Context: an optimization exercise on an open-source flow, tuned for small area and a short achievable clock period. The choices shown serve that exercise and are no tape-out recipe.
In this exercise RTL edits were held to simulation tests only and were not proved equivalent to the original.
The series may have gaps, and a smaller design here may also do less where the tests do not look.
Power figures rest on the tool's default switching activity, not on a simulated workload.

--- flow/config.mk ---
export PLATFORM = sky130hd
export DESIGN_NAME = DALU
export DESIGN_NICKNAME = DALU
export VERILOG_FILES = /design/flow/design.v
export SDC_FILE = /design/flow/constraint.sdc
export NUM_CORES = 4
export LEC_CHECK = 0
export CAP_MARGIN = 20
export CORE_MARGIN = 2
export CORE_UTILIZATION = 40
export SLEW_MARGIN = 20
--- flow/constraint.sdc ---
create_clock -name core_clock -period 9.0 [get_ports {clk}]
set_input_delay 1.8000 -clock core_clock [delete_from_list [all_inputs] [get_ports {clk}]]
set_output_delay 1.8000 -clock core_clock [all_outputs]
set_load 0.01 [all_outputs]
--- flow/design.v ---
`timescale 1ns / 1ps
module DALU(
	clk,
	rst,
	in_valid,
	instruction,
  out_valid,
  out
    );
input signed [18:0] instruction;
input clk,rst,in_valid;
output reg signed [15:0] out;
output reg out_valid;
reg signed [2:0] op;
reg signed [5:0] s,t;
reg signed [3:0] fun;
reg signed [9:0] i;
reg count;
always@(posedge clk) begin
	if(rst==1) out<=0;
	else if(count==1) begin
		if(op==3'b000) begin
			case(fun)
				4'b0000:out<=s&t;
				4'b0001:out<=s|t;
				4'b0010:out<=s^t;
				4'b0011:out<=s+t;
				4'b0100:out<=s-t;
				default:out<=0;
			endcase
		end
		else if(op==3'b001) out<=s*t*fun;
		else if(op==3'b010) out<=(s+t+fun)*(s+t+fun);
		else if(op==3'b011) out<=s+i;
		else if(op==3'b100) out<=s-i;
		else out<=0;
	end
	else out<=0;
end
always@(posedge clk) begin
	if(rst==1) out_valid<=0;
	else if(count==1) out_valid<=1;
	else out_valid<=0;
end
always@(posedge clk) begin
	if(rst==1) count<=0;
	else if(in_valid==1) count<=1;
	else count<=0;
end
always@(posedge clk) begin
	if(rst==1) op<=0;
	else if(in_valid==1) op<=instruction[18:16];
	else op<=op;
end
always@(posedge clk) begin
	if(rst==1) s<=0;
	else if(in_valid==1) s<=instruction[15:10];
	else s<=s;
end
always@(posedge clk) begin
	if(rst==1) t<=0;
	else if(in_valid==1&&instruction[18:16]==3'b000||instruction[18:16]==3'b001||instruction[18:16]==3'b010) t<=instruction[9:4];
	else t<=t;
end
always@(posedge clk) begin
	if(rst==1) i<=0;
	else if(in_valid==1&&instruction[18:16]==3'b011||instruction[18:16]==3'b100) i<=instruction[9:0];
	else i<=i;
end
always@(posedge clk) begin
	if(rst==1) fun<=0;
	else if(in_valid==1&&instruction[18:16]==3'b000||instruction[18:16]==3'b001||instruction[18:16]==3'b010) fun<=instruction[3:0];
	else fun<=fun;
end
endmodule
--- flow/run.sh ---
#!/bin/bash
# synth_recipe.tcl (not shown) runs the flow's synth.tcl, then flattens the netlist and writes it again
# the make line also repeats each setting of config.mk as NAME=value (left out here)
make -C /OpenROAD-flow-scripts/flow DESIGN_CONFIG=/design/flow/config.mk WORK_HOME=/design/flow/orfs CLKGATE_MAP_FILE= SYNTH_SCRIPT=/design/flow/synth_recipe.tcl finish
Fig. 1: run 1, cell classes on the final placement
(3 px per um)
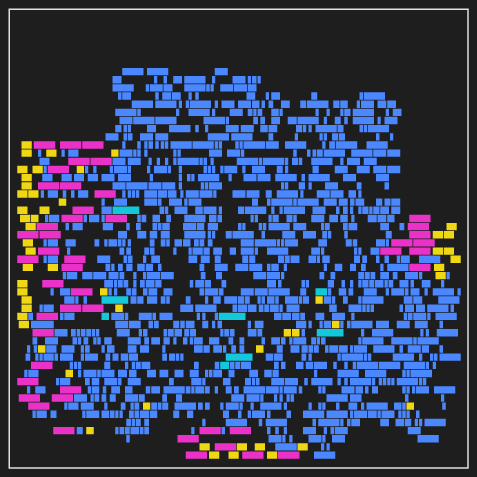
Key: magenta = flip-flops [cells 47]; cyan = clock drivers and dummy loads [cells 8]; yellow = other buffers and delay cells [cells 54]; blue = all other logic [cells 1004]

Fig. 2: run 1, sequential cells grouped by signal name
(3 px per um) Other sequential cells in the stronger gray, the rest of the logic in the fainter gray.
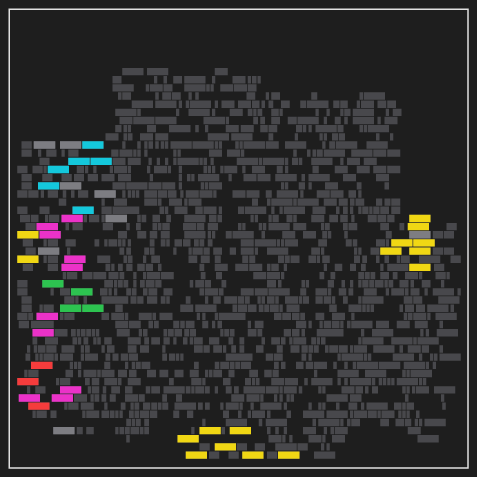
Key: green = fun [placed flops 4]; yellow = out [placed flops 16]; red = op [placed flops 3]; magenta = i [placed flops 10]; cyan = s [placed flops 6]
Another 8 sequential cells are not colored.

==> flow_summary_export.csv, run 1 <==
group,metric,value,unit
layout,clkbuf_count,5,
sta,final.period_utilization,0.821,
layout,final_cell_mix,"inv_1 (182), ha_1 (132), nor2_1 (123)",
synth,syn-instance-count,1086,
synth,synth_compound_area_frac,0.138,
power_and_ir_drop,finalPower,1.78,mW
layout,multiInputGateArea,7050,um2
sta,tightest_slew,1.05,ns
synth,syn_area,8810,um2
cts,clk_latency,0.31,ns
critical_path,crit_top_cell,"fa_1",
sta,slew_viol_final,0,
layout,layout_commonest_cell,"inv_1",
sta,rsz0062_at_grt,"no",
synth,yosysTopAreaCellShare,0.213,
power_and_ir_drop,p_comb_frac,0.754,
synth,synth-edff-count,0,
routing,drtIter0Drc,436,
global_route,grt_pass1_vias,7243,
layout,largest_reg_flops,16,
layout,fin_area,9690,um2
global_route,antenna_found_initial,0,
critical_path,critPathLaunchType,"flop",
synth,yosysTopAreaCell,"fa_1",
critical_path,path_class,"flop to flop",
critical_path,path_buf_inv,3,
power_and_ir_drop,p_leak,4.71,nW
critical_path,reg2reg_depth,25,
floorplan,tapCellCount,280,
power_and_ir_drop,switchingPower,0.874,mW
worst_hold_path,hp-class,"flop to flop",
power_and_ir_drop,power-top-group,"combinational cells",
outcome,status,"timing/DRC/antenna clean",
synth,synth_top_family_by_area,"adder cells",
synth,ys_top_cells_by_area,"fa_1 (21%), ha_1 (19%), dfxtp_1 (11%)",
sta,setup_viol,0,
routing,top_layer_used,"met4",
routing,dr_wl_met3,971,um
critical_path,r2r_end,"out[15]",
floorplan,core_region_area,21800,um2
power_and_ir_drop,p_int,0.904,mW
cts,cts_max_level,2,
floorplan,die_w,152,um
layout,inv_count,186,
sta,finalHoldViolations,0,
synth,yosysMostFrequentCell,"inv_1",
sta,setup_ws,1.61,ns
layout,nMultiInputCombCells,818,
layout,seqCellArea,941,um2
routing,drcViolationCount,0,
floorplan,num_io_pins,39,
layout,stdcell_count,1393,
worst_hold_path,hold_end,"i[2]",
floorplan,num_rows,54,
synth,synthTopCellsByCount,"inv_1 (182), ha_1 (132), nor2_1 (123), fa_1 (94), nand2_1 (77)",
synth,synthesis.nets,1334,
global_route,met3_usage,0.0245,
cts,cts_buffers,5,
floorplan,die_y,152,um
global_route,grt_pass1_wl,36400,um
layout,seq_area_frac,0.0971,
cts,cts_hold_buf,0,
critical_path,crit_family,"adder cells",
critical_path,arrival,7.58,ns
placed_design,dpl_worst_slack,1.58,ns
power_and_ir_drop,p_per_area,183,nW/um2
critical_path,crit_fanout,5,
layout,bufAreaShareNonClock,0.0517,
worst_hold_path,hold_path_depth,2,
cts,ctsResizeCount,0,
power_and_ir_drop,sequentialPower,0.235,mW
floorplan,start_util,0.405,
placed_design,post-dp-hpwl,18300,um
layout,clkCellAreaFrac,0.0158,
layout,largest_class,"multi-input gates",
worst_hold_path,hp-start,"i[2]",
sta,clock_skew,0.0113,ns
synth,synthArstFlopShare,0,
synth,synth-simple-area-share,0.153,
critical_path,cp_data_required_time,9.19,ns
routing,via_per_inst,5.22,
synth,ys.flop_type,"dfxtp_1",
routing,m1WireLength,10200,um
placed_design,gp_congestion,0.881,
layout,layout-drive-gt1-share,0.0386,
cts,cts.clk_slew.worst_paths,0.07,ns
power_and_ir_drop,p_comb,1.34,mW
global_route,grt_max_degree,33,
power_and_ir_drop,powerClk,0.202,mW
Fig. 3: run 1, routing congestion map
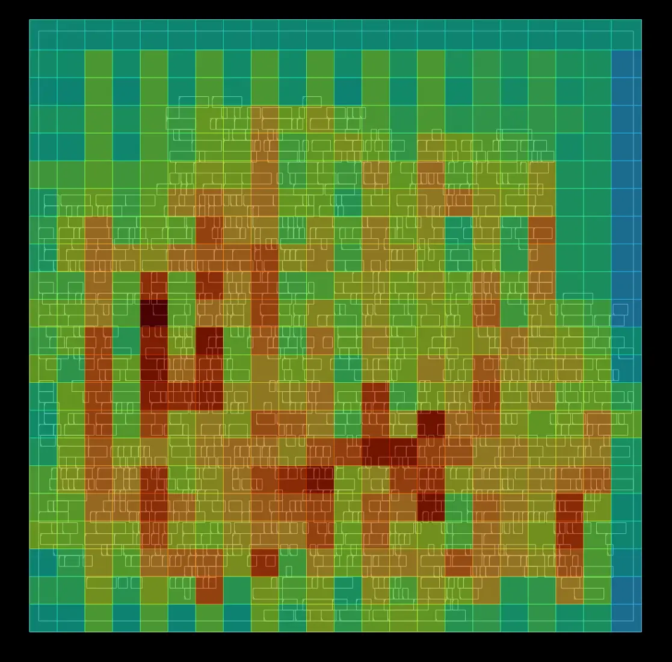
GR peak layer: met2
WL/cell: 15.5 um
all-layer global routing usage: 0.190
met1 GRT Util: 0.266
Final Util: 0.445

Fig. 4: run 1, metal 2
(4 px per um)
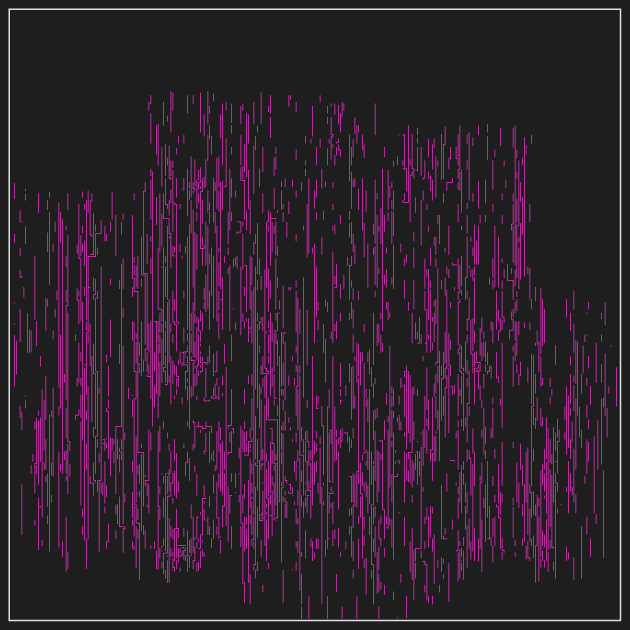
1085 nets have wire on it. The layer carries 10100 um of wire.
via count: 7270
final WL: 21700 um
M2 GR Usage: 0.312

Fig. 5: run 1, clock network drawn from the DEF
(3 px per um)
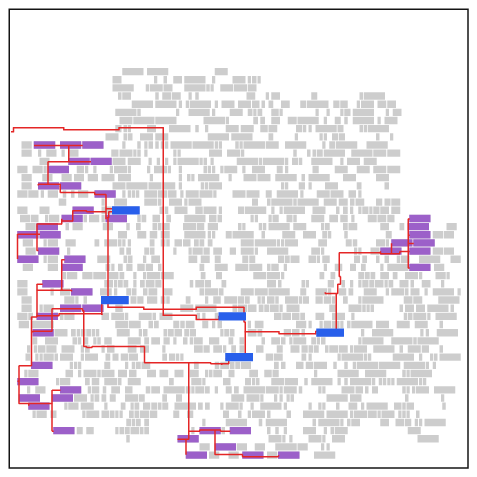

--- run 2 (changed files replaced; the others as in run 1) ---
==> flow/design.v <==
module DALU(clk, rst, in_valid, instruction, out_valid, out);
input clk, rst, in_valid;
input [18:0] instruction;
output [15:0] out;
output reg out_valid;
wire [18:0] ins = instruction;
wire [2:0] op = ins[18:16];
wire [5:0] s = ins[15:10];
wire [3:0] f = ins[3:0];
wire op0 = op == 3'd0, mo1 = op == 3'd1, mo2 = op == 3'd2, mo3 = op == 3'd3, mo4 = op == 3'd4;
wire mlog = op0 & (f == 4'd0 | f == 4'd1 | f == 4'd2);
wire madd = op0 & (f == 4'd3);
wire msub = op0 & (f == 4'd4);
wire selAs = madd | msub | mo2 | mo3 | mo4;
wire selBt = madd | mo2;
wire selBnt = msub;
wire [5:0] tt = ins[9:4];
wire [5:0] lg = f[1] ? (s ^ tt) : f[0] ? (s | tt) : (s & tt);
wire pass = (op0 & (f <= 4'd4)) | mo3 | mo4;
wire [10:0] sum;
wire a0 = ins[0] ^ 1'b0;
wire a1 = (ins[1] & ~ins[0] & ~1'b0) | (~ins[1] & ins[0] & 1'b0);
wire a2 = ((a0 & ins[4]) | (a1 & 1'b0)) ^ ins[1];
wire a3 = ((a0 & ins[5]) | (a1 & ins[4])) ^ ins[1];
wire a4 = ((a0 & ins[6]) | (a1 & ins[5])) ^ ins[1];
wire a5 = ((a0 & ins[7]) | (a1 & ins[6])) ^ ins[1];
wire a6 = ((a0 & ins[8]) | (a1 & ins[7])) ^ ins[1];
wire a7 = ((a0 & ins[9]) | (a1 & ins[8])) ^ ins[1];
wire a8 = ((a0 & ins[9]) | (a1 & ins[9])) ^ ins[1];
wire a9 = ins[2] ^ ins[1];
wire a10 = (ins[3] & ~ins[2] & ~ins[1]) | (~ins[3] & ins[2] & ins[1]);
wire a11 = ((a9 & ins[4]) | (a10 & 1'b0)) ^ ins[3];
wire a12 = ((a9 & ins[5]) | (a10 & ins[4])) ^ ins[3];
wire a13 = ((a9 & ins[6]) | (a10 & ins[5])) ^ ins[3];
wire a14 = ((a9 & ins[7]) | (a10 & ins[6])) ^ ins[3];
wire a15 = ((a9 & ins[8]) | (a10 & ins[7])) ^ ins[3];
wire a16 = ((a9 & ins[9]) | (a10 & ins[8])) ^ ins[3];
wire a17 = ((a9 & ins[9]) | (a10 & ins[9])) ^ ins[3];
wire a18 = (selAs & s[0]) | (mo1 & a2) | (mlog & lg[0]);
wire a19 = (selBt & ins[4]) | (selBnt & ~ins[4]) | (mo3 & ins[0]) | (mo4 & ~ins[0]);
wire a20 = (mo2 & ins[0]);
wire a21 = (selAs & s[1]) | (mo1 & a3) | (mlog & lg[1]);
wire a22 = (selBt & ins[5]) | (selBnt & ~ins[5]) | (mo3 & ins[1]) | (mo4 & ~ins[1]);
wire a23 = (mo2 & ins[1]);
wire a24 = (selAs & s[2]) | (mo1 & a4) | (mlog & lg[2]);
wire a25 = (selBt & ins[6]) | (selBnt & ~ins[6]) | (mo3 & ins[2]) | (mo4 & ~ins[2]) | (mo1 & a11);
wire a26 = (mo2 & ins[2]) | (mo1 & ins[3]);
wire a27 = (selAs & s[3]) | (mo1 & a5) | (mlog & lg[3]);
wire a28 = (selBt & ins[7]) | (selBnt & ~ins[7]) | (mo3 & ins[3]) | (mo4 & ~ins[3]) | (mo1 & a12);
wire a29 = (mo2 & ins[3]);
wire a30 = (selAs & s[4]) | (mo1 & a6) | (mlog & lg[4]);
wire a31 = (selBt & ins[8]) | (selBnt & ~ins[8]) | (mo3 & ins[4]) | (mo4 & ~ins[4]) | (mo1 & a13);
wire a32 = (mo2 & ins[3]);
wire a33 = (selAs & s[5]) | (mo1 & a7) | (mlog & lg[5]);
wire a34 = (selBt & ins[9]) | (selBnt & ~ins[9]) | (mo3 & ins[5]) | (mo4 & ~ins[5]) | (mo1 & a14);
wire a35 = (mo2 & ins[3]);
wire a36 = (selAs & s[5]) | (mo1 & a8) | (mlog & lg[5]);
wire a37 = (selBt & ins[9]) | (selBnt & ~ins[9]) | (mo3 & ins[6]) | (mo4 & ~ins[6]) | (mo1 & a15);
wire a38 = (mo2 & ins[3]);
wire a39 = (selAs & s[5]) | (mo1 & a8) | (mlog & lg[5]);
wire a40 = (selBt & ins[9]) | (selBnt & ~ins[9]) | (mo3 & ins[7]) | (mo4 & ~ins[7]) | (mo1 & a16);
wire a41 = (mo2 & ins[3]);
wire a42 = (selAs & s[5]) | (mo1 & a8) | (mlog & lg[5]);
wire a43 = (selBt & ins[9]) | (selBnt & ~ins[9]) | (mo3 & ins[8]) | (mo4 & ~ins[8]) | (mo1 & a17);
wire a44 = (mo2 & ins[3]);
wire a45 = (selAs & s[5]) | (mo1 & a8) | (mlog & lg[5]);
wire a46 = (selBt & ins[9]) | (selBnt & ~ins[9]) | (mo3 & ins[9]) | (mo4 & ~ins[9]) | (mo1 & a17);
wire a47 = (mo2 & ins[3]);
wire a48 = (selAs & s[5]) | (mo1 & a8) | (mlog & lg[5]);
wire a49 = (selBt & ins[9]) | (selBnt & ~ins[9]) | (mo3 & ins[9]) | (mo4 & ~ins[9]) | (mo1 & a17);
wire a50 = (mo2 & ins[3]);
wire a51 = selBnt | mo4 | (mo1 & ins[1]);
wire a52 = a20 ^ a51 ^ a18;
wire a53 = (a20 & a51) | (a20 & a18) | (a51 & a18);
wire a54 = a23 ^ a21 ^ a22;
wire a55 = (a23 & a21) | (a23 & a22) | (a21 & a22);
wire a56 = a26 ^ a24 ^ a25;
wire a57 = (a26 & a24) | (a26 & a25) | (a24 & a25);
wire a58 = a29 ^ a27 ^ a28;
wire a59 = (a29 & a27) | (a29 & a28) | (a27 & a28);
wire a60 = a32 ^ a30 ^ a31;
wire a61 = (a32 & a30) | (a32 & a31) | (a30 & a31);
wire a62 = a35 ^ a33 ^ a34;
wire a63 = (a35 & a33) | (a35 & a34) | (a33 & a34);
wire a64 = a38 ^ a36 ^ a37;
wire a65 = (a38 & a36) | (a38 & a37) | (a36 & a37);
wire a66 = a41 ^ a39 ^ a40;
wire a67 = (a41 & a39) | (a41 & a40) | (a39 & a40);
wire a68 = a44 ^ a42 ^ a43;
wire a69 = (a44 & a42) | (a44 & a43) | (a42 & a43);
wire a70 = a47 ^ a45 ^ a46;
wire a71 = (a47 & a45) | (a47 & a46) | (a45 & a46);
wire a72 = a50 ^ a48 ^ a49;
wire a73 = (a50 & a48) | (a50 & a49) | (a48 & a49);
assign sum = {a71, a69, a67, a65, a63, a61, a59, a57, a55, a53, a19} + {a72, a70, a68, a66, a64, a62, a60, a58, a56, a54, a52};
wire [5:0] ua = sum[7:2];
wire [5:0] ar = ua + {5'd0, sum[1]};
wire [5:0] xn = mo1 ? s : mo2 ? ar : {5'd0, pass};
wire [10:0] yn = mo2 ? {sum[7], ua, sum[0], 3'b000} : sum;
wire [1:0] en = {mo2 & sum[1] & ~sum[0], mo2 & sum[0]};
reg v1;
reg [5:0] x;
reg [10:0] y;
reg [1:0] e;
reg [13:0] r;
wire [13:0] p;
always @(posedge clk) begin
  v1 <= in_valid & ~rst;
  out_valid <= v1 & ~rst;
  x <= xn;
  y <= yn;
  e <= en;
  r <= p;
end
wire m0 = x[0] & y[0];
wire m1 = x[0] & y[1];
wire m2 = x[0] & y[2];
wire m3 = x[0] & y[3];
wire m4 = x[0] & y[4];
wire m5 = x[0] & y[5];
wire m6 = x[0] & y[6];
wire m7 = x[0] & y[7];
wire m8 = x[0] & y[8];
wire m9 = x[0] & y[9];
wire m10 = ~(x[0] & y[10]);
wire m11 = x[1] & y[0];
wire m12 = x[1] & y[1];
wire m13 = x[1] & y[2];
wire m14 = x[1] & y[3];
wire m15 = x[1] & y[4];
wire m16 = x[1] & y[5];
wire m17 = x[1] & y[6];
wire m18 = x[1] & y[7];
wire m19 = x[1] & y[8];
wire m20 = x[1] & y[9];
wire m21 = ~(x[1] & y[10]);
wire m22 = x[2] & y[0];
wire m23 = x[2] & y[1];
wire m24 = x[2] & y[2];
wire m25 = x[2] & y[3];
wire m26 = x[2] & y[4];
wire m27 = x[2] & y[5];
wire m28 = x[2] & y[6];
wire m29 = x[2] & y[7];
wire m30 = x[2] & y[8];
wire m31 = x[2] & y[9];
wire m32 = ~(x[2] & y[10]);
wire m33 = x[3] & y[0];
wire m34 = x[3] & y[1];
wire m35 = x[3] & y[2];
wire m36 = x[3] & y[3];
wire m37 = x[3] & y[4];
wire m38 = x[3] & y[5];
wire m39 = x[3] & y[6];
wire m40 = x[3] & y[7];
wire m41 = x[3] & y[8];
wire m42 = x[3] & y[9];
wire m43 = ~(x[3] & y[10]);
wire m44 = x[4] & y[0];
wire m45 = x[4] & y[1];
wire m46 = x[4] & y[2];
wire m47 = x[4] & y[3];
wire m48 = x[4] & y[4];
wire m49 = x[4] & y[5];
wire m50 = x[4] & y[6];
wire m51 = x[4] & y[7];
wire m52 = x[4] & y[8];
wire m53 = x[4] & y[9];
wire m54 = ~(x[5] & y[0]);
wire m55 = ~(x[5] & y[1]);
wire m56 = ~(x[5] & y[2]);
wire m57 = ~(x[5] & y[3]);
wire m58 = ~(x[5] & y[4]);
wire m59 = ~(x[5] & y[5]);
wire m60 = ~(x[5] & y[6]);
wire m61 = ~(x[5] & y[7]);
wire m62 = ~(x[5] & y[8]);
wire m63 = e[1] ^ m2 ^ m12;
wire m64 = (e[1] & m2) | (e[1] & m12) | (m2 & m12);
wire m65 = m3 ^ m13 ^ m23;
wire m66 = (m3 & m13) | (m3 & m23) | (m13 & m23);
wire m67 = m33 ^ m64;
wire m68 = m33 & m64;
wire m69 = m4 ^ m14 ^ m24;
wire m70 = (m4 & m14) | (m4 & m24) | (m14 & m24);
wire m71 = m34 ^ m44 ^ m66;
wire m72 = (m34 & m44) | (m34 & m66) | (m44 & m66);
wire m73 = m69 ^ m68;
wire m74 = m69 & m68;
wire m75 = 1'b1 ^ m5 ^ m15;
wire m76 = (1'b1 & m5) | (1'b1 & m15) | (m5 & m15);
wire m77 = m25 ^ m35 ^ m45;
wire m78 = (m25 & m35) | (m25 & m45) | (m35 & m45);
wire m79 = m54 ^ m70 ^ m75;
wire m80 = (m54 & m70) | (m54 & m75) | (m70 & m75);
wire m81 = m77 ^ m72 ^ m74;
wire m82 = (m77 & m72) | (m77 & m74) | (m72 & m74);
wire m83 = m6 ^ m16 ^ m26;
wire m84 = (m6 & m16) | (m6 & m26) | (m16 & m26);
wire m85 = m36 ^ m46 ^ m55;
wire m86 = (m36 & m46) | (m36 & m55) | (m46 & m55);
wire m87 = m76 ^ m78 ^ m83;
wire m88 = (m76 & m78) | (m76 & m83) | (m78 & m83);
wire m89 = m85 ^ m80 ^ m87;
wire m90 = (m85 & m80) | (m85 & m87) | (m80 & m87);
wire m91 = m7 ^ m17 ^ m27;
wire m92 = (m7 & m17) | (m7 & m27) | (m17 & m27);
wire m93 = m37 ^ m47 ^ m56;
wire m94 = (m37 & m47) | (m37 & m56) | (m47 & m56);
wire m95 = m84 ^ m86 ^ m91;
wire m96 = (m84 & m86) | (m84 & m91) | (m86 & m91);
wire m97 = m93 ^ m88 ^ m95;
wire m98 = (m93 & m88) | (m93 & m95) | (m88 & m95);
wire m99 = m8 ^ m18 ^ m28;
wire m100 = (m8 & m18) | (m8 & m28) | (m18 & m28);
wire m101 = m38 ^ m48 ^ m57;
wire m102 = (m38 & m48) | (m38 & m57) | (m48 & m57);
wire m103 = m92 ^ m94 ^ m99;
wire m104 = (m92 & m94) | (m92 & m99) | (m94 & m99);
wire m105 = m101 ^ m96 ^ m103;
wire m106 = (m101 & m96) | (m101 & m103) | (m96 & m103);
wire m107 = m9 ^ m19 ^ m29;
wire m108 = (m9 & m19) | (m9 & m29) | (m19 & m29);
wire m109 = m39 ^ m49 ^ m58;
wire m110 = (m39 & m49) | (m39 & m58) | (m49 & m58);
wire m111 = m100 ^ m102 ^ m107;
wire m112 = (m100 & m102) | (m100 & m107) | (m102 & m107);
wire m113 = m109 ^ m104 ^ m111;
wire m114 = (m109 & m104) | (m109 & m111) | (m104 & m111);
wire m115 = 1'b1 ^ m10 ^ m20;
wire m116 = (1'b1 & m10) | (1'b1 & m20) | (m10 & m20);
wire m117 = m30 ^ m40 ^ m50;
wire m118 = (m30 & m40) | (m30 & m50) | (m40 & m50);
wire m119 = m59 ^ m108 ^ m110;
wire m120 = (m59 & m108) | (m59 & m110) | (m108 & m110);
wire m121 = m115 ^ m117 ^ m112;
wire m122 = (m115 & m117) | (m115 & m112) | (m117 & m112);
wire m123 = m119 ^ m114;
wire m124 = m119 & m114;
wire m125 = m21 ^ m31 ^ m41;
wire m126 = (m21 & m31) | (m21 & m41) | (m31 & m41);
wire m127 = m51 ^ m60 ^ m116;
wire m128 = (m51 & m60) | (m51 & m116) | (m60 & m116);
wire m129 = m118 ^ m125 ^ m120;
wire m130 = (m118 & m125) | (m118 & m120) | (m125 & m120);
wire m131 = m127 ^ m122 ^ m129;
wire m132 = (m127 & m122) | (m127 & m129) | (m122 & m129);
wire m133 = m32 ^ m42 ^ m52;
wire m134 = (m32 & m42) | (m32 & m52) | (m42 & m52);
wire m135 = m61 ^ m126 ^ m133;
wire m136 = (m61 & m126) | (m61 & m133) | (m126 & m133);
wire m137 = m128 ^ m135 ^ m130;
wire m138 = (m128 & m135) | (m128 & m130) | (m135 & m130);
wire m139 = m43 ^ m53 ^ m62;
wire m140 = (m43 & m53) | (m43 & m62) | (m53 & m62);
wire m141 = m134 ^ m139 ^ m136;
wire m142 = (m134 & m139) | (m134 & m136) | (m139 & m136);
wire m143 = e[0] & m0;
wire m144 = m1 & m11;
wire m145 = m22 & m63;
wire m146 = m65 & m67;
wire m147 = m71 & m73;
wire m148 = m79 & m81;
wire m149 = m82 & m89;
wire m150 = m90 & m97;
wire m151 = m98 & m105;
wire m152 = m106 & m113;
wire m153 = m121 & m123;
wire m154 = m124 & m131;
wire m155 = m132 & m137;
wire m156 = m138 & m141;
wire m157 = e[0] ^ m0;
wire m158 = m1 ^ m11;
wire m159 = m22 ^ m63;
wire m160 = m65 ^ m67;
wire m161 = m71 ^ m73;
wire m162 = m79 ^ m81;
wire m163 = m82 ^ m89;
wire m164 = m90 ^ m97;
wire m165 = m98 ^ m105;
wire m166 = m106 ^ m113;
wire m167 = m121 ^ m123;
wire m168 = m124 ^ m131;
wire m169 = m132 ^ m137;
wire m170 = m138 ^ m141;
wire m171 = m144 | (m158 & m143);
wire m172 = m158 & m157;
wire m173 = m146 | (m160 & m145);
wire m174 = m160 & m159;
wire m175 = m148 | (m162 & m147);
wire m176 = m162 & m161;
wire m177 = m150 | (m164 & m149);
wire m178 = m164 & m163;
wire m179 = m152 | (m166 & m151);
wire m180 = m166 & m165;
wire m181 = m154 | (m168 & m153);
wire m182 = m168 & m167;
wire m183 = m156 | (m170 & m155);
wire m184 = m170 & m169;
wire m185 = m145 | (m159 & m171);
wire m186 = m159 & m172;
wire m187 = m173 | (m174 & m171);
wire m188 = m174 & m172;
wire m189 = m149 | (m163 & m175);
wire m190 = m163 & m176;
wire m191 = m177 | (m178 & m175);
wire m192 = m178 & m176;
wire m193 = m153 | (m167 & m179);
wire m194 = m167 & m180;
wire m195 = m181 | (m182 & m179);
wire m196 = m182 & m180;
wire m197 = m147 | (m161 & m187);
wire m198 = m161 & m188;
wire m199 = m175 | (m176 & m187);
wire m200 = m176 & m188;
wire m201 = m189 | (m190 & m187);
wire m202 = m190 & m188;
wire m203 = m191 | (m192 & m187);
wire m204 = m192 & m188;
wire m205 = m155 | (m169 & m195);
wire m206 = m169 & m196;
wire m207 = m183 | (m184 & m195);
wire m208 = m184 & m196;
wire m209 = m151 | (m165 & m203);
wire m210 = m165 & m204;
wire m211 = m179 | (m180 & m203);
wire m212 = m180 & m204;
wire m213 = m193 | (m194 & m203);
wire m214 = m194 & m204;
wire m215 = m195 | (m196 & m203);
wire m216 = m196 & m204;
wire m217 = m205 | (m206 & m203);
wire m218 = m206 & m204;
wire m219 = m207 | (m208 & m203);
wire m220 = m208 & m204;
assign p[0] = m157;
assign p[1] = m158 ^ m143;
assign p[2] = m159 ^ m171;
assign p[3] = m160 ^ m185;
assign p[4] = m161 ^ m187;
assign p[5] = m162 ^ m197;
assign p[6] = m163 ^ m199;
assign p[7] = m164 ^ m201;
assign p[8] = m165 ^ m203;
assign p[9] = m166 ^ m209;
assign p[10] = m167 ^ m211;
assign p[11] = m168 ^ m213;
assign p[12] = m169 ^ m215;
assign p[13] = m170 ^ m217;
assign out = {{2{r[13]}}, r};
endmodule
Fig. 6: run 2, clock network drawn from the DEF
(4 px per um)
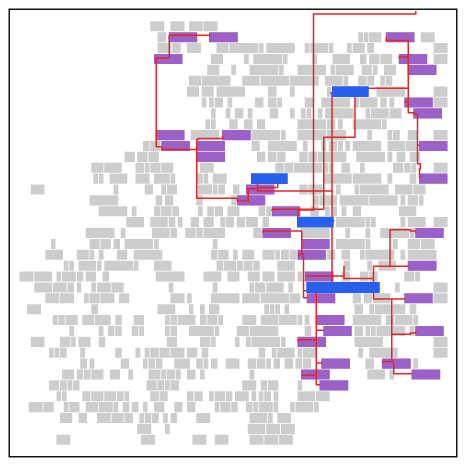
Key: purple = flip-flops [count 35]; red = clock wires [length 543 um]; blue = cells driving clock nets [count 5]
There are 6 routed clock nets.

Fig. 7: run 2, cell classes on the final placement
(4 px per um)
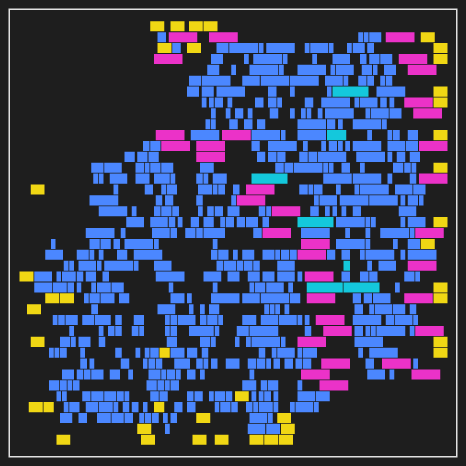
Key: magenta = flip-flops [cells 35]; blue = all other logic [cells 502]; cyan = clock drivers and dummy loads [cells 7]; yellow = other buffers and delay cells [cells 41]

==> run 2 against run 1 <==
Against the previous run: power is 38% lower; clock skew is 0.0048 ns lower; maximum frequency is 11% higher; global-route usage is 1.5 points lower; flip-flop and latch count is 12 lower; hold slack worse by 0.10 ns.
==> flow_summary_export.csv, run 2 <==
group,metric,value,unit
placed_design,dpl_worst_slack,2.06,ns
power_and_ir_drop,sequentialPower,0.255,mW
floorplan,die_y,112,um
power_and_ir_drop,finalPower,1.10,mW
sta,finalHoldViolations,0,
critical_path,reg2reg_depth,12,
floorplan,die_w,112,um
routing,routed_wl,10500,um
synth,synthesis.nets,677,
sta,slew_viol_final,0,
worst_hold_path,hold_path_depth,1,
layout,bufAreaShareNonClock,0.0773,
worst_hold_path,hold_end,"out_valid",
worst_hold_path,hp-class,"flop to flop",
global_route,grt_max_degree,27,
cts,cts_max_level,2,
layout,seq_area_frac,0.134,
routing,m1WireLength,4770,um
critical_path,path_buf_inv,4,
synth,synth_top_family_by_area,"adder cells",
cts,clock-sinks,35,
power_and_ir_drop,p_comb,0.671,mW
floorplan,num_io_pins,39,
power_and_ir_drop,p_leak,2.38,nW
routing,dr_wl_met3,411,um
cts,cts.clk_slew.worst_paths,0.05,ns
routing,drtIter0Drc,290,
floorplan,start_util,0.407,
layout,nMultiInputCombCells,420,
layout,clkbuf_count,6,
power_and_ir_drop,power_frac_clock,0.156,
layout,stdcell_count,728,
layout,multiInputGateArea,3480,um2
layout,final_cell_mix,"inv_1 (82), nand2_1 (67), fa_1 (48)",
global_route,grt.total_usage,0.175,
routing,vias,3876,
sta,slew_headroom,0.503,
outcome,status,"timing/DRC/antenna clean",
synth,synth-simple-area-share,0.184,
cts,cts_tree,"built",
synth,yosysMostFrequentCell,"inv_1",
synth,synth_compound_area_frac,0.187,
sta,final.period_utilization,0.743,
critical_path,crit_family,"compound AO/OA/AOI/OAI gates",
critical_path,crit_fanout,22,
layout,fin_area,5220,um2
sta,setup_viol,0,
cts,cts_buffers,5,
synth,synthAdderAreaFrac,0.319,
routing,via_per_inst,5.32,
layout,clkCellAreaFrac,0.0276,
synth,synthTopCellsByCount,"inv_1 (82), nand2_1 (67), fa_1 (48), o21ai_0 (46), ha_1 (41)",
sta,clock_skew,0.00651,ns
sta,setup_ws,2.31,ns
critical_path,r2r_end,"r[9]",
worst_hold_path,hp-start,"v1",
cts,ctsResizeCount,0,
floorplan,num_rows,39,
critical_path,cp_data_required_time,9.16,ns
floorplan,tapCellCount,143,
global_route,met3_usage,0.0169,
floorplan,core_region_area,11400,um2
global_route,grt_pass1_wl,18200,um
layout,final_util,0.459,
layout,seqCellArea,701,um2
placed_design,post-dp-hpwl,8390,um
layout,layout_commonest_cell,"inv_1",
synth,synthArstFlopShare,0,
synth,synth-edff-count,0,
critical_path,path_class,"input port to flop",
placed_design,gp_congestion,0.887,
layout,layout-drive-gt1-share,0.0325,
routing,top_layer_used,"met4",
power_and_ir_drop,p_int,0.646,mW
cts,cts_hold_buf,0,
critical_path,critPathLaunchType,"input port",
synth,ys.flop_type,"dfxtp_1",
power_and_ir_drop,switchingPower,0.451,mW
global_route,gr-usage-met2,0.304,
synth,syn-instance-count,566,
synth,yosysTopAreaCellShare,0.208,
layout,inv_count,82,
power_and_ir_drop,power-top-group,"combinational cells",
routing,drcViolationCount,0,
routing,wl_per_cell,14.4,um
global_route,antenna_found_initial,0,
sta,tightest_slew,0.726,ns
cts,clk_path_buf_depth,2,
global_route,use_met1,0.233,
synth,yosysTopAreaCell,"fa_1",
layout,largest_class,"multi-input gates",
global_route,grt_pass1_vias,3816,
power_and_ir_drop,p_comb_frac,0.612,
power_and_ir_drop,powerClk,0.171,mW
synth,ys_top_cells_by_area,"fa_1 (21%), dfxtp_1 (15%), ha_1 (11%)",
sta,rsz0062_at_grt,"no",
critical_path,arrival,6.85,ns
cts,clk_latency,0.28,ns
Fig. 8: run 2, sequential cells grouped by signal name
(4 px per um) Other sequential cells in the stronger gray, the rest of the logic in the fainter gray.
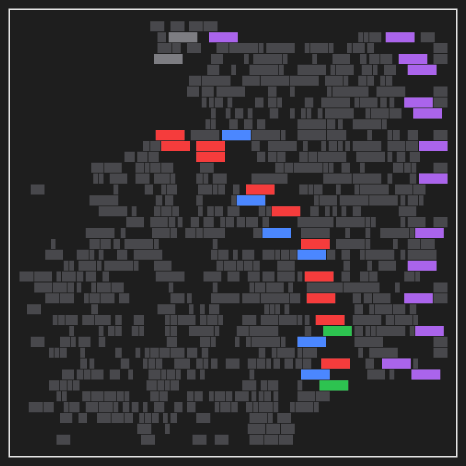

## Run 3: files that changed since run 2, shown whole
==> flow/design.v <==
module DALU(clk, rst, in_valid, instruction, out_valid, out);
input clk, rst, in_valid;
input [18:0] instruction;
output [15:0] out;
output reg out_valid;
wire [18:0] ins = instruction;
wire [2:0] op = ins[18:16];
wire [5:0] s = ins[15:10];
wire [3:0] f = ins[3:0];
wire op0 = op == 3'd0, mo1 = op == 3'd1, mo2 = op == 3'd2, mo3 = op == 3'd3, mo4 = op == 3'd4;
wire mlog = op0 & (f == 4'd0 | f == 4'd1 | f == 4'd2);
wire madd = op0 & (f == 4'd3);
wire msub = op0 & (f == 4'd4);
wire selAs = madd | msub | mo3 | mo4;
wire [5:0] tt = ins[9:4];
wire [5:0] lg = f[1] ? (s ^ tt) : f[0] ? (s | tt) : (s & tt);
wire pass = (op0 & (f <= 4'd4)) | mo3 | mo4;
wire [10:0] sum;
wire a0 = ins[0] ^ 1'b0;
wire a1 = (ins[1] & ~ins[0] & ~1'b0) | (~ins[1] & ins[0] & 1'b0);
wire a2 = ((a0 & ins[4]) | (a1 & 1'b0)) ^ ins[1];
wire a3 = ((a0 & ins[5]) | (a1 & ins[4])) ^ ins[1];
wire a4 = ((a0 & ins[6]) | (a1 & ins[5])) ^ ins[1];
wire a5 = ((a0 & ins[7]) | (a1 & ins[6])) ^ ins[1];
wire a6 = ((a0 & ins[8]) | (a1 & ins[7])) ^ ins[1];
wire a7 = ((a0 & ins[9]) | (a1 & ins[8])) ^ ins[1];
wire a8 = ((a0 & ins[9]) | (a1 & ins[9])) ^ ins[1];
wire a9 = ins[2] ^ ins[1];
wire a10 = (ins[3] & ~ins[2] & ~ins[1]) | (~ins[3] & ins[2] & ins[1]);
wire a11 = ((a9 & ins[4]) | (a10 & 1'b0)) ^ ins[3];
wire a12 = ((a9 & ins[5]) | (a10 & ins[4])) ^ ins[3];
wire a13 = ((a9 & ins[6]) | (a10 & ins[5])) ^ ins[3];
wire a14 = ((a9 & ins[7]) | (a10 & ins[6])) ^ ins[3];
wire a15 = ((a9 & ins[8]) | (a10 & ins[7])) ^ ins[3];
wire a16 = ((a9 & ins[9]) | (a10 & ins[8])) ^ ins[3];
wire a17 = ((a9 & ins[9]) | (a10 & ins[9])) ^ ins[3];
wire a18 = (selAs & s[0]) | (mo1 & a2) | (mlog & lg[0]);
wire a19 = (madd & ins[4]) | (msub & ~ins[4]) | (mo3 & ins[0]) | (mo4 & ~ins[0]);
wire a20 = (selAs & s[1]) | (mo1 & a3) | (mlog & lg[1]);
wire a21 = (madd & ins[5]) | (msub & ~ins[5]) | (mo3 & ins[1]) | (mo4 & ~ins[1]);
wire a22 = (selAs & s[2]) | (mo1 & a4) | (mlog & lg[2]) | (mo2 & s[0]);
wire a23 = (madd & ins[6]) | (msub & ~ins[6]) | (mo3 & ins[2]) | (mo4 & ~ins[2]) | (mo1 & a11) | (mo2 & ins[4]);
wire a24 = (mo2 & ins[0]) | (mo1 & ins[3]);
wire a25 = (selAs & s[3]) | (mo1 & a5) | (mlog & lg[3]) | (mo2 & s[1]);
wire a26 = (madd & ins[7]) | (msub & ~ins[7]) | (mo3 & ins[3]) | (mo4 & ~ins[3]) | (mo1 & a12) | (mo2 & ins[5]);
wire a27 = (mo2 & ins[1]);
wire a28 = (selAs & s[4]) | (mo1 & a6) | (mlog & lg[4]) | (mo2 & s[2]);
wire a29 = (madd & ins[8]) | (msub & ~ins[8]) | (mo3 & ins[4]) | (mo4 & ~ins[4]) | (mo1 & a13) | (mo2 & ins[6]);
wire a30 = (mo2 & ins[2]);
wire a31 = (selAs & s[5]) | (mo1 & a7) | (mlog & lg[5]) | (mo2 & s[3]);
wire a32 = (madd & ins[9]) | (msub & ~ins[9]) | (mo3 & ins[5]) | (mo4 & ~ins[5]) | (mo1 & a14) | (mo2 & ins[7]);
wire a33 = (mo2 & ins[3]);
wire a34 = (selAs & s[5]) | (mo1 & a8) | (mlog & lg[5]) | (mo2 & s[4]);
wire a35 = (madd & ins[9]) | (msub & ~ins[9]) | (mo3 & ins[6]) | (mo4 & ~ins[6]) | (mo1 & a15) | (mo2 & ins[8]);
wire a36 = (mo2 & ins[3]);
wire a37 = (selAs & s[5]) | (mo1 & a8) | (mlog & lg[5]) | (mo2 & s[5]);
wire a38 = (madd & ins[9]) | (msub & ~ins[9]) | (mo3 & ins[7]) | (mo4 & ~ins[7]) | (mo1 & a16) | (mo2 & ins[9]);
wire a39 = (mo2 & ins[3]);
wire a40 = (selAs & s[5]) | (mo1 & a8) | (mlog & lg[5]) | (mo2 & s[5]);
wire a41 = (madd & ins[9]) | (msub & ~ins[9]) | (mo3 & ins[8]) | (mo4 & ~ins[8]) | (mo1 & a17) | (mo2 & ins[9]);
wire a42 = (mo2 & ins[3]);
wire a43 = (selAs & s[5]) | (mo1 & a8) | (mlog & lg[5]) | (mo2 & s[5]);
wire a44 = (madd & ins[9]) | (msub & ~ins[9]) | (mo3 & ins[9]) | (mo4 & ~ins[9]) | (mo1 & a17) | (mo2 & ins[9]);
wire a45 = (mo2 & ins[3]);
wire a46 = (selAs & s[5]) | (mo1 & a8) | (mlog & lg[5]) | (mo2 & s[5]);
wire a47 = (madd & ins[9]) | (msub & ~ins[9]) | (mo3 & ins[9]) | (mo4 & ~ins[9]) | (mo1 & a17) | (mo2 & ins[9]);
wire a48 = (mo2 & ins[3]);
wire a49 = msub | mo4 | (mo1 & ins[1]);
wire a50, a51;
DALU_fa u_a50 (.a(a49), .b(a18), .c(a19), .s(a50), .co(a51));
wire a52, a53;
DALU_fa u_a52 (.a(a20), .b(a21), .c(a51), .s(a52), .co(a53));
wire a54, a55;
DALU_fa u_a54 (.a(a24), .b(a22), .c(a23), .s(a54), .co(a55));
wire a56, a57;
DALU_fa u_a56 (.a(a27), .b(a25), .c(a26), .s(a56), .co(a57));
wire a58, a59;
DALU_fa u_a58 (.a(a30), .b(a28), .c(a29), .s(a58), .co(a59));
wire a60, a61;
DALU_fa u_a60 (.a(a33), .b(a31), .c(a32), .s(a60), .co(a61));
wire a62, a63;
DALU_fa u_a62 (.a(a36), .b(a34), .c(a35), .s(a62), .co(a63));
wire a64, a65;
DALU_fa u_a64 (.a(a39), .b(a37), .c(a38), .s(a64), .co(a65));
wire a66, a67;
DALU_fa u_a66 (.a(a42), .b(a40), .c(a41), .s(a66), .co(a67));
wire a68, a69;
DALU_fa u_a68 (.a(a45), .b(a43), .c(a44), .s(a68), .co(a69));
wire a70, a71;
DALU_fa u_a70 (.a(a48), .b(a46), .c(a47), .s(a70), .co(a71));
wire a72, a73;
DALU_ha u_a72 (.a(a54), .b(a53), .s(a72), .co(a73));
wire a74, a75;
DALU_ha u_a74 (.a(a55), .b(a56), .s(a74), .co(a75));
wire a76, a77;
DALU_ha u_a76 (.a(a57), .b(a58), .s(a76), .co(a77));
wire a78, a79;
DALU_ha u_a78 (.a(a59), .b(a60), .s(a78), .co(a79));
wire a80, a81;
DALU_ha u_a80 (.a(a61), .b(a62), .s(a80), .co(a81));
wire a82, a83;
DALU_ha u_a82 (.a(a63), .b(a64), .s(a82), .co(a83));
wire a84, a85;
DALU_ha u_a84 (.a(a65), .b(a66), .s(a84), .co(a85));
wire a86, a87;
DALU_ha u_a86 (.a(a67), .b(a68), .s(a86), .co(a87));
wire a88, a89;
DALU_ha u_a88 (.a(a69), .b(a70), .s(a88), .co(a89));
wire a90 = a52 & a50;
wire a91 = a75 | (a74 & a73);
wire a92 = a74 & a72;
wire a93 = a79 | (a78 & a77);
wire a94 = a78 & a76;
wire a95 = a83 | (a82 & a81);
wire a96 = a82 & a80;
wire a97 = a87 | (a86 & a85);
wire a98 = a86 & a84;
wire a99 = a72 & a90;
wire a100 = a92 & a90;
wire a101 = a81 | (a80 & a93);
wire a102 = a80 & a94;
wire a103 = a95 | (a96 & a93);
wire a104 = a96 & a94;
wire a105 = a89 | (a88 & a97);
wire a106 = a88 & a98;
wire a107 = a77 | (a76 & a91);
wire a108 = a76 & a100;
wire a109 = a93 | (a94 & a91);
wire a110 = a94 & a100;
wire a111 = a101 | (a102 & a91);
wire a112 = a102 & a100;
wire a113 = a103 | (a104 & a91);
wire a114 = a104 & a100;
wire a115 = a85 | (a84 & a113);
wire a116 = a84 & a114;
wire a117 = a97 | (a98 & a113);
wire a118 = a98 & a114;
wire a119 = a105 | (a106 & a113);
wire a120 = a106 & a114;
wire a121 = a74 ^ a73;
wire a122 = a76 ^ a91;
wire a123 = a78 ^ a107;
wire a124 = a80 ^ a109;
wire a125 = a82 ^ a111;
wire a126 = a84 ^ a113;
wire a127 = a86 ^ a115;
wire a128 = a88 ^ a117;
assign sum[0] = a50;
assign sum[1] = a52;
assign sum[2] = a72;
assign sum[3] = a121;
assign sum[4] = a122;
assign sum[5] = a123;
assign sum[6] = a124;
assign sum[7] = a125;
assign sum[8] = a126;
assign sum[9] = a127;
assign sum[10] = a128;
wire [5:0] xn = mo1 ? s : mo2 ? sum[9:4] : {5'd0, pass};
wire [10:0] yn = {sum[10:4], mo2 ? sum[2] : sum[3], ~mo2 & sum[2], sum[1:0]};
reg v1;
reg [5:0] x;
reg [10:0] y;
reg g, e0;
reg [13:0] r;
wire [13:0] p;
always @(posedge clk) begin
  v1 <= in_valid & ~rst;
  out_valid <= v1 & ~rst;
  x <= xn;
  y <= yn;
  g <= mo2 & sum[3];
  e0 <= mo2 & sum[2];
  r <= p;
end
wire m0 = x[0] & y[0];
wire m1 = x[0] & y[1];
wire m2 = x[0] & y[2];
wire m3 = x[0] & y[3];
wire m4 = x[0] & y[4];
wire m5 = x[0] & y[5];
wire m6 = x[0] & y[6];
wire m7 = x[0] & y[7];
wire m8 = x[0] & y[8];
wire m9 = x[0] & y[9];
wire m10 = ~(x[0] & y[10]);
wire m11 = x[1] & y[0];
wire m12 = x[1] & y[1];
wire m13 = x[1] & y[2];
wire m14 = x[1] & y[3];
wire m15 = x[1] & y[4];
wire m16 = x[1] & y[5];
wire m17 = x[1] & y[6];
wire m18 = x[1] & y[7];
wire m19 = x[1] & y[8];
wire m20 = x[1] & y[9];
wire m21 = ~(x[1] & y[10]);
wire m22 = x[2] & y[0];
wire m23 = x[2] & y[1];
wire m24 = x[2] & y[2];
wire m25 = x[2] & y[3];
wire m26 = x[2] & y[4];
wire m27 = x[2] & y[5];
wire m28 = x[2] & y[6];
wire m29 = x[2] & y[7];
wire m30 = x[2] & y[8];
wire m31 = x[2] & y[9];
wire m32 = ~(x[2] & y[10]);
wire m33 = x[3] & y[0];
wire m34 = x[3] & y[1];
wire m35 = x[3] & y[2];
wire m36 = x[3] & y[3];
wire m37 = x[3] & y[4];
wire m38 = x[3] & y[5];
wire m39 = x[3] & y[6];
wire m40 = x[3] & y[7];
wire m41 = x[3] & y[8];
wire m42 = x[3] & y[9];
wire m43 = ~(x[3] & y[10]);
wire m44 = x[4] & y[0];
wire m45 = x[4] & y[1];
wire m46 = x[4] & y[2];
wire m47 = x[4] & y[3];
wire m48 = x[4] & y[4];
wire m49 = x[4] & y[5];
wire m50 = x[4] & y[6];
wire m51 = x[4] & y[7];
wire m52 = x[4] & y[8];
wire m53 = x[4] & y[9];
wire m54 = ~(x[5] & y[0]);
wire m55 = ~(x[5] & y[1]);
wire m56 = ~(x[5] & y[2]);
wire m57 = ~(x[5] & y[3]);
wire m58 = ~(x[5] & y[4]);
wire m59 = ~(x[5] & y[5]);
wire m60 = ~(x[5] & y[6]);
wire m61 = ~(x[5] & y[7]);
wire m62 = ~(x[5] & y[8]);
wire m63 = g & x[0];
wire m64 = g & x[1];
wire m65 = g & x[2];
wire m66 = g & x[3];
wire m67 = g & x[4];
wire m68 = ~(g & x[5]);
wire m69 = g & ~e0;
wire m70 = g & e0;
wire m71, m72;
DALU_fa u_m71 (.a(m69), .b(m2), .c(m12), .s(m71), .co(m72));
wire m73, m74;
DALU_fa u_m73 (.a(m70), .b(m3), .c(m13), .s(m73), .co(m74));
wire m75, m76;
DALU_fa u_m75 (.a(m23), .b(m33), .c(m72), .s(m75), .co(m76));
wire m77, m78;
DALU_fa u_m77 (.a(m4), .b(m14), .c(m24), .s(m77), .co(m78));
wire m79, m80;
DALU_fa u_m79 (.a(m34), .b(m44), .c(m63), .s(m79), .co(m80));
wire m81, m82;
DALU_fa u_m81 (.a(m74), .b(m77), .c(m79), .s(m81), .co(m82));
wire m83 = ~(m5 ^ m15);
wire m84 = m5 | m15;
wire m85, m86;
DALU_fa u_m85 (.a(m25), .b(m35), .c(m45), .s(m85), .co(m86));
wire m87, m88;
DALU_fa u_m87 (.a(m54), .b(m64), .c(m78), .s(m87), .co(m88));
wire m89, m90;
DALU_fa u_m89 (.a(m80), .b(m83), .c(m85), .s(m89), .co(m90));
wire m91, m92;
DALU_fa u_m91 (.a(m82), .b(m87), .c(m89), .s(m91), .co(m92));
wire m93, m94;
DALU_fa u_m93 (.a(m6), .b(m16), .c(m26), .s(m93), .co(m94));
wire m95, m96;
DALU_fa u_m95 (.a(m36), .b(m46), .c(m55), .s(m95), .co(m96));
wire m97, m98;
DALU_fa u_m97 (.a(m65), .b(m84), .c(m86), .s(m97), .co(m98));
wire m99, m100;
DALU_fa u_m99 (.a(m93), .b(m95), .c(m88), .s(m99), .co(m100));
wire m101, m102;
DALU_fa u_m101 (.a(m90), .b(m97), .c(m99), .s(m101), .co(m102));
wire m103, m104;
DALU_fa u_m103 (.a(m7), .b(m17), .c(m27), .s(m103), .co(m104));
wire m105, m106;
DALU_fa u_m105 (.a(m37), .b(m47), .c(m56), .s(m105), .co(m106));
wire m107, m108;
DALU_fa u_m107 (.a(m66), .b(m94), .c(m96), .s(m107), .co(m108));
wire m109, m110;
DALU_fa u_m109 (.a(m103), .b(m105), .c(m98), .s(m109), .co(m110));
wire m111, m112;
DALU_fa u_m111 (.a(m107), .b(m100), .c(m109), .s(m111), .co(m112));
wire m113, m114;
DALU_fa u_m113 (.a(m8), .b(m18), .c(m28), .s(m113), .co(m114));
wire m115, m116;
DALU_fa u_m115 (.a(m38), .b(m48), .c(m57), .s(m115), .co(m116));
wire m117, m118;
DALU_fa u_m117 (.a(m67), .b(m104), .c(m106), .s(m117), .co(m118));
wire m119, m120;
DALU_fa u_m119 (.a(m113), .b(m115), .c(m108), .s(m119), .co(m120));
wire m121, m122;
DALU_fa u_m121 (.a(m117), .b(m110), .c(m119), .s(m121), .co(m122));
wire m123 = ~(m9 ^ m19);
wire m124 = m9 | m19;
wire m125, m126;
DALU_fa u_m125 (.a(m29), .b(m39), .c(m49), .s(m125), .co(m126));
wire m127, m128;
DALU_fa u_m127 (.a(m58), .b(m68), .c(m114), .s(m127), .co(m128));
wire m129, m130;
DALU_fa u_m129 (.a(m116), .b(m123), .c(m125), .s(m129), .co(m130));
wire m131, m132;
DALU_fa u_m131 (.a(m118), .b(m127), .c(m129), .s(m131), .co(m132));
wire m133, m134;
DALU_fa u_m133 (.a(m120), .b(m131), .c(m122), .s(m133), .co(m134));
wire m135, m136;
DALU_fa u_m135 (.a(m10), .b(m20), .c(m30), .s(m135), .co(m136));
wire m137, m138;
DALU_fa u_m137 (.a(m40), .b(m50), .c(m59), .s(m137), .co(m138));
wire m139, m140;
DALU_fa u_m139 (.a(m124), .b(m126), .c(m135), .s(m139), .co(m140));
wire m141, m142;
DALU_fa u_m141 (.a(m137), .b(m128), .c(m130), .s(m141), .co(m142));
wire m143, m144;
DALU_fa u_m143 (.a(m139), .b(m132), .c(m141), .s(m143), .co(m144));
wire m145, m146;
DALU_fa u_m145 (.a(m21), .b(m31), .c(m41), .s(m145), .co(m146));
wire m147, m148;
DALU_fa u_m147 (.a(m51), .b(m60), .c(m136), .s(m147), .co(m148));
wire m149, m150;
DALU_fa u_m149 (.a(m138), .b(m145), .c(m140), .s(m149), .co(m150));
wire m151, m152;
DALU_fa u_m151 (.a(m147), .b(m142), .c(m149), .s(m151), .co(m152));
wire m153, m154;
DALU_fa u_m153 (.a(m32), .b(m42), .c(m52), .s(m153), .co(m154));
wire m155, m156;
DALU_fa u_m155 (.a(m61), .b(m146), .c(m153), .s(m155), .co(m156));
wire m157, m158;
DALU_fa u_m157 (.a(m148), .b(m155), .c(m150), .s(m157), .co(m158));
wire m159, m160;
DALU_fa u_m159 (.a(m43), .b(m53), .c(m62), .s(m159), .co(m160));
wire m161, m162;
DALU_fa u_m161 (.a(m154), .b(m159), .c(m156), .s(m161), .co(m162));
wire m163, m164;
DALU_ha u_m163 (.a(e0), .b(m0), .s(m163), .co(m164));
wire m165, m166;
DALU_ha u_m165 (.a(m1), .b(m11), .s(m165), .co(m166));
wire m167, m168;
DALU_ha u_m167 (.a(m22), .b(m71), .s(m167), .co(m168));
wire m169, m170;
DALU_ha u_m169 (.a(m73), .b(m75), .s(m169), .co(m170));
wire m171, m172;
DALU_ha u_m171 (.a(m76), .b(m81), .s(m171), .co(m172));
wire m173, m174;
DALU_ha u_m173 (.a(m92), .b(m101), .s(m173), .co(m174));
wire m175, m176;
DALU_ha u_m175 (.a(m102), .b(m111), .s(m175), .co(m176));
wire m177, m178;
DALU_ha u_m177 (.a(m112), .b(m121), .s(m177), .co(m178));
wire m179, m180;
DALU_ha u_m179 (.a(m143), .b(m134), .s(m179), .co(m180));
wire m181, m182;
DALU_ha u_m181 (.a(m144), .b(m151), .s(m181), .co(m182));
wire m183, m184;
DALU_ha u_m183 (.a(m152), .b(m157), .s(m183), .co(m184));
wire m185, m186;
DALU_ha u_m185 (.a(m161), .b(m158), .s(m185), .co(m186));
wire m187 = m166 | (m165 & m164);
wire m188 = m165 & m163;
wire m189 = m170 | (m169 & m168);
wire m190 = m169 & m167;
wire m191 = m91 & m172;
wire m192 = m91 & m171;
wire m193 = m176 | (m175 & m174);
wire m194 = m175 & m173;
wire m195 = m133 & m178;
wire m196 = m133 & m177;
wire m197 = m182 | (m181 & m180);
wire m198 = m181 & m179;
wire m199 = m186 | (m185 & m184);
wire m200 = m185 & m183;
wire m201 = m168 | (m167 & m187);
wire m202 = m167 & m188;
wire m203 = m189 | (m190 & m187);
wire m204 = m190 & m188;
wire m205 = m174 | (m173 & m191);
wire m206 = m173 & m192;
wire m207 = m193 | (m194 & m191);
wire m208 = m194 & m192;
wire m209 = m180 | (m179 & m195);
wire m210 = m179 & m196;
wire m211 = m197 | (m198 & m195);
wire m212 = m198 & m196;
wire m213 = m172 | (m171 & m203);
wire m214 = m171 & m204;
wire m215 = m191 | (m192 & m203);
wire m216 = m192 & m204;
wire m217 = m205 | (m206 & m203);
wire m218 = m206 & m204;
wire m219 = m207 | (m208 & m203);
wire m220 = m208 & m204;
wire m221 = m184 | (m183 & m211);
wire m222 = m183 & m212;
wire m223 = m199 | (m200 & m211);
wire m224 = m200 & m212;
wire m225 = m178 | (m177 & m219);
wire m226 = m177 & m220;
wire m227 = m195 | (m196 & m219);
wire m228 = m196 & m220;
wire m229 = m209 | (m210 & m219);
wire m230 = m210 & m220;
wire m231 = m211 | (m212 & m219);
wire m232 = m212 & m220;
wire m233 = m221 | (m222 & m219);
wire m234 = m222 & m220;
wire m235 = m223 | (m224 & m219);
wire m236 = m224 & m220;
wire m237 = m165 ^ m164;
wire m238 = m167 ^ m187;
wire m239 = m169 ^ m201;
wire m240 = m171 ^ m203;
wire m241 = m91 ^ m213;
wire m242 = m173 ^ m215;
wire m243 = m175 ^ m217;
wire m244 = m177 ^ m219;
wire m245 = m133 ^ m225;
wire m246 = m179 ^ m227;
wire m247 = m181 ^ m229;
wire m248 = m183 ^ m231;
wire m249 = m185 ^ m233;
assign p[0] = m163;
assign p[1] = m237;
assign p[2] = m238;
assign p[3] = m239;
assign p[4] = m240;
assign p[5] = m241;
assign p[6] = m242;
assign p[7] = m243;
assign p[8] = m244;
assign p[9] = m245;
assign p[10] = m246;
assign p[11] = m247;
assign p[12] = m248;
assign p[13] = m249;
assign out = {{2{r[13]}}, r};
endmodule
module DALU_fa(input a, input b, input c, output s, output co);
assign s = a ^ b ^ c;
assign co = (a & b) | (a & c) | (b & c);
endmodule
module DALU_ha(input a, input b, output s, output co);
assign s = a ^ b;
assign co = a & b;
endmodule
==> flow/config.mk <==
export PLATFORM = sky130hd
export DESIGN_NAME = DALU
export DESIGN_NICKNAME = DALU
export VERILOG_FILES = /design/flow/design.v
export SDC_FILE = /design/flow/constraint.sdc
export NUM_CORES = 4
export LEC_CHECK = 0
export CAP_MARGIN = 20
export CORE_MARGIN = 2
export CORE_UTILIZATION = 40
export SLEW_MARGIN = 20
export SYNTH_HIERARCHICAL = 1
export SYNTH_MINIMUM_KEEP_SIZE = 0
Fig. 9: run 3, sequential cells grouped by signal name
(4 px per um) Other sequential cells in the stronger gray, the rest of the logic in the fainter gray.
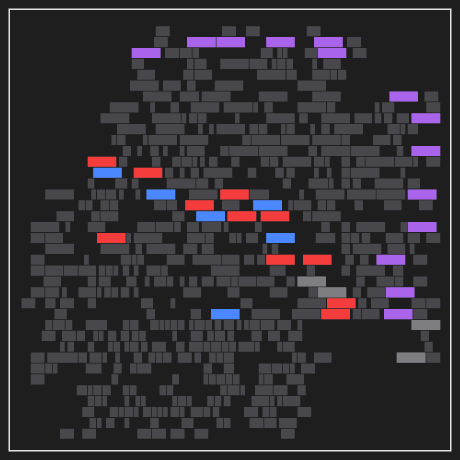
seq pwr: 0.254 mW
sequential cell area share: 0.141
Final Util: 0.458
flip-flop and latch area: 701 um2

==> run 3 against run 2 <==
Against the previous run: sequential share of layout area up 0.63 points; critical path type unchanged; cell count down 10%; wire length down 3.8%; setup slack better by 0.17 ns; core utilization down 0.11 points; still clean.
==> flow_summary_export.csv, run 3 <==
group,metric,value,unit
power_and_ir_drop,switchingPower,0.418,mW
sta,slew_viol_final,0,
placed_design,gp_congestion,0.865,
power_and_ir_drop,power-top-group,"combinational cells",
layout,bufAreaShareNonClock,0.0794,
critical_path,path_class,"input port to flop",
synth,synth-edff-count,0,
power_and_ir_drop,p_int,0.588,mW
cts,cts_hold_buf,0,
floorplan,die_w,110,um
floorplan,num_io_pins,39,
synth,synth_compound_area_frac,0.168,
layout,final_cell_mix,"and2_1 (56), fa_1 (55), nand2_1 (51)",
sta,rsz0062_at_grt,"no",
global_route,grt_max_degree,26,
layout,fin_area,4980,um2
critical_path,crit_family,"adder cells",
floorplan,core_region_area,10900,um2
layout,inv_count,22,
synth,ys.flop_type,"dfxtp_1",
global_route,grt_pass1_wl,17300,um
critical_path,cp_data_required_time,9.22,ns
routing,m1WireLength,4600,um
layout,clkCellAreaFrac,0.0186,
layout,nMultiInputCombCells,410,
routing,drcViolationCount,0,
worst_hold_path,hp-class,"flop to flop",
power_and_ir_drop,p_comb_frac,0.624,
cts,clk_latency,0.30,ns
routing,drtIter0Drc,357,
synth,synth_top_family_by_area,"adder cells",
sta,finalHoldViolations,0,
layout,largest_class,"multi-input gates",
routing,top_layer_used,"met4",
sta,final.period_utilization,0.724,
cts,cts_max_level,2,
floorplan,die_area,12100,um2
layout,stdcell_count,655,
layout,clkbuf_count,5,
synth,yosysMostFrequentCell,"and2_1",
critical_path,crit_top_cell,"ha_1",
power_and_ir_drop,powerClk,0.125,mW
synth,yosysTopAreaCellShare,0.245,
layout,largest_reg_flops,14,
floorplan,die_y,110,um
critical_path,reg2reg_depth,12,
sta,tightest_slew,1.08,ns
power_and_ir_drop,p_leak,2.17,nW
synth,synthAdderAreaFrac,0.364,
routing,vias,3615,
synth,syn_area,4500,um2
critical_path,arrival,6.74,ns
routing,routed_wl,10100,um
sta,clock_skew,0.0111,ns
worst_hold_path,hold_end,"out_valid",
global_route,grt_pass1_vias,3582,
synth,ys_top_cells_by_area,"fa_1 (24%), dfxtp_1 (16%), ha_1 (12%)",
layout,multiInputGateArea,3540,um2
cts,cts.clk_slew.worst_paths,0.08,ns
critical_path,slowest_delay,1.03,ns
cts,cts_tree,"built",
routing,dr_wl_met3,435,um
outcome,status,"timing/DRC/antenna clean",
sta,slew_headroom,0.277,
cts,clock-sinks,35,
sta,setup_ws,2.48,ns
cts,clk_path_buf_depth,2,
placed_design,dpl_worst_slack,2.21,ns
sta,fmax,0.153,GHz
floorplan,tapCellCount,140,
placed_design,post-dp-hpwl,7840,um
critical_path,path_buf_inv,3,
floorplan,num_rows,38,
power_and_ir_drop,p_per_area,202,nW/um2
synth,synthArstFlopShare,0,
layout,layout-drive-gt1-share,0.0466,
critical_path,cp-end-kind,"flop",
worst_hold_path,hp-start,"v1",
synth,syn-instance-count,502,
synth,synthTopCellsByCount,"and2_1 (56), fa_1 (55), nand2_1 (51), ha_1 (42), dfxtp_1 (35)",
synth,synthesis.nets,621,
sta,setup_tns,0,ns
sta,setup_viol,0,
power_and_ir_drop,power_frac_clock,0.124,
global_route,busiest_layer,"met2",
synth,yosysTopAreaCell,"fa_1",
critical_path,crit_fanout,21,
floorplan,start_util,0.413,
power_and_ir_drop,p_comb,0.628,mW
critical_path,critPathLaunchType,"input port",
critical_path,r2r_end,"r[13]",
layout,layout_commonest_cell,"and2_1",
cts,cts_buffers,5,
worst_hold_path,hold_path_depth,1,
cts,ctsResizeCount,0,
routing,via_per_inst,5.52,
power_and_ir_drop,finalPower,1.01,mW
global_route,antenna_found_initial,0,
synth,synth-simple-area-share,0.191,
Fig. 10: run 3, routing congestion map
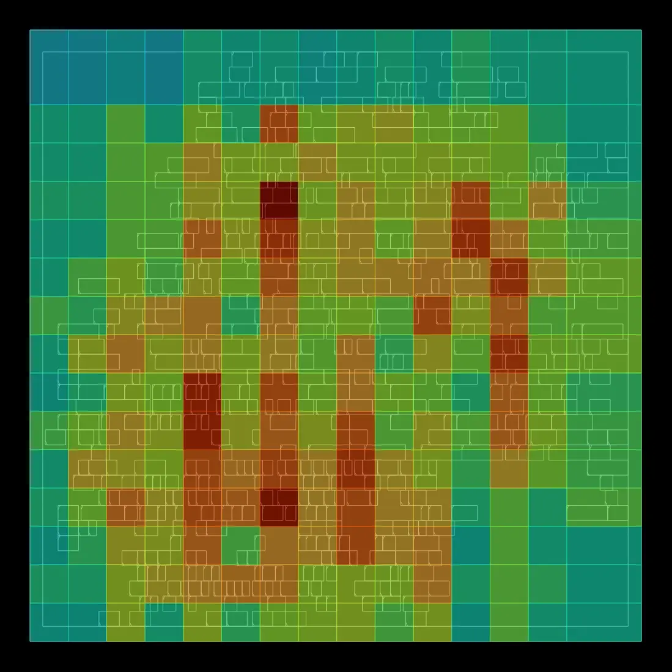
met3 Track Usage GR: 0.0241
all-layer global routing usage: 0.182
met1 GRT Util: 0.245
M2 GR Usage: 0.308
WL/cell: 15.3 um

Fig. 11: run 3, clock network drawn from the DEF
(4 px per um)
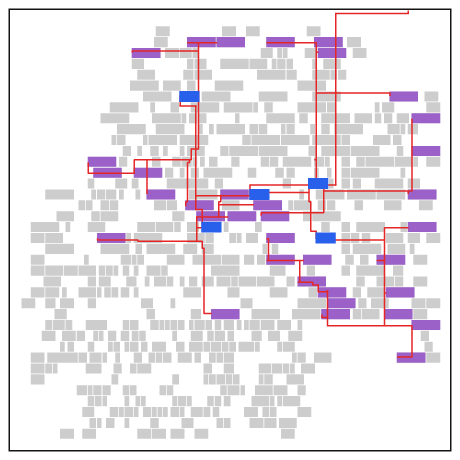

==> inputs of run 4 (changes only) <==
--- a/flow/config.mk
+++ b/flow/config.mk
@@ -8,6 +8,7 @@
 export CAP_MARGIN = 20
 export CORE_MARGIN = 2
 export CORE_UTILIZATION = 40
+export SETUP_SLACK_MARGIN = 5
 export SLEW_MARGIN = 20
 export SYNTH_HIERARCHICAL = 1
 export SYNTH_MINIMUM_KEEP_SIZE = 0
Fig. 12: run 4, clock network drawn from the DEF
(4 px per um)
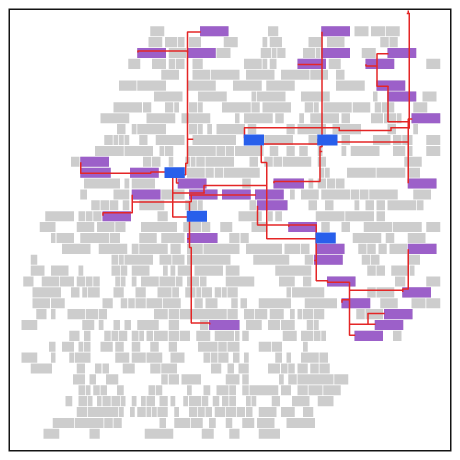
Key: purple = flip-flops [count 35]; red = clock wires [length 569 um]; blue = cells driving clock nets [count 5]
There are 6 routed clock nets.
clk pwr: 0.172 mW
worst-case clock skew: 0.00977 ns
clk latency of the worst-skew pair: 0.29 ns
Clk pwr share: 0.151

==> run 4 against run 3 <==
Against the previous run: count of clock-buffer cells in the layout increased by 1; final area is 12% higher; wire length increased by 9.6%; non-clock buffer count increased by 27; still clean; critical path depth down 3; hold slack got worse by 0.0027 ns; via count rose by 5.6%; cell count rose by 4.1%; register-to-register slack improved by 0.21 ns; area after synthesis is the same; largest power group unchanged; die area unchanged; first-iteration DRC count is 37% lower.
==> flow_summary_export.csv, run 4 <==
group,metric,value,unit
critical_path,slowest_delay,0.57,ns
cts,cts_buffers,5,
power_and_ir_drop,p_comb,0.713,mW
synth,synth_top_family_by_area,"adder cells",
placed_design,post-dp-hpwl,8120,um
job,maxCapViolCount,0,
sta,setup_tns,0,ns
synth,synthesis.nets,621,
critical_path,arrival,5.08,ns
floorplan,tapCellCount,140,
synth,synth-simple-area-share,0.191,
layout,layout-drive-gt1-share,0.208,
cts,cts.clk_slew.worst_paths,0.08,ns
cts,cts_tree,"built",
synth,syn-instance-count,502,
outcome,status,"timing/DRC/antenna clean",
routing,top_layer_used,"met4",
layout,seqCellArea,707,um2
cts,cts_hold_buf,0,
routing,vias,3816,
layout,fin_area,5590,um2
floorplan,die_y,110,um
cts,cts_max_level,2,
cts,clk_path_buf_depth,2,
power_and_ir_drop,switchingPower,0.440,mW
sta,setup_viol,0,
worst_hold_path,hold_path_depth,1,
synth,synth-edff-count,0,
floorplan,core_region_area,10900,um2
cts,clock-sinks,35,
sta,fmax,0.206,GHz
critical_path,path_buf_inv,2,
routing,via_per_inst,5.60,
worst_hold_path,hp-start,"v1",
power_and_ir_drop,power-top-group,"combinational cells",
sta,slew_headroom,0.595,
synth,synthArstFlopShare,0,
layout,multiInputGateArea,3790,um2
global_route,grt_max_degree,26,
routing,drtIter0Drc,224,
synth,synthAdderAreaFrac,0.364,
critical_path,crit_fanout,4,
worst_hold_path,hp-class,"flop to flop",
critical_path,crit_family,"adder cells",
routing,ant_nets,0,
synth,yosysTopAreaCellShare,0.245,
global_route,grt_pass1_vias,3978,
critical_path,r2r_end,"r[13]",
floorplan,num_rows,38,
critical_path,cp-end-kind,"flop",
layout,seq_area_frac,0.126,
critical_path,critPathLaunchType,"input port",
layout,clkbuf_count,6,
layout,final_cell_mix,"and2_1 (55), fa_1 (52), nand2_1 (47)",
power_and_ir_drop,p_per_area,204,nW/um2
sta,finalHoldViolations,0,
layout,largest_reg_flops,14,
layout,nMultiInputCombCells,410,
layout,stdcell_count,682,
global_route,busiest_layer,"met2",
power_and_ir_drop,finalPower,1.14,mW
critical_path,path_class,"input port to flop",
synth,yosysTopAreaCell,"fa_1",
power_and_ir_drop,p_comb_frac,0.626,
routing,m1WireLength,4930,um
layout,layout_commonest_cell,"and2_1",
worst_hold_path,hold_end,"out_valid",
sta,setup_ws,4.14,ns
floorplan,num_io_pins,39,
synth,ys.flop_type,"dfxtp_1",
critical_path,crit_top_cell,"ha_4",
power_and_ir_drop,p_int,0.699,mW
floorplan,die_w,110,um
cts,ctsResizeCount,144,
layout,bufAreaShareNonClock,0.122,
sta,final.period_utilization,0.539,
placed_design,dpl_worst_slack,2.56,ns
synth,syn_area,4500,um2
layout,diodes,0,
floorplan,start_util,0.413,
synth,ys_top_cells_by_area,"fa_1 (24%), dfxtp_1 (16%), ha_1 (12%)",
layout,largest_class,"multi-input gates",
power_and_ir_drop,p_leak,2.44,nW
routing,dr_wl_met3,513,um
global_route,use_met1,0.265,
synth,yosysMostFrequentCell,"and2_1",
global_route,grt_pass1_wl,19000,um
routing,routed_wl,11000,um
layout,inv_count,22,
global_route,antenna_found_initial,0,
critical_path,reg2reg_depth,12,
sta,slew_viol_final,0,
synth,synthTopCellsByCount,"and2_1 (56), fa_1 (55), nand2_1 (51), ha_1 (42), dfxtp_1 (35)",
placed_design,gp_congestion,0.871,
sta,rsz0062_at_grt,"yes",
power_and_ir_drop,sequentialPower,0.255,mW
Fig. 13: run 4, routing congestion map
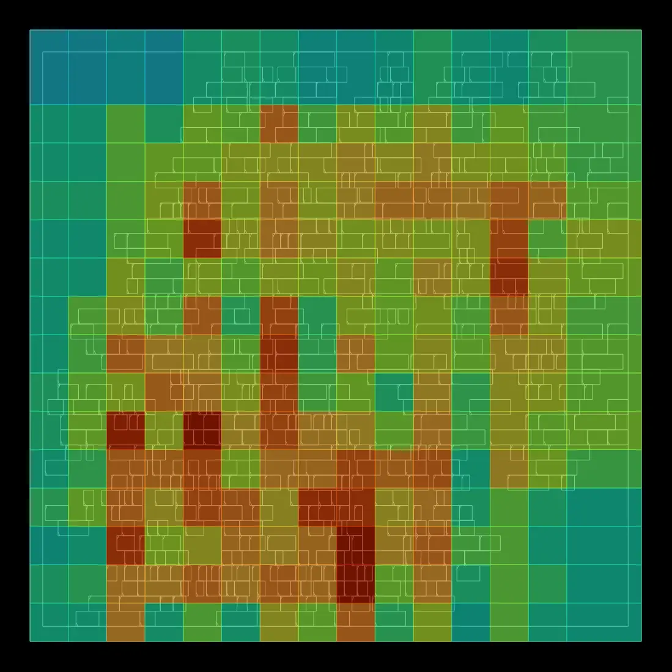
M2 GR Usage: 0.331
WL/cell: 16.2 um
Final Util: 0.514
met3 Track Usage GR: 0.0300
all-layer global routing usage: 0.198

Fig. 14: run 4, cell classes on the final placement
(4 px per um)
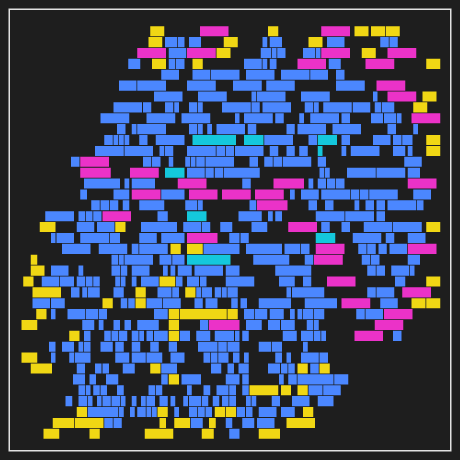

==> inputs of run 5 (changes only) <==
==> flow/flow/run.sh (new file) <==
#!/bin/bash
# The standard layout, with the port buffers made of buf_2 cells instead of
# the resizer's default choice (a slow delay cell).
set -euo pipefail
echo 'export BUFFER_PORTS_ARGS = -buffer_cell sky130_fd_sc_hd__buf_2' >> config.mk
bash standard.sh finish > flow.log 2>&1
==> flow/standard.sh (new file) <==
#!/bin/bash
# synth_recipe.tcl (not shown) runs the flow's synth.tcl, then flattens the netlist and writes it again
# the make line also repeats each setting of config.mk as NAME=value (left out here)
make -C /OpenROAD-flow-scripts/flow DESIGN_CONFIG=/design/flow/config.mk WORK_HOME=/design/flow/orfs CLKGATE_MAP_FILE= SYNTH_SCRIPT=/design/flow/synth_recipe.tcl "${@:-finish}"
--- a/flow/config.mk
+++ b/flow/config.mk
@@ -12,3 +12,4 @@
 export SLEW_MARGIN = 20
 export SYNTH_HIERARCHICAL = 1
 export SYNTH_MINIMUM_KEEP_SIZE = 0
+export BUFFER_PORTS_ARGS = -buffer_cell sky130_fd_sc_hd__buf_2
removed: flow/run.sh
Fig. 15: run 5, cell classes on the final placement
(4 px per um)
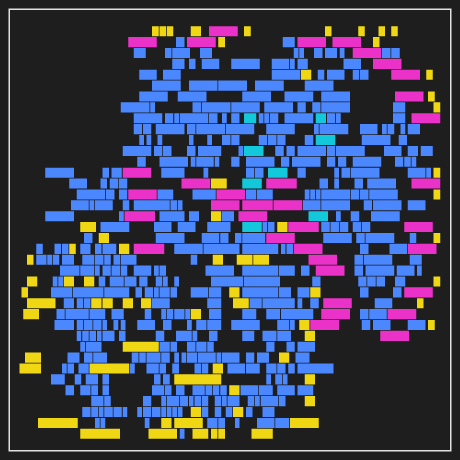
Key: blue = all other logic [cells 432]; magenta = flip-flops [cells 35]; cyan = clock drivers and dummy loads [cells 8]; yellow = other buffers and delay cells [cells 70]
Rows: 38
Design Area, Final: 5520 um2
sequential cell area share: 0.128
Final Util: 0.507
core region area: 10900 um2

Fig. 16: run 5, clock network drawn from the DEF
(4 px per um)
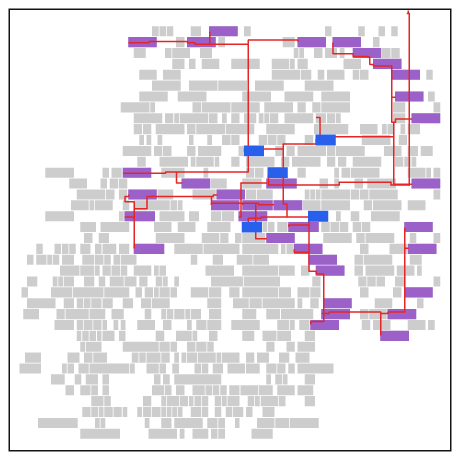
Key: purple = flip-flops [count 35]; blue = cells driving clock nets [count 5]; red = clock wires [length 530 um]
Position of the flops: spread over the die. There are 6 routed clock nets.

==> run 5 against run 4 <==
Against the previous run: still clean; wire length rose by 0.80%; sequential power is essentially flat; area after synthesis unchanged; combinational power decreased by 3.2%; via count decreased by 0.47%; non-clock buffer count increased by 3; clock power decreased by 28%; core utilization fell by 0.69 points; critical path depth unchanged; power down 6.4%; sequential share of layout area is 0.17 points higher; largest cell class unchanged.
==> flow_summary_export.csv, run 5 <==
group,metric,value,unit
routing,top_layer_used,"met4",
synth,yosysTopAreaCellShare,0.245,
layout,clkCellAreaFrac,0.0179,
cts,cts_hold_buf,0,
routing,drtIter0Drc,281,
floorplan,num_io_pins,39,
power_and_ir_drop,p_leak,2.46,nW
sta,rsz0062_at_grt,"yes",
critical_path,critPathLaunchType,"input port",
sta,setup_tns,0,ns
critical_path,r2r_end,"r[13]",
layout,layout_commonest_cell,"and2_1",
synth,ys.flop_type,"dfxtp_1",
power_and_ir_drop,power-top-group,"combinational cells",
power_and_ir_drop,p_int,0.624,mW
synth,synthesis.nets,621,
synth,syn_area,4500,um2
power_and_ir_drop,power_frac_clock,0.116,
layout,largest_class,"multi-input gates",
routing,vias,3798,
critical_path,path_class,"input port to flop",
cts,clock-sinks,35,
job,maxCapViolCount,0,
layout,final_cell_mix,"and2_1 (55), fa_1 (52), nand2_1 (49)",
worst_hold_path,hp-class,"flop to flop",
synth,syn-instance-count,502,
worst_hold_path,hp-start,"v1",
sta,fmax,0.206,GHz
outcome,status,"timing/DRC/antenna clean",
critical_path,path_buf_inv,4,
power_and_ir_drop,sequentialPower,0.253,mW
layout,bufAreaShareNonClock,0.120,
power_and_ir_drop,p_comb_frac,0.647,
layout,layout-drive-gt1-share,0.244,
global_route,antenna_found_initial,0,
routing,wl_per_cell,16.2,um
placed_design,post-dp-hpwl,8160,um
synth,synth-simple-area-share,0.191,
layout,stdcell_count,685,
sta,setup_viol,0,
critical_path,arrival,5.09,ns
global_route,grt_pass1_wl,18500,um
sta,clock_skew,0.00421,ns
sta,final.period_utilization,0.541,
synth,synth_top_family_by_area,"adder cells",
worst_hold_path,hold_path_depth,1,
synth,synthArstFlopShare,0,
Fig. 17: run 5, metal 2
(4 px per um)
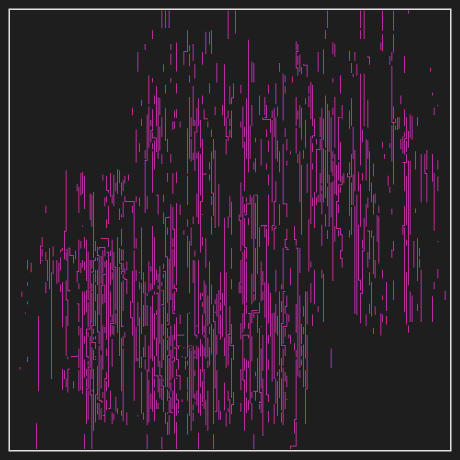

--- run 6 (changed files replaced; the others as in run 5) ---
removed: flow/flow/run.sh
removed: flow/standard.sh
==> flow/design.v <==
module DALU(clk, rst, in_valid, instruction, out_valid, out);
input clk, rst, in_valid;
input [18:0] instruction;
output [15:0] out;
output reg out_valid;
wire [18:0] ins = instruction;
wire [2:0] op = ins[18:16];
wire [5:0] s = ins[15:10];
wire [5:0] tt = ins[9:4];
wire [3:0] f = ins[3:0];
wire op0 = op == 3'd0, mo1 = op == 3'd1, mo2 = op == 3'd2, mo3 = op == 3'd3, mo4 = op == 3'd4;
wire mlog = op0 & (f == 4'd0 | f == 4'd1 | f == 4'd2);
wire madd = op0 & (f == 4'd3);
wire msub = op0 & (f == 4'd4);
wire selAs = madd | msub | mo3 | mo4;
wire pass = (op0 & (f <= 4'd4)) | mo3 | mo4;
wire [5:0] lg = f[1] ? (s ^ tt) : f[0] ? (s | tt) : (s & tt);
wire [6:0] nt = 7'd0 - {tt[5], tt};
reg [7:0] r0, r1;
always @* begin
  case (f[1:0])
    2'b01: r0 = {{2{tt[5]}}, tt};
    2'b10: r0 = {nt, 1'b0};
    2'b11: r0 = {nt[6], nt};
    default: r0 = 8'd0;
  endcase
  case (f[3:1])
    3'b001, 3'b010: r1 = {{2{tt[5]}}, tt};
    3'b011: r1 = {tt[5], tt, 1'b0};
    3'b100: r1 = {nt, 1'b0};
    3'b101, 3'b110: r1 = {nt[6], nt};
    default: r1 = 8'd0;
  endcase
end
wire [7:0] u;
wire a0, a1;
DALU_fa u_a0 (.a(s[0]), .b(tt[0]), .c(f[0]), .s(a0), .co(a1));
wire a2, a3;
DALU_fa u_a2 (.a(s[1]), .b(tt[1]), .c(f[1]), .s(a2), .co(a3));
wire a4, a5;
DALU_fa u_a4 (.a(s[2]), .b(tt[2]), .c(f[2]), .s(a4), .co(a5));
wire a6, a7;
DALU_fa u_a6 (.a(s[3]), .b(tt[3]), .c(f[3]), .s(a6), .co(a7));
wire a8, a9;
DALU_fa u_a8 (.a(s[4]), .b(tt[4]), .c(f[3]), .s(a8), .co(a9));
wire a10, a11;
DALU_fa u_a10 (.a(s[5]), .b(tt[5]), .c(f[3]), .s(a10), .co(a11));
wire a12, a13;
DALU_fa u_a12 (.a(s[5]), .b(tt[5]), .c(f[3]), .s(a12), .co(a13));
wire a14, a15;
DALU_fa u_a14 (.a(s[5]), .b(tt[5]), .c(f[3]), .s(a14), .co(a15));
wire a16, a17;
DALU_ha u_a16 (.a(a1), .b(a2), .s(a16), .co(a17));
wire a18, a19;
DALU_ha u_a18 (.a(a3), .b(a4), .s(a18), .co(a19));
wire a20, a21;
DALU_ha u_a20 (.a(a5), .b(a6), .s(a20), .co(a21));
wire a22, a23;
DALU_ha u_a22 (.a(a7), .b(a8), .s(a22), .co(a23));
wire a24, a25;
DALU_ha u_a24 (.a(a9), .b(a10), .s(a24), .co(a25));
wire a26, a27;
DALU_ha u_a26 (.a(a11), .b(a12), .s(a26), .co(a27));
wire a28, a29;
DALU_ha u_a28 (.a(a13), .b(a14), .s(a28), .co(a29));
wire a30 = a16 & a0;
wire a31 = a21 | (a20 & a19);
wire a32 = a20 & a18;
wire a33 = a25 | (a24 & a23);
wire a34 = a24 & a22;
wire a35 = a29 | (a28 & a27);
wire a36 = a28 & a26;
wire a37 = a19 | (a18 & a17);
wire a38 = a18 & a30;
wire a39 = a31 | (a32 & a17);
wire a40 = a32 & a30;
wire a41 = a27 | (a26 & a33);
wire a42 = a26 & a34;
wire a43 = a35 | (a36 & a33);
wire a44 = a36 & a34;
wire a45 = a23 | (a22 & a39);
wire a46 = a22 & a40;
wire a47 = a33 | (a34 & a39);
wire a48 = a34 & a40;
wire a49 = a41 | (a42 & a39);
wire a50 = a42 & a40;
wire a51 = a43 | (a44 & a39);
wire a52 = a44 & a40;
wire a53 = a18 ^ a17;
wire a54 = a20 ^ a37;
wire a55 = a22 ^ a39;
wire a56 = a24 ^ a45;
wire a57 = a26 ^ a47;
wire a58 = a28 ^ a49;
assign u[0] = a0;
assign u[1] = a16;
assign u[2] = a53;
assign u[3] = a54;
assign u[4] = a55;
assign u[5] = a56;
assign u[6] = a57;
assign u[7] = a58;
reg v1;
reg ya0;
reg ya1;
reg ya2;
reg ya3;
reg ya4;
reg ya5;
reg ya6;
reg ya7;
reg ya8;
reg ya9;
reg yb0;
reg yb1;
reg yb2;
reg yb3;
reg yb4;
reg yb5;
reg yb6;
reg yb7;
reg yb8;
reg yb9;
reg yc0;
reg x0;
reg x1;
reg x2;
reg x3;
reg x4;
reg x5;
reg g0;
reg e0;
reg plo0;
reg plo1;
reg plo2;
reg plo3;
reg plo4;
reg plo5;
reg pc0;
reg pa0;
reg pa1;
reg pa2;
reg pa3;
reg pa4;
reg pa5;
reg pa6;
reg pa7;
reg pb0;
reg pb1;
reg pb2;
reg pb4;
reg pb5;
reg pb6;
reg pb7;
always @(posedge clk) begin
  v1 <= in_valid & ~rst;
  out_valid <= v1 & ~rst;
  ya0 <= (selAs & s[0]) | (mo1 & r0[0]) | (mlog & lg[0]) | (mo2 & 1'b0);
  ya1 <= (selAs & s[1]) | (mo1 & r0[1]) | (mlog & lg[1]) | (mo2 & 1'b0);
  ya2 <= (selAs & s[2]) | (mo1 & r0[2]) | (mlog & lg[2]) | (mo2 & 1'b0);
  ya3 <= (selAs & s[3]) | (mo1 & r0[3]) | (mlog & lg[3]) | (mo2 & u[0]);
  ya4 <= (selAs & s[4]) | (mo1 & r0[4]) | (mlog & lg[4]) | (mo2 & u[2]);
  ya5 <= (selAs & s[5]) | (mo1 & r0[5]) | (mlog & lg[5]) | (mo2 & u[3]);
  ya6 <= (selAs & s[5]) | (mo1 & r0[6]) | (mlog & lg[5]) | (mo2 & u[4]);
  ya7 <= (selAs & s[5]) | (mo1 & r0[7]) | (mlog & lg[5]) | (mo2 & u[5]);
  ya8 <= (selAs & s[5]) | (mo1 & r0[7]) | (mlog & lg[5]) | (mo2 & u[6]);
  ya9 <= (selAs & s[5]) | (mo1 & r0[7]) | (mlog & lg[5]) | (mo2 & u[7]);
  yb0 <= (madd & tt[0]) | (msub & nt[0]) | (mo3 & ins[0]) | (mo4 & ~ins[0]) | (mo1 & 1'b0);
  yb1 <= (madd & tt[1]) | (msub & nt[1]) | (mo3 & ins[1]) | (mo4 & ~ins[1]) | (mo1 & 1'b0);
  yb2 <= (madd & tt[2]) | (msub & nt[2]) | (mo3 & ins[2]) | (mo4 & ~ins[2]) | (mo1 & r1[0]);
  yb3 <= (madd & tt[3]) | (msub & nt[3]) | (mo3 & ins[3]) | (mo4 & ~ins[3]) | (mo1 & r1[1]);
  yb4 <= (madd & tt[4]) | (msub & nt[4]) | (mo3 & ins[4]) | (mo4 & ~ins[4]) | (mo1 & r1[2]);
  yb5 <= (madd & tt[5]) | (msub & nt[5]) | (mo3 & ins[5]) | (mo4 & ~ins[5]) | (mo1 & r1[3]);
  yb6 <= (madd & tt[5]) | (msub & nt[6]) | (mo3 & ins[6]) | (mo4 & ~ins[6]) | (mo1 & r1[4]);
  yb7 <= (madd & tt[5]) | (msub & nt[6]) | (mo3 & ins[7]) | (mo4 & ~ins[7]) | (mo1 & r1[5]);
  yb8 <= (madd & tt[5]) | (msub & nt[6]) | (mo3 & ins[8]) | (mo4 & ~ins[8]) | (mo1 & r1[6]);
  yb9 <= (madd & tt[5]) | (msub & nt[6]) | (mo3 & ins[9]) | (mo4 & ~ins[9]) | (mo1 & r1[7]);
  yc0 <= mo4;
  x0 <= mo1 ? s[0] : mo2 ? u[2] : pass;
  x1 <= mo1 ? s[1] : mo2 ? u[3] : 1'b0;
  x2 <= mo1 ? s[2] : mo2 ? u[4] : 1'b0;
  x3 <= mo1 ? s[3] : mo2 ? u[5] : 1'b0;
  x4 <= mo1 ? s[4] : mo2 ? u[6] : 1'b0;
  x5 <= mo1 ? s[5] : mo2 ? u[7] : 1'b0;
  g0 <= mo2 & u[1];
  e0 <= mo2 & u[0];
  plo0 <= m241;
  plo1 <= m243;
  plo2 <= m245;
  plo3 <= m247;
  plo4 <= m249;
  plo5 <= m251;
  pc0 <= m252;
  pa0 <= m170;
  pa1 <= m180;
  pa2 <= m190;
  pa3 <= m211;
  pa4 <= m212;
  pa5 <= m222;
  pa6 <= m230;
  pa7 <= m239;
  pb0 <= m179;
  pb1 <= m189;
  pb2 <= m199;
  pb4 <= m221;
  pb5 <= m229;
  pb6 <= m235;
  pb7 <= m236;
end
wire [10:0] y;
wire m0, m1;
DALU_ha u_m0 (.a(ya0), .b(yb0), .s(m0), .co(m1));
wire m2, m3;
DALU_ha u_m2 (.a(ya1), .b(yb1), .s(m2), .co(m3));
wire m4, m5;
DALU_ha u_m4 (.a(ya2), .b(yb2), .s(m4), .co(m5));
wire m6, m7;
DALU_ha u_m6 (.a(ya3), .b(yb3), .s(m6), .co(m7));
wire m8, m9;
DALU_ha u_m8 (.a(ya4), .b(yb4), .s(m8), .co(m9));
wire m10, m11;
DALU_ha u_m10 (.a(ya5), .b(yb5), .s(m10), .co(m11));
wire m12, m13;
DALU_ha u_m12 (.a(ya6), .b(yb6), .s(m12), .co(m13));
wire m14, m15;
DALU_ha u_m14 (.a(ya7), .b(yb7), .s(m14), .co(m15));
wire m16, m17;
DALU_ha u_m16 (.a(ya8), .b(yb8), .s(m16), .co(m17));
wire m18, m19;
DALU_ha u_m18 (.a(ya9), .b(yb9), .s(m18), .co(m19));
wire m20, m21;
DALU_ha u_m20 (.a(ya9), .b(yb9), .s(m20), .co(m21));
wire m22 = m3 | (m2 & m1);
wire m23 = m2 & m0;
wire m24 = m7 | (m6 & m5);
wire m25 = m6 & m4;
wire m26 = m11 | (m10 & m9);
wire m27 = m10 & m8;
wire m28 = m15 | (m14 & m13);
wire m29 = m14 & m12;
wire m30 = m19 | (m18 & m17);
wire m31 = m18 & m16;
wire m32 = m5 | (m4 & m22);
wire m33 = m4 & m23;
wire m34 = m24 | (m25 & m22);
wire m35 = m25 & m23;
wire m36 = m13 | (m12 & m26);
wire m37 = m12 & m27;
wire m38 = m28 | (m29 & m26);
wire m39 = m29 & m27;
wire m40 = m21 | (m20 & m30);
wire m41 = m20 & m31;
wire m42 = m9 | (m8 & m34);
wire m43 = m8 & m35;
wire m44 = m26 | (m27 & m34);
wire m45 = m27 & m35;
wire m46 = m36 | (m37 & m34);
wire m47 = m37 & m35;
wire m48 = m38 | (m39 & m34);
wire m49 = m39 & m35;
wire m50 = m17 | (m16 & m48);
wire m51 = m16 & m49;
wire m52 = m30 | (m31 & m48);
wire m53 = m31 & m49;
wire m54 = m40 | (m41 & m48);
wire m55 = m41 & m49;
wire m56 = m1 | (m0 & yc0);
wire m57 = m22 | (m23 & yc0);
wire m58 = m32 | (m33 & yc0);
wire m59 = m34 | (m35 & yc0);
wire m60 = m42 | (m43 & yc0);
wire m61 = m44 | (m45 & yc0);
wire m62 = m46 | (m47 & yc0);
wire m63 = m48 | (m49 & yc0);
wire m64 = m50 | (m51 & yc0);
wire m65 = m52 | (m53 & yc0);
wire m66 = m54 | (m55 & yc0);
wire m67 = m0 ^ yc0;
wire m68 = m2 ^ m56;
wire m69 = m4 ^ m57;
wire m70 = m6 ^ m58;
wire m71 = m8 ^ m59;
wire m72 = m10 ^ m60;
wire m73 = m12 ^ m61;
wire m74 = m14 ^ m62;
wire m75 = m16 ^ m63;
wire m76 = m18 ^ m64;
wire m77 = m20 ^ m65;
assign y[0] = m67;
assign y[1] = m68;
assign y[2] = m69;
assign y[3] = m70;
assign y[4] = m71;
assign y[5] = m72;
assign y[6] = m73;
assign y[7] = m74;
assign y[8] = m75;
assign y[9] = m76;
assign y[10] = m77;
wire m78 = x0 & y[0];
wire m79 = x0 & y[1];
wire m80 = x0 & y[2];
wire m81 = x0 & y[3];
wire m82 = x0 & y[4];
wire m83 = x0 & y[5];
wire m84 = x0 & y[6];
wire m85 = x0 & y[7];
wire m86 = x0 & y[8];
wire m87 = x0 & y[9];
wire m88 = ~(x0 & y[10]);
wire m89 = x1 & y[0];
wire m90 = x1 & y[1];
wire m91 = x1 & y[2];
wire m92 = x1 & y[3];
wire m93 = x1 & y[4];
wire m94 = x1 & y[5];
wire m95 = x1 & y[6];
wire m96 = x1 & y[7];
wire m97 = x1 & y[8];
wire m98 = x1 & y[9];
wire m99 = ~(x1 & y[10]);
wire m100 = x2 & y[0];
wire m101 = x2 & y[1];
wire m102 = x2 & y[2];
wire m103 = x2 & y[3];
wire m104 = x2 & y[4];
wire m105 = x2 & y[5];
wire m106 = x2 & y[6];
wire m107 = x2 & y[7];
wire m108 = x2 & y[8];
wire m109 = x2 & y[9];
wire m110 = ~(x2 & y[10]);
wire m111 = x3 & y[0];
wire m112 = x3 & y[1];
wire m113 = x3 & y[2];
wire m114 = x3 & y[3];
wire m115 = x3 & y[4];
wire m116 = x3 & y[5];
wire m117 = x3 & y[6];
wire m118 = x3 & y[7];
wire m119 = x3 & y[8];
wire m120 = x3 & y[9];
wire m121 = ~(x3 & y[10]);
wire m122 = x4 & y[0];
wire m123 = x4 & y[1];
wire m124 = x4 & y[2];
wire m125 = x4 & y[3];
wire m126 = x4 & y[4];
wire m127 = x4 & y[5];
wire m128 = x4 & y[6];
wire m129 = x4 & y[7];
wire m130 = x4 & y[8];
wire m131 = x4 & y[9];
wire m132 = ~(x5 & y[0]);
wire m133 = ~(x5 & y[1]);
wire m134 = ~(x5 & y[2]);
wire m135 = ~(x5 & y[3]);
wire m136 = ~(x5 & y[4]);
wire m137 = ~(x5 & y[5]);
wire m138 = ~(x5 & y[6]);
wire m139 = ~(x5 & y[7]);
wire m140 = ~(x5 & y[8]);
wire m141 = g0 & x0;
wire m142 = g0 & x1;
wire m143 = g0 & x2;
wire m144 = g0 & x3;
wire m145 = g0 & x4;
wire m146 = ~(g0 & x5);
wire m147 = g0 & ~e0;
wire m148 = g0 & e0;
wire m149, m150;
DALU_fa u_m149 (.a(m147), .b(m100), .c(m90), .s(m149), .co(m150));
wire m151, m152;
DALU_fa u_m151 (.a(m148), .b(m111), .c(m101), .s(m151), .co(m152));
wire m153, m154;
DALU_fa u_m153 (.a(m91), .b(m81), .c(m150), .s(m153), .co(m154));
wire m155, m156;
DALU_fa u_m155 (.a(m141), .b(m122), .c(m112), .s(m155), .co(m156));
wire m157, m158;
DALU_fa u_m157 (.a(m102), .b(m92), .c(m82), .s(m157), .co(m158));
wire m159, m160;
DALU_fa u_m159 (.a(m152), .b(m155), .c(m154), .s(m159), .co(m160));
wire m161 = ~(m142 ^ m132);
wire m162 = m142 | m132;
wire m163, m164;
DALU_fa u_m163 (.a(m123), .b(m113), .c(m103), .s(m163), .co(m164));
wire m165, m166;
DALU_fa u_m165 (.a(m161), .b(m93), .c(m156), .s(m165), .co(m166));
wire m167, m168;
DALU_fa u_m167 (.a(m83), .b(m163), .c(m158), .s(m167), .co(m168));
wire m169, m170;
DALU_fa u_m169 (.a(m165), .b(m160), .c(m167), .s(m169), .co(m170));
wire m171, m172;
DALU_fa u_m171 (.a(m143), .b(m133), .c(m124), .s(m171), .co(m172));
wire m173, m174;
DALU_fa u_m173 (.a(m114), .b(m162), .c(m104), .s(m173), .co(m174));
wire m175, m176;
DALU_fa u_m175 (.a(m94), .b(m171), .c(m84), .s(m175), .co(m176));
wire m177, m178;
DALU_fa u_m177 (.a(m164), .b(m166), .c(m173), .s(m177), .co(m178));
wire m179, m180;
DALU_fa u_m179 (.a(m175), .b(m168), .c(m177), .s(m179), .co(m180));
wire m181, m182;
DALU_fa u_m181 (.a(m144), .b(m134), .c(m125), .s(m181), .co(m182));
wire m183, m184;
DALU_fa u_m183 (.a(m115), .b(m105), .c(m172), .s(m183), .co(m184));
wire m185, m186;
DALU_fa u_m185 (.a(m95), .b(m181), .c(m85), .s(m185), .co(m186));
wire m187, m188;
DALU_fa u_m187 (.a(m174), .b(m183), .c(m176), .s(m187), .co(m188));
wire m189, m190;
DALU_fa u_m189 (.a(m185), .b(m178), .c(m187), .s(m189), .co(m190));
wire m191, m192;
DALU_fa u_m191 (.a(m145), .b(m135), .c(m126), .s(m191), .co(m192));
wire m193, m194;
DALU_fa u_m193 (.a(m116), .b(m106), .c(m182), .s(m193), .co(m194));
wire m195, m196;
DALU_fa u_m195 (.a(m96), .b(m191), .c(m86), .s(m195), .co(m196));
wire m197, m198;
DALU_fa u_m197 (.a(m184), .b(m193), .c(m186), .s(m197), .co(m198));
wire m199, m200;
DALU_fa u_m199 (.a(m195), .b(m188), .c(m197), .s(m199), .co(m200));
wire m201 = ~(m146 ^ m136);
wire m202 = m146 | m136;
wire m203, m204;
DALU_fa u_m203 (.a(m127), .b(m117), .c(m107), .s(m203), .co(m204));
wire m205, m206;
DALU_fa u_m205 (.a(m192), .b(m201), .c(m87), .s(m205), .co(m206));
wire m207, m208;
DALU_fa u_m207 (.a(m97), .b(m194), .c(m203), .s(m207), .co(m208));
wire m209, m210;
DALU_fa u_m209 (.a(m196), .b(m205), .c(m198), .s(m209), .co(m210));
wire m211, m212;
DALU_fa u_m211 (.a(m207), .b(m200), .c(m209), .s(m211), .co(m212));
wire m213, m214;
DALU_fa u_m213 (.a(m137), .b(m128), .c(m118), .s(m213), .co(m214));
wire m215, m216;
DALU_fa u_m215 (.a(m202), .b(m88), .c(m98), .s(m215), .co(m216));
wire m217, m218;
DALU_fa u_m217 (.a(m108), .b(m204), .c(m213), .s(m217), .co(m218));
wire m219, m220;
DALU_fa u_m219 (.a(m206), .b(m215), .c(m208), .s(m219), .co(m220));
wire m221, m222;
DALU_fa u_m221 (.a(m217), .b(m210), .c(m219), .s(m221), .co(m222));
wire m223, m224;
DALU_fa u_m223 (.a(m138), .b(m129), .c(m99), .s(m223), .co(m224));
wire m225, m226;
DALU_fa u_m225 (.a(m109), .b(m119), .c(m214), .s(m225), .co(m226));
wire m227, m228;
DALU_fa u_m227 (.a(m216), .b(m223), .c(m218), .s(m227), .co(m228));
wire m229, m230;
DALU_fa u_m229 (.a(m225), .b(m220), .c(m227), .s(m229), .co(m230));
wire m231, m232;
DALU_fa u_m231 (.a(m139), .b(m110), .c(m120), .s(m231), .co(m232));
wire m233, m234;
DALU_fa u_m233 (.a(m130), .b(m224), .c(m231), .s(m233), .co(m234));
wire m235, m236;
DALU_fa u_m235 (.a(m226), .b(m233), .c(m228), .s(m235), .co(m236));
wire m237, m238;
DALU_fa u_m237 (.a(m121), .b(m131), .c(m140), .s(m237), .co(m238));
wire m239, m240;
DALU_fa u_m239 (.a(m232), .b(m237), .c(m234), .s(m239), .co(m240));
wire m241, m242;
DALU_ha u_m241 (.a(e0), .b(m78), .s(m241), .co(m242));
wire m243, m244;
DALU_fa u_m243 (.a(m89), .b(m79), .c(m242), .s(m243), .co(m244));
wire m245, m246;
DALU_fa u_m245 (.a(m80), .b(m149), .c(m244), .s(m245), .co(m246));
wire m247, m248;
DALU_fa u_m247 (.a(m151), .b(m153), .c(m246), .s(m247), .co(m248));
wire m249, m250;
DALU_fa u_m249 (.a(m157), .b(m159), .c(m248), .s(m249), .co(m250));
wire m251, m252;
DALU_ha u_m251 (.a(m169), .b(m250), .s(m251), .co(m252));
wire [7:0] phi;
wire o0, o1;
DALU_ha u_o0 (.a(pa0), .b(pb0), .s(o0), .co(o1));
wire o2, o3;
DALU_ha u_o2 (.a(pa1), .b(pb1), .s(o2), .co(o3));
wire o4, o5;
DALU_ha u_o4 (.a(pa2), .b(pb2), .s(o4), .co(o5));
wire o6, o7;
DALU_ha u_o6 (.a(pa4), .b(pb4), .s(o6), .co(o7));
wire o8, o9;
DALU_ha u_o8 (.a(pa5), .b(pb5), .s(o8), .co(o9));
wire o10, o11;
DALU_ha u_o10 (.a(pa6), .b(pb6), .s(o10), .co(o11));
wire o12, o13;
DALU_ha u_o12 (.a(pa7), .b(pb7), .s(o12), .co(o13));
wire o14 = o3 | (o2 & o1);
wire o15 = o2 & o0;
wire o16 = pa3 & o5;
wire o17 = pa3 & o4;
wire o18 = o9 | (o8 & o7);
wire o19 = o8 & o6;
wire o20 = o13 | (o12 & o11);
wire o21 = o12 & o10;
wire o22 = o5 | (o4 & o14);
wire o23 = o4 & o15;
wire o24 = o16 | (o17 & o14);
wire o25 = o17 & o15;
wire o26 = o11 | (o10 & o18);
wire o27 = o10 & o19;
wire o28 = o20 | (o21 & o18);
wire o29 = o21 & o19;
wire o30 = o7 | (o6 & o24);
wire o31 = o6 & o25;
wire o32 = o18 | (o19 & o24);
wire o33 = o19 & o25;
wire o34 = o26 | (o27 & o24);
wire o35 = o27 & o25;
wire o36 = o28 | (o29 & o24);
wire o37 = o29 & o25;
wire o38 = o1 | (o0 & pc0);
wire o39 = o14 | (o15 & pc0);
wire o40 = o22 | (o23 & pc0);
wire o41 = o24 | (o25 & pc0);
wire o42 = o30 | (o31 & pc0);
wire o43 = o32 | (o33 & pc0);
wire o44 = o34 | (o35 & pc0);
wire o45 = o36 | (o37 & pc0);
wire o46 = o0 ^ pc0;
wire o47 = o2 ^ o38;
wire o48 = o4 ^ o39;
wire o49 = pa3 ^ o40;
wire o50 = o6 ^ o41;
wire o51 = o8 ^ o42;
wire o52 = o10 ^ o43;
wire o53 = o12 ^ o44;
assign phi[0] = o46;
assign phi[1] = o47;
assign phi[2] = o48;
assign phi[3] = o49;
assign phi[4] = o50;
assign phi[5] = o51;
assign phi[6] = o52;
assign phi[7] = o53;
wire [13:0] p = {phi, plo5, plo4, plo3, plo2, plo1, plo0};
assign out = {{2{p[13]}}, p};
endmodule
module DALU_fa(input a, input b, input c, output s, output co);
assign s = a ^ b ^ c;
assign co = (a & b) | (a & c) | (b & c);
endmodule
module DALU_ha(input a, input b, output s, output co);
assign s = a ^ b;
assign co = a & b;
endmodule
==> flow/run.sh <==
#!/bin/bash
# synth_recipe.tcl (not shown) runs the flow's synth.tcl, then flattens the netlist and writes it again
# the make line also repeats each setting of config.mk as NAME=value (left out here)
make -C /OpenROAD-flow-scripts/flow DESIGN_CONFIG=/design/flow/config.mk WORK_HOME=/design/flow/orfs CLKGATE_MAP_FILE= SYNTH_SCRIPT=/design/flow/synth_recipe.tcl finish
==> flow/config.mk <==
export PLATFORM = sky130hd
export DESIGN_NAME = DALU
export DESIGN_NICKNAME = DALU
export VERILOG_FILES = /design/flow/design.v
export SDC_FILE = /design/flow/constraint.sdc
export NUM_CORES = 4
export LEC_CHECK = 0
export CAP_MARGIN = 20
export CORE_MARGIN = 2
export CORE_UTILIZATION = 40
export SETUP_SLACK_MARGIN = 5
export SLEW_MARGIN = 20
export SYNTH_HIERARCHICAL = 1
export SYNTH_MINIMUM_KEEP_SIZE = 0
Fig. 18: run 6, metal 2
(4 px per um)
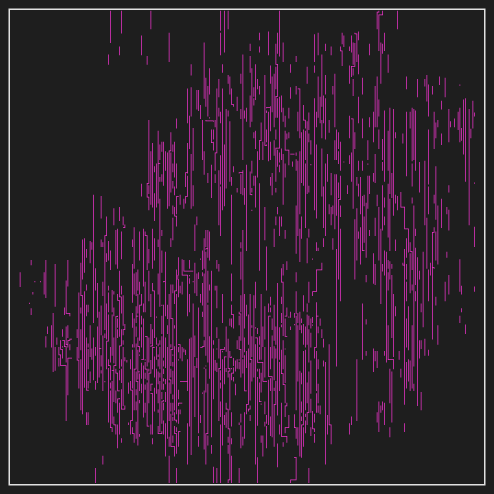
The wires run mostly vertical. The layer carries 6120 um of wire.

Fig. 19: run 6, I/O nets highlighted
(4 px per um)
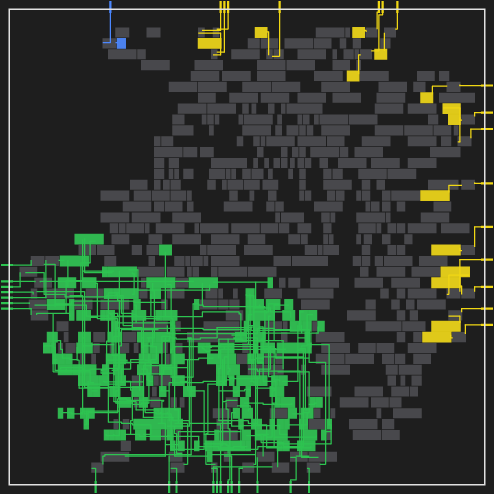
Key: green = instruction [direction input, end cells 161, wire 2610 um]; blue = in_valid [direction input, end cells 1, wire 10.2 um]; yellow = out [direction output, end cells 14, wire 192 um]
I/O Buffers: 38
# IOs: 39

==> run 6 against run 5 <==
Against the previous run: sequential power increased by 25%; largest cell class unchanged; power increased by 5.5%; clock skew increased by 0.0035 ns; die area increased by 16%; final area increased by 9.1%; count of clock-buffer cells in the layout decreased by 1; largest power group unchanged; global-route usage decreased by 0.76 points; first-iteration DRC count decreased by 16%; sequential share of layout area increased by 4.8 points.
==> flow_summary_export.csv, run 6 <==
group,metric,value,unit
cts,ctsResizeCount,30,
global_route,busiest_layer,"met2",
critical_path,r2r_end,"pb4",
global_route,met3_usage,0.0246,
sta,setup_ws,5.11,ns
routing,dr_wl_met3,804,um
placed_design,post-dp-hpwl,9740,um
sta,slew_headroom,0.415,
layout,clkbuf_count,5,
layout,multi_input_area_share,0.657,
cts,clk_latency,0.30,ns
synth,synth-simple-area-share,0.191,
power_and_ir_drop,switchingPower,0.431,mW
floorplan,tapCellCount,172,
cts,post_cts_buffers,1,
layout,multiInputGateArea,3950,um2
layout,clkCellAreaFrac,0.0249,
synth,ys_top_cells_by_area,"fa_1 (21%), dfxtp_1 (20%), ha_1 (11%)",
layout,final_cell_mix,"fa_1 (56), dfxtp_1 (51), nand2_1 (48)",
layout,seq_area_frac,0.177,
critical_path,arrival,2.09,ns
power_and_ir_drop,sequentialPower,0.315,mW
critical_path,crit_chain,"ha_4, a21o_1, a21o_1, a21oi_2, o211ai_1, a21oi_2, xnor2_2, clkbuf_2",
sta,slew_viol_final,0,
job,maxCapViolCount,0,
power_and_ir_drop,p_per_area,187,nW/um2
power_and_ir_drop,p_leak,2.70,nW
placed_design,gp_congestion,0.939,
sta,tightest_slew,0.871,ns
floorplan,die_area,14000,um2
sta,setup_viol,0,
sta,rsz0062_at_grt,"no",
power_and_ir_drop,p_comb,0.614,mW
routing,drtIter0Drc,236,
sta,final.period_utilization,0.432,
worst_hold_path,hp-class,"flop to flop",
critical_path,cp-end-kind,"output pin",
sta,fmax,0.257,GHz
cts,cts_buffers,5,
worst_hold_path,hp-start,"v1",
routing,drcViolationCount,0,
critical_path,crit_fanout,3,
synth,synth_compound_area_frac,0.162,
layout,stdcell_count,756,
critical_path,reg2reg_depth,10,
routing,m1WireLength,5710,um
critical_path,crit_family,"compound AO/OA/AOI/OAI gates",
synth,synthArstFlopShare,0,
critical_path,path_buf_inv,1,
outcome,status,"timing/DRC/antenna clean",
layout,nMultiInputCombCells,445,
routing,top_layer_used,"met4",
worst_hold_path,hold_end,"out_valid",
routing,via_per_inst,5.54,
synth,ys.flop_type,"dfxtp_1",
synth,synth-edff-count,0,
synth,synthAdderAreaFrac,0.324,
sta,clock_skew,0.00772,ns
layout,seqCellArea,1060,um2
global_route,gr-usage-met2,0.310,
synth,synthTopCellsByCount,"fa_1 (56), dfxtp_1 (53), nand2_1 (48), ha_1 (46), nor2_1 (40)",
floorplan,die_y,118,um
worst_hold_path,hold_path_depth,1,
sta,finalHoldViolations,0,
critical_path,cp_data_required_time,7.20,ns
global_route,use_met1,0.257,
cts,cts_hold_buf,0,
critical_path,path_class,"flop to output pin",
synth,synth_xor_area_frac,0.0315,
power_and_ir_drop,finalPower,1.12,mW
power_and_ir_drop,power-top-group,"combinational cells",
routing,ant_nets,0,
routing,routed_wl,12800,um
cts,cts_max_level,2,
floorplan,start_util,0.412,
synth,syn-instance-count,562,
cts,cts_tree,"built",
floorplan,die_w,118,um
routing,wl_per_cell,16.9,um
layout,largest_class,"multi-input gates",
floorplan,num_rows,41,
routing,vias,4190,
layout,buffers,48,
power_and_ir_drop,powerClk,0.196,mW
placed_design,dpl_worst_slack,4.25,ns
sta,setup_tns,0,ns
cts,cts.clk_slew.worst_paths,0.07,ns
global_route,grt_max_degree,30,
critical_path,critPathLaunchType,"flop",
global_route,grt_pass1_vias,4196,
layout,layout_commonest_cell,"fa_1",
layout,final_util,0.473,
synth,synth_top_family_by_area,"adder cells",
global_route,grt_pass1_wl,21200,um
synth,yosysMostFrequentCell,"fa_1",
power_and_ir_drop,p_comb_frac,0.546,
synth,yosysTopAreaCellShare,0.214,
layout,diodes,0,
layout,fin_area,6020,um2
critical_path,slowest_delay,0.34,ns
global_route,grt.total_usage,0.186,
layout,n_fill_cell,1241,
layout,layout-drive-gt1-share,0.108,
Fig. 20: run 6, clock network drawn from the DEF
(4 px per um)
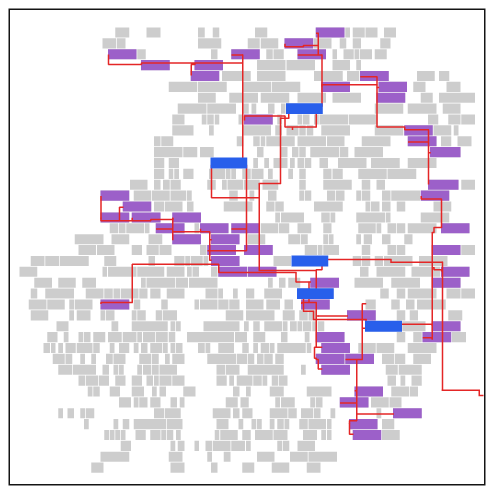

==> inputs of run 7 (changes only) <==
==> flow/flow/run.sh (new file) <==
#!/bin/bash
# The standard layout, with the port buffers made of buf_2 cells instead of
# the resizer's default choice (a slow delay cell).
set -euo pipefail
echo 'export BUFFER_PORTS_ARGS = -buffer_cell sky130_fd_sc_hd__buf_2' >> config.mk
bash standard.sh finish > flow.log 2>&1
==> flow/standard.sh (new file) <==
#!/bin/bash
# synth_recipe.tcl (not shown) runs the flow's synth.tcl, then flattens the netlist and writes it again
# the make line also repeats each setting of config.mk as NAME=value (left out here)
make -C /OpenROAD-flow-scripts/flow DESIGN_CONFIG=/design/flow/config.mk WORK_HOME=/design/flow/orfs CLKGATE_MAP_FILE= SYNTH_SCRIPT=/design/flow/synth_recipe.tcl "${@:-finish}"
--- a/flow/config.mk
+++ b/flow/config.mk
@@ -5,10 +5,13 @@
 export SDC_FILE = /design/flow/constraint.sdc
 export NUM_CORES = 4
 export LEC_CHECK = 0
+export ABC_AREA = 1
 export CAP_MARGIN = 20
 export CORE_MARGIN = 2
 export CORE_UTILIZATION = 40
+export CTS_BUF_LIST = sky130_fd_sc_hd__clkbuf_8
 export SETUP_SLACK_MARGIN = 5
 export SLEW_MARGIN = 20
 export SYNTH_HIERARCHICAL = 1
 export SYNTH_MINIMUM_KEEP_SIZE = 0
+export BUFFER_PORTS_ARGS = -buffer_cell sky130_fd_sc_hd__buf_2
removed: flow/run.sh
Fig. 21: run 7, clock network drawn from the DEF
(4 px per um)
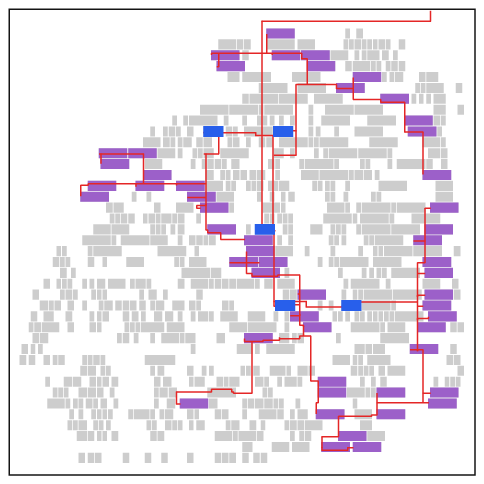
Key: blue = cells driving clock nets [count 5]; purple = flip-flops [count 53]; red = clock wires [length 669 um]
Position of the flops: spread over the die. There are 6 routed clock nets.

Fig. 22: run 7, metal 2
(4 px per um)
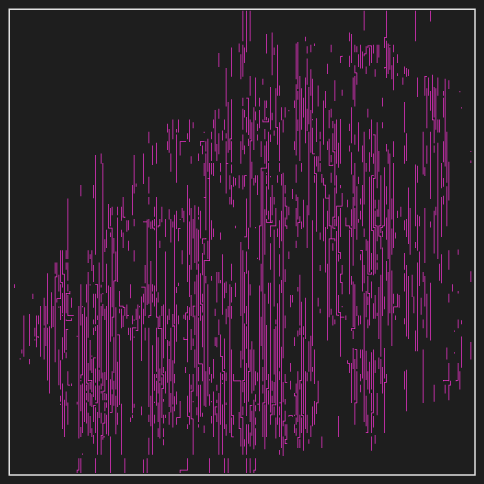
650 nets have wire on it. The longest straight run is 46.9 um. The wires run mostly vertical. The layer carries 6150 um of wire. The layer holds 48% of the routed length.
final WL: 12700 um
via count: 4290

==> run 7 against run 6 <==
Against the previous run: clock skew shrank 0.0027 ns; still clean; critical endpoint is now pa3; sequential power shrank 3%; via count grew 2.4%; sequential share of layout area grew 2.0 points; flip-flop and latch count is the same; non-clock buffer count shrank 9; die area shrank 4.1%; count of clock-buffer cells in the layout is the same; maximum frequency grew 1.5%; area after synthesis shrank 4.2%; critical path depth grew 3.
==> flow_summary_export.csv, run 7 <==
group,metric,value,unit
outcome,status,"timing/DRC/antenna clean",
floorplan,num_rows,40,
layout,multi_input_area_share,0.649,
critical_path,path_buf_inv,0,
synth,synthesis.nets,763,
synth,yosysMostFrequentCell,"nand2_1",
cts,cts_max_level,2,
routing,top_layer_used,"met4",
floorplan,die_y,116,um
routing,wl_per_cell,15.3,um
floorplan,die_w,116,um
power_and_ir_drop,p_leak,2.78,nW
synth,yosysTopAreaCellShare,0.223,
layout,nMultiInputCombCells,478,
synth,ys.flop_type,"dfxtp_1",
synth,synthTopCellsByCount,"nand2_1 (124), nor2_1 (87), inv_1 (75), fa_1 (56), dfxtp_1 (53)",
global_route,grt_max_degree,18,
synth,synthAdderAreaFrac,0.338,
power_and_ir_drop,finalPower,0.943,mW
sta,slew_viol_final,0,
critical_path,crit_fanout,6,
critical_path,r2r_end,"pa3",
floorplan,die_area,13500,um2
global_route,use_met1,0.265,
synth,ys_top_cells_by_area,"fa_1 (22%), dfxtp_1 (21%), ha_1 (11%)",
global_route,grt_pass1_vias,4362,
sta,fmax,0.261,GHz
sta,tightest_slew,0.522,ns
routing,m1WireLength,5580,um
sta,clock_skew,0.00504,ns
layout,buffers,39,
layout,clkbuf_count,5,
layout,inv_count,88,
cts,cts.clk_slew.worst_paths,0.10,ns
layout,seq_area_frac,0.197,
critical_path,crit_family,"adder cells",
worst_hold_path,hp-start,"v1",
sta,final.period_utilization,0.425,
job,maxCapViolCount,0,
worst_hold_path,hp-class,"flop to flop",
cts,clk_path_buf_depth,2,
layout,multiInputGateArea,3500,um2
synth,syn_area,5020,um2
placed_design,portBuffers,38,
critical_path,reg2reg_depth,11,
critical_path,cp_data_required_time,9.19,ns
global_route,grt.total_usage,0.205,
power_and_ir_drop,p_int,0.538,mW
placed_design,gp_congestion,0.926,
critical_path,crit_chain,"ha_1, nand2_1, nand3_1, a21oi_1, xor2_2, nor2_1, fa_1, fa_1, fa_1, fa_1, fa_1",
sta,rsz0062_at_grt,"yes",
cts,cts_buffers,5,
synth,syn-instance-count,639,
layout,stdcell_count,834,
critical_path,crit_top_cell,"fa_1",
worst_hold_path,hold_end,"out_valid",
cts,cts_hold_buf,0,
placed_design,post-dp-hpwl,10500,um
power_and_ir_drop,power-top-group,"combinational cells",
Fig. 23: run 7, cell classes on the final placement
(4 px per um)
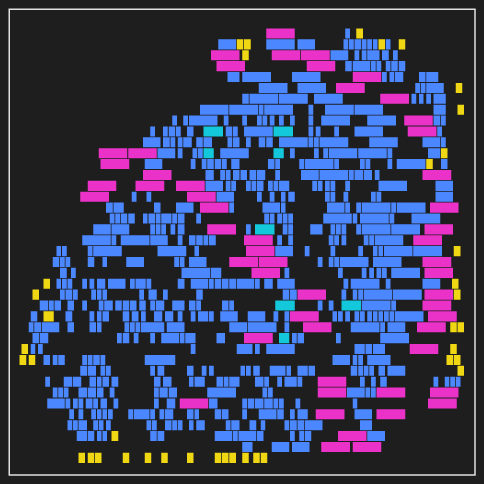

==> inputs of run 8 (changes only) <==
--- a/flow/config.mk
+++ b/flow/config.mk
@@ -5,11 +5,9 @@
 export SDC_FILE = /design/flow/constraint.sdc
 export NUM_CORES = 4
 export LEC_CHECK = 0
-export ABC_AREA = 1
 export CAP_MARGIN = 20
 export CORE_MARGIN = 2
 export CORE_UTILIZATION = 40
-export CTS_BUF_LIST = sky130_fd_sc_hd__clkbuf_8
 export SETUP_SLACK_MARGIN = 5
 export SLEW_MARGIN = 20
 export SYNTH_HIERARCHICAL = 1
Fig. 24: run 8, cell classes on the final placement
(4 px per um)
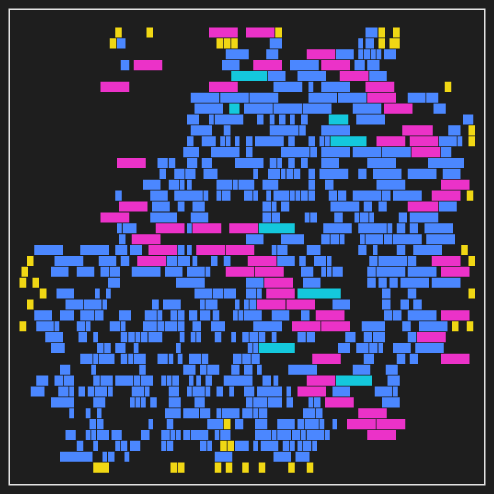
Final Util: 0.448
core region area: 12700 um2

==> run 8 against run 7 <==
Against the previous run: still clean; die area rose by 4.3%; power increased by 16%; sequential power rose by 3%; via count down 4.9%; area after synthesis rose by 4.4%; synthesized cell count decreased by 12%; flip-flop and latch count is the same; final area increased by 5.6%; cell count is 10% lower; core utilization is 0.25 points higher; first-iteration DRC count fell by 1.2%; largest power group unchanged.
==> flow_summary_export.csv, run 8 <==
group,metric,value,unit
outcome,status,"timing/DRC/antenna clean",
placed_design,dpl_worst_slack,4.61,ns
layout,n_fill_cell,1280,
cts,cts_hold_buf,0,
placed_design,post-dp-hpwl,9560,um
layout,seqCellArea,1060,um2
global_route,grt_pass1_wl,21100,um
critical_path,cp_data_required_time,7.20,ns
synth,synth-simple-area-share,0.191,
power_and_ir_drop,p_int,0.678,mW
synth,synthTopCellsByCount,"fa_1 (56), dfxtp_1 (53), nand2_1 (48), ha_1 (46), nor2_1 (40)",
floorplan,start_util,0.412,
layout,fin_area,5700,um2
sta,slew_viol_final,0,
power_and_ir_drop,powerClk,0.224,mW
critical_path,crit_chain,"ha_4, a21o_1, a21o_1, a21oi_2, o211ai_1, a21oi_2, xnor2_2, buf_2",
layout,multi_input_area_share,0.689,
global_route,busiest_layer,"met2",
global_route,grt_pass1_vias,4236,
synth,synth-edff-count,0,
layout,buffers,39,
sta,clock_skew,0.00390,ns
synth,synth_xor_area_frac,0.0315,
synth,syn-instance-count,562,
sta,tightest_slew,0.798,ns
sta,rsz0062_at_grt,"yes",
synth,syn_area,5240,um2
worst_hold_path,hp-start,"v1",
sta,setup_tns,0,ns
sta,setup_ws,5.06,ns
routing,via_per_inst,5.46,
cts,clock-sinks,53,
routing,m1WireLength,5510,um
sta,final.period_utilization,0.438,
placed_design,gp_congestion,0.988,
critical_path,reg2reg_depth,12,
power_and_ir_drop,switchingPower,0.415,mW
global_route,met3_usage,0.0227,
critical_path,critPathLaunchType,"flop",
floorplan,die_y,118,um
power_and_ir_drop,sequentialPower,0.314,mW
critical_path,slowest_delay,0.33,ns
power_and_ir_drop,p_per_area,192,nW/um2
layout,final_cell_mix,"fa_1 (56), dfxtp_1 (51), nand2_1 (48)",
layout,stdcell_count,747,
routing,dr_wl_met3,577,um
layout,diodes,0,
cts,cts_max_level,2,
layout,bufAreaShareNonClock,0.0358,
layout,largest_class,"multi-input gates",
critical_path,crit_fanout,3,
power_and_ir_drop,p_comb,0.555,mW
cts,cts.clk_slew.worst_paths,0.07,ns
synth,ys_top_cells_by_area,"fa_1 (21%), dfxtp_1 (20%), ha_1 (11%)",
floorplan,num_io_pins,39,
global_route,grt_max_degree,43,
routing,drtIter0Drc,257,
sta,finalHoldViolations,0,
synth,synth_top_family_by_area,"adder cells",
layout,nMultiInputCombCells,445,
job,maxCapViolCount,0,
worst_hold_path,hold_end,"out_valid",
synth,yosysTopAreaCell,"fa_1",
cts,post_cts_buffers,1,
synth,ys.flop_type,"dfxtp_1",
layout,inv_count,30,
layout,syn_to_final_growth,8.61,%
sta,slew_headroom,0.464,
cts,cts_buffers,5,
cts,clk_latency,0.30,ns
layout,multiInputGateArea,3920,um2
critical_path,r2r_end,"pa3",
routing,ant_nets,0,
synth,syn_avg_cell_area,9.33,um2
layout,seq_area_frac,0.187,
power_and_ir_drop,power_frac_clock,0.205,
power_and_ir_drop,p_leak,2.56,nW
synth,synthArstFlopShare,0,
global_route,use_met1,0.251,
synth,yosysMostFrequentCell,"fa_1",
routing,drcViolationCount,0,
power_and_ir_drop,p_comb_frac,0.508,
layout,clkCellAreaFrac,0.0310,
synth,synthAdderAreaFrac,0.324,
sta,fmax,0.254,GHz
global_route,gr-usage-met2,0.305,
worst_hold_path,hold_path_depth,1,
floorplan,die_area,14000,um2
power_and_ir_drop,power-top-group,"combinational cells",
synth,synthesis.nets,686,
critical_path,path_class,"flop to output pin",
cts,ctsResizeCount,2,
layout,clkbuf_count,6,
synth,yosysTopAreaCellShare,0.214,
worst_hold_path,hp-class,"flop to flop",
cts,cts_tree,"built",
routing,wl_per_cell,16.0,um
routing,top_layer_used,"met4",
critical_path,arrival,2.14,ns
floorplan,tapCellCount,172,
floorplan,die_w,118,um
sta,setup_viol,0,
routing,routed_wl,12000,um
critical_path,crit_family,"compound AO/OA/AOI/OAI gates",
placed_design,portBuffers,38,
synth,synth_compound_area_frac,0.162,
Fig. 25: run 8, metal 2
(4 px per um)
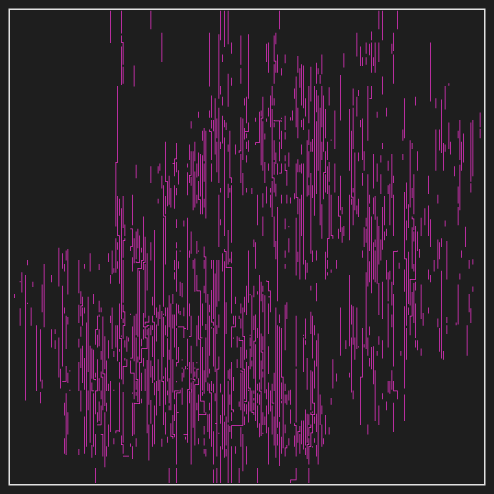
591 nets have wire on it. The wires run mostly vertical.


==> gallery <==
Routing congestion map.
(a)
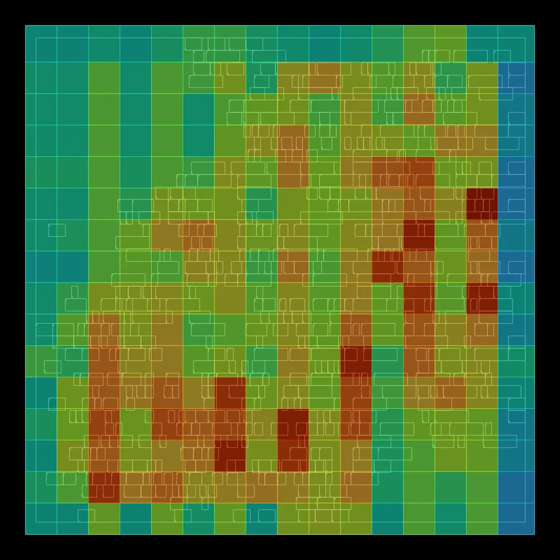
(b)
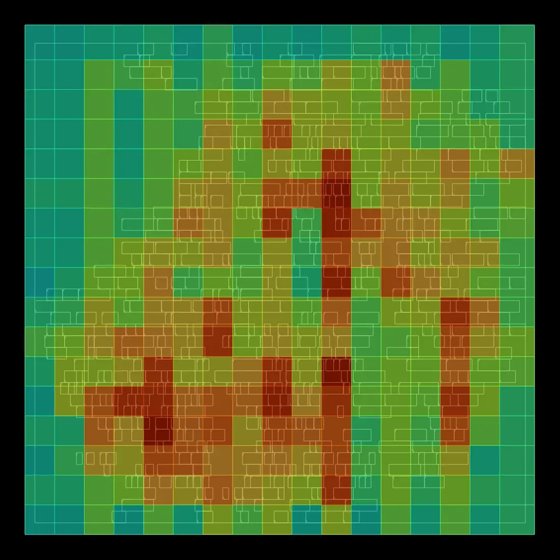
The one with the most wire per cell is (b).
(b): run 6
(a): run 2


## Gallery

Routing congestion map.
image #1
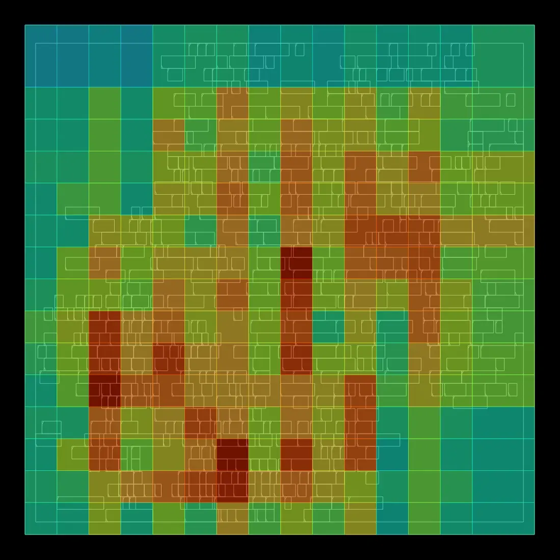
image #2
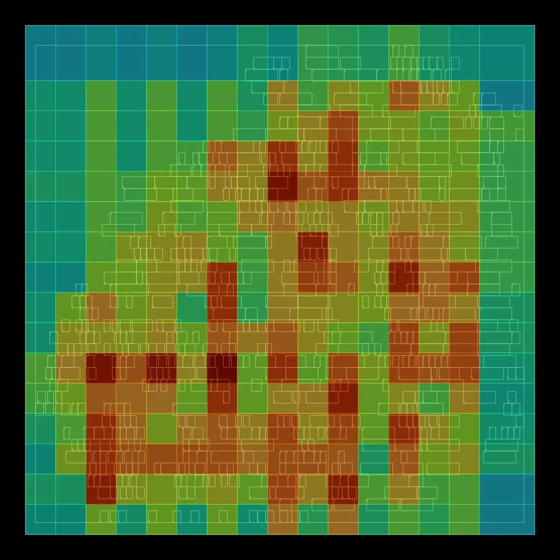
| picture | from |
|---|---|
| image #2 | run 7 |
| image #1 | run 5 |

re-timing with driven ports:
How much do the figures lean on ideal ports? The routed layouts below were timed once more, with nothing changed but the port constraints.
Step 1: set_driving_cell puts a clkbuf_16 on clk and a buf_2 on each other input, an assumption about the parent block.
Step 2 moves the port delays by t, midway between the first and last clock arrival at a register: inputs arrive t later, outputs are due t later. That takes back most of the time a late clock gives input paths.
Slacks: ideal / step 1 / step 2; pairs: ideal / step 1.
| run | t (ns) | setup slack, ns | clock arrival spread, ns | slew at the worst register clock pin (ns) |
|---|---|---|---|---|
| run 1 | 0.348 | 1.607 / 1.607 / 1.607 | 0.011 / 0.011 | 0.08 / 0.08 |
| run 2 | 0.307 | 2.310 / 2.323 / 2.015 | 0.006 / 0.007 | 0.06 / 0.06 |
| run 3 | 0.325 | 2.483 / 2.490 / 2.166 | 0.011 / 0.011 | 0.09 / 0.09 |
| run 4 | 0.316 | 4.145 / 4.139 / 3.823 | 0.010 / 0.010 | 0.08 / 0.08 |
| run 5 | 0.312 | 4.135 / 4.072 / 3.760 | 0.004 / 0.004 | 0.08 / 0.08 |
| run 6 | 0.329 | 5.114 / 5.079 / 4.799 | 0.008 / 0.008 | 0.07 / 0.07 |
| run 7 | 0.336 | 5.171 / 5.170 / 5.163 | 0.008 / 0.008 | 0.10 / 0.10 |
| run 8 | 0.332 | 5.059 / 5.020 / 4.830 | 0.004 / 0.004 | 0.07 / 0.07 |
After both steps setup and hold are still met in every run listed. For run 5, which loses most, drivers alone change the setup slack by -0.063 ns; drivers and shift together by -0.375 ns.
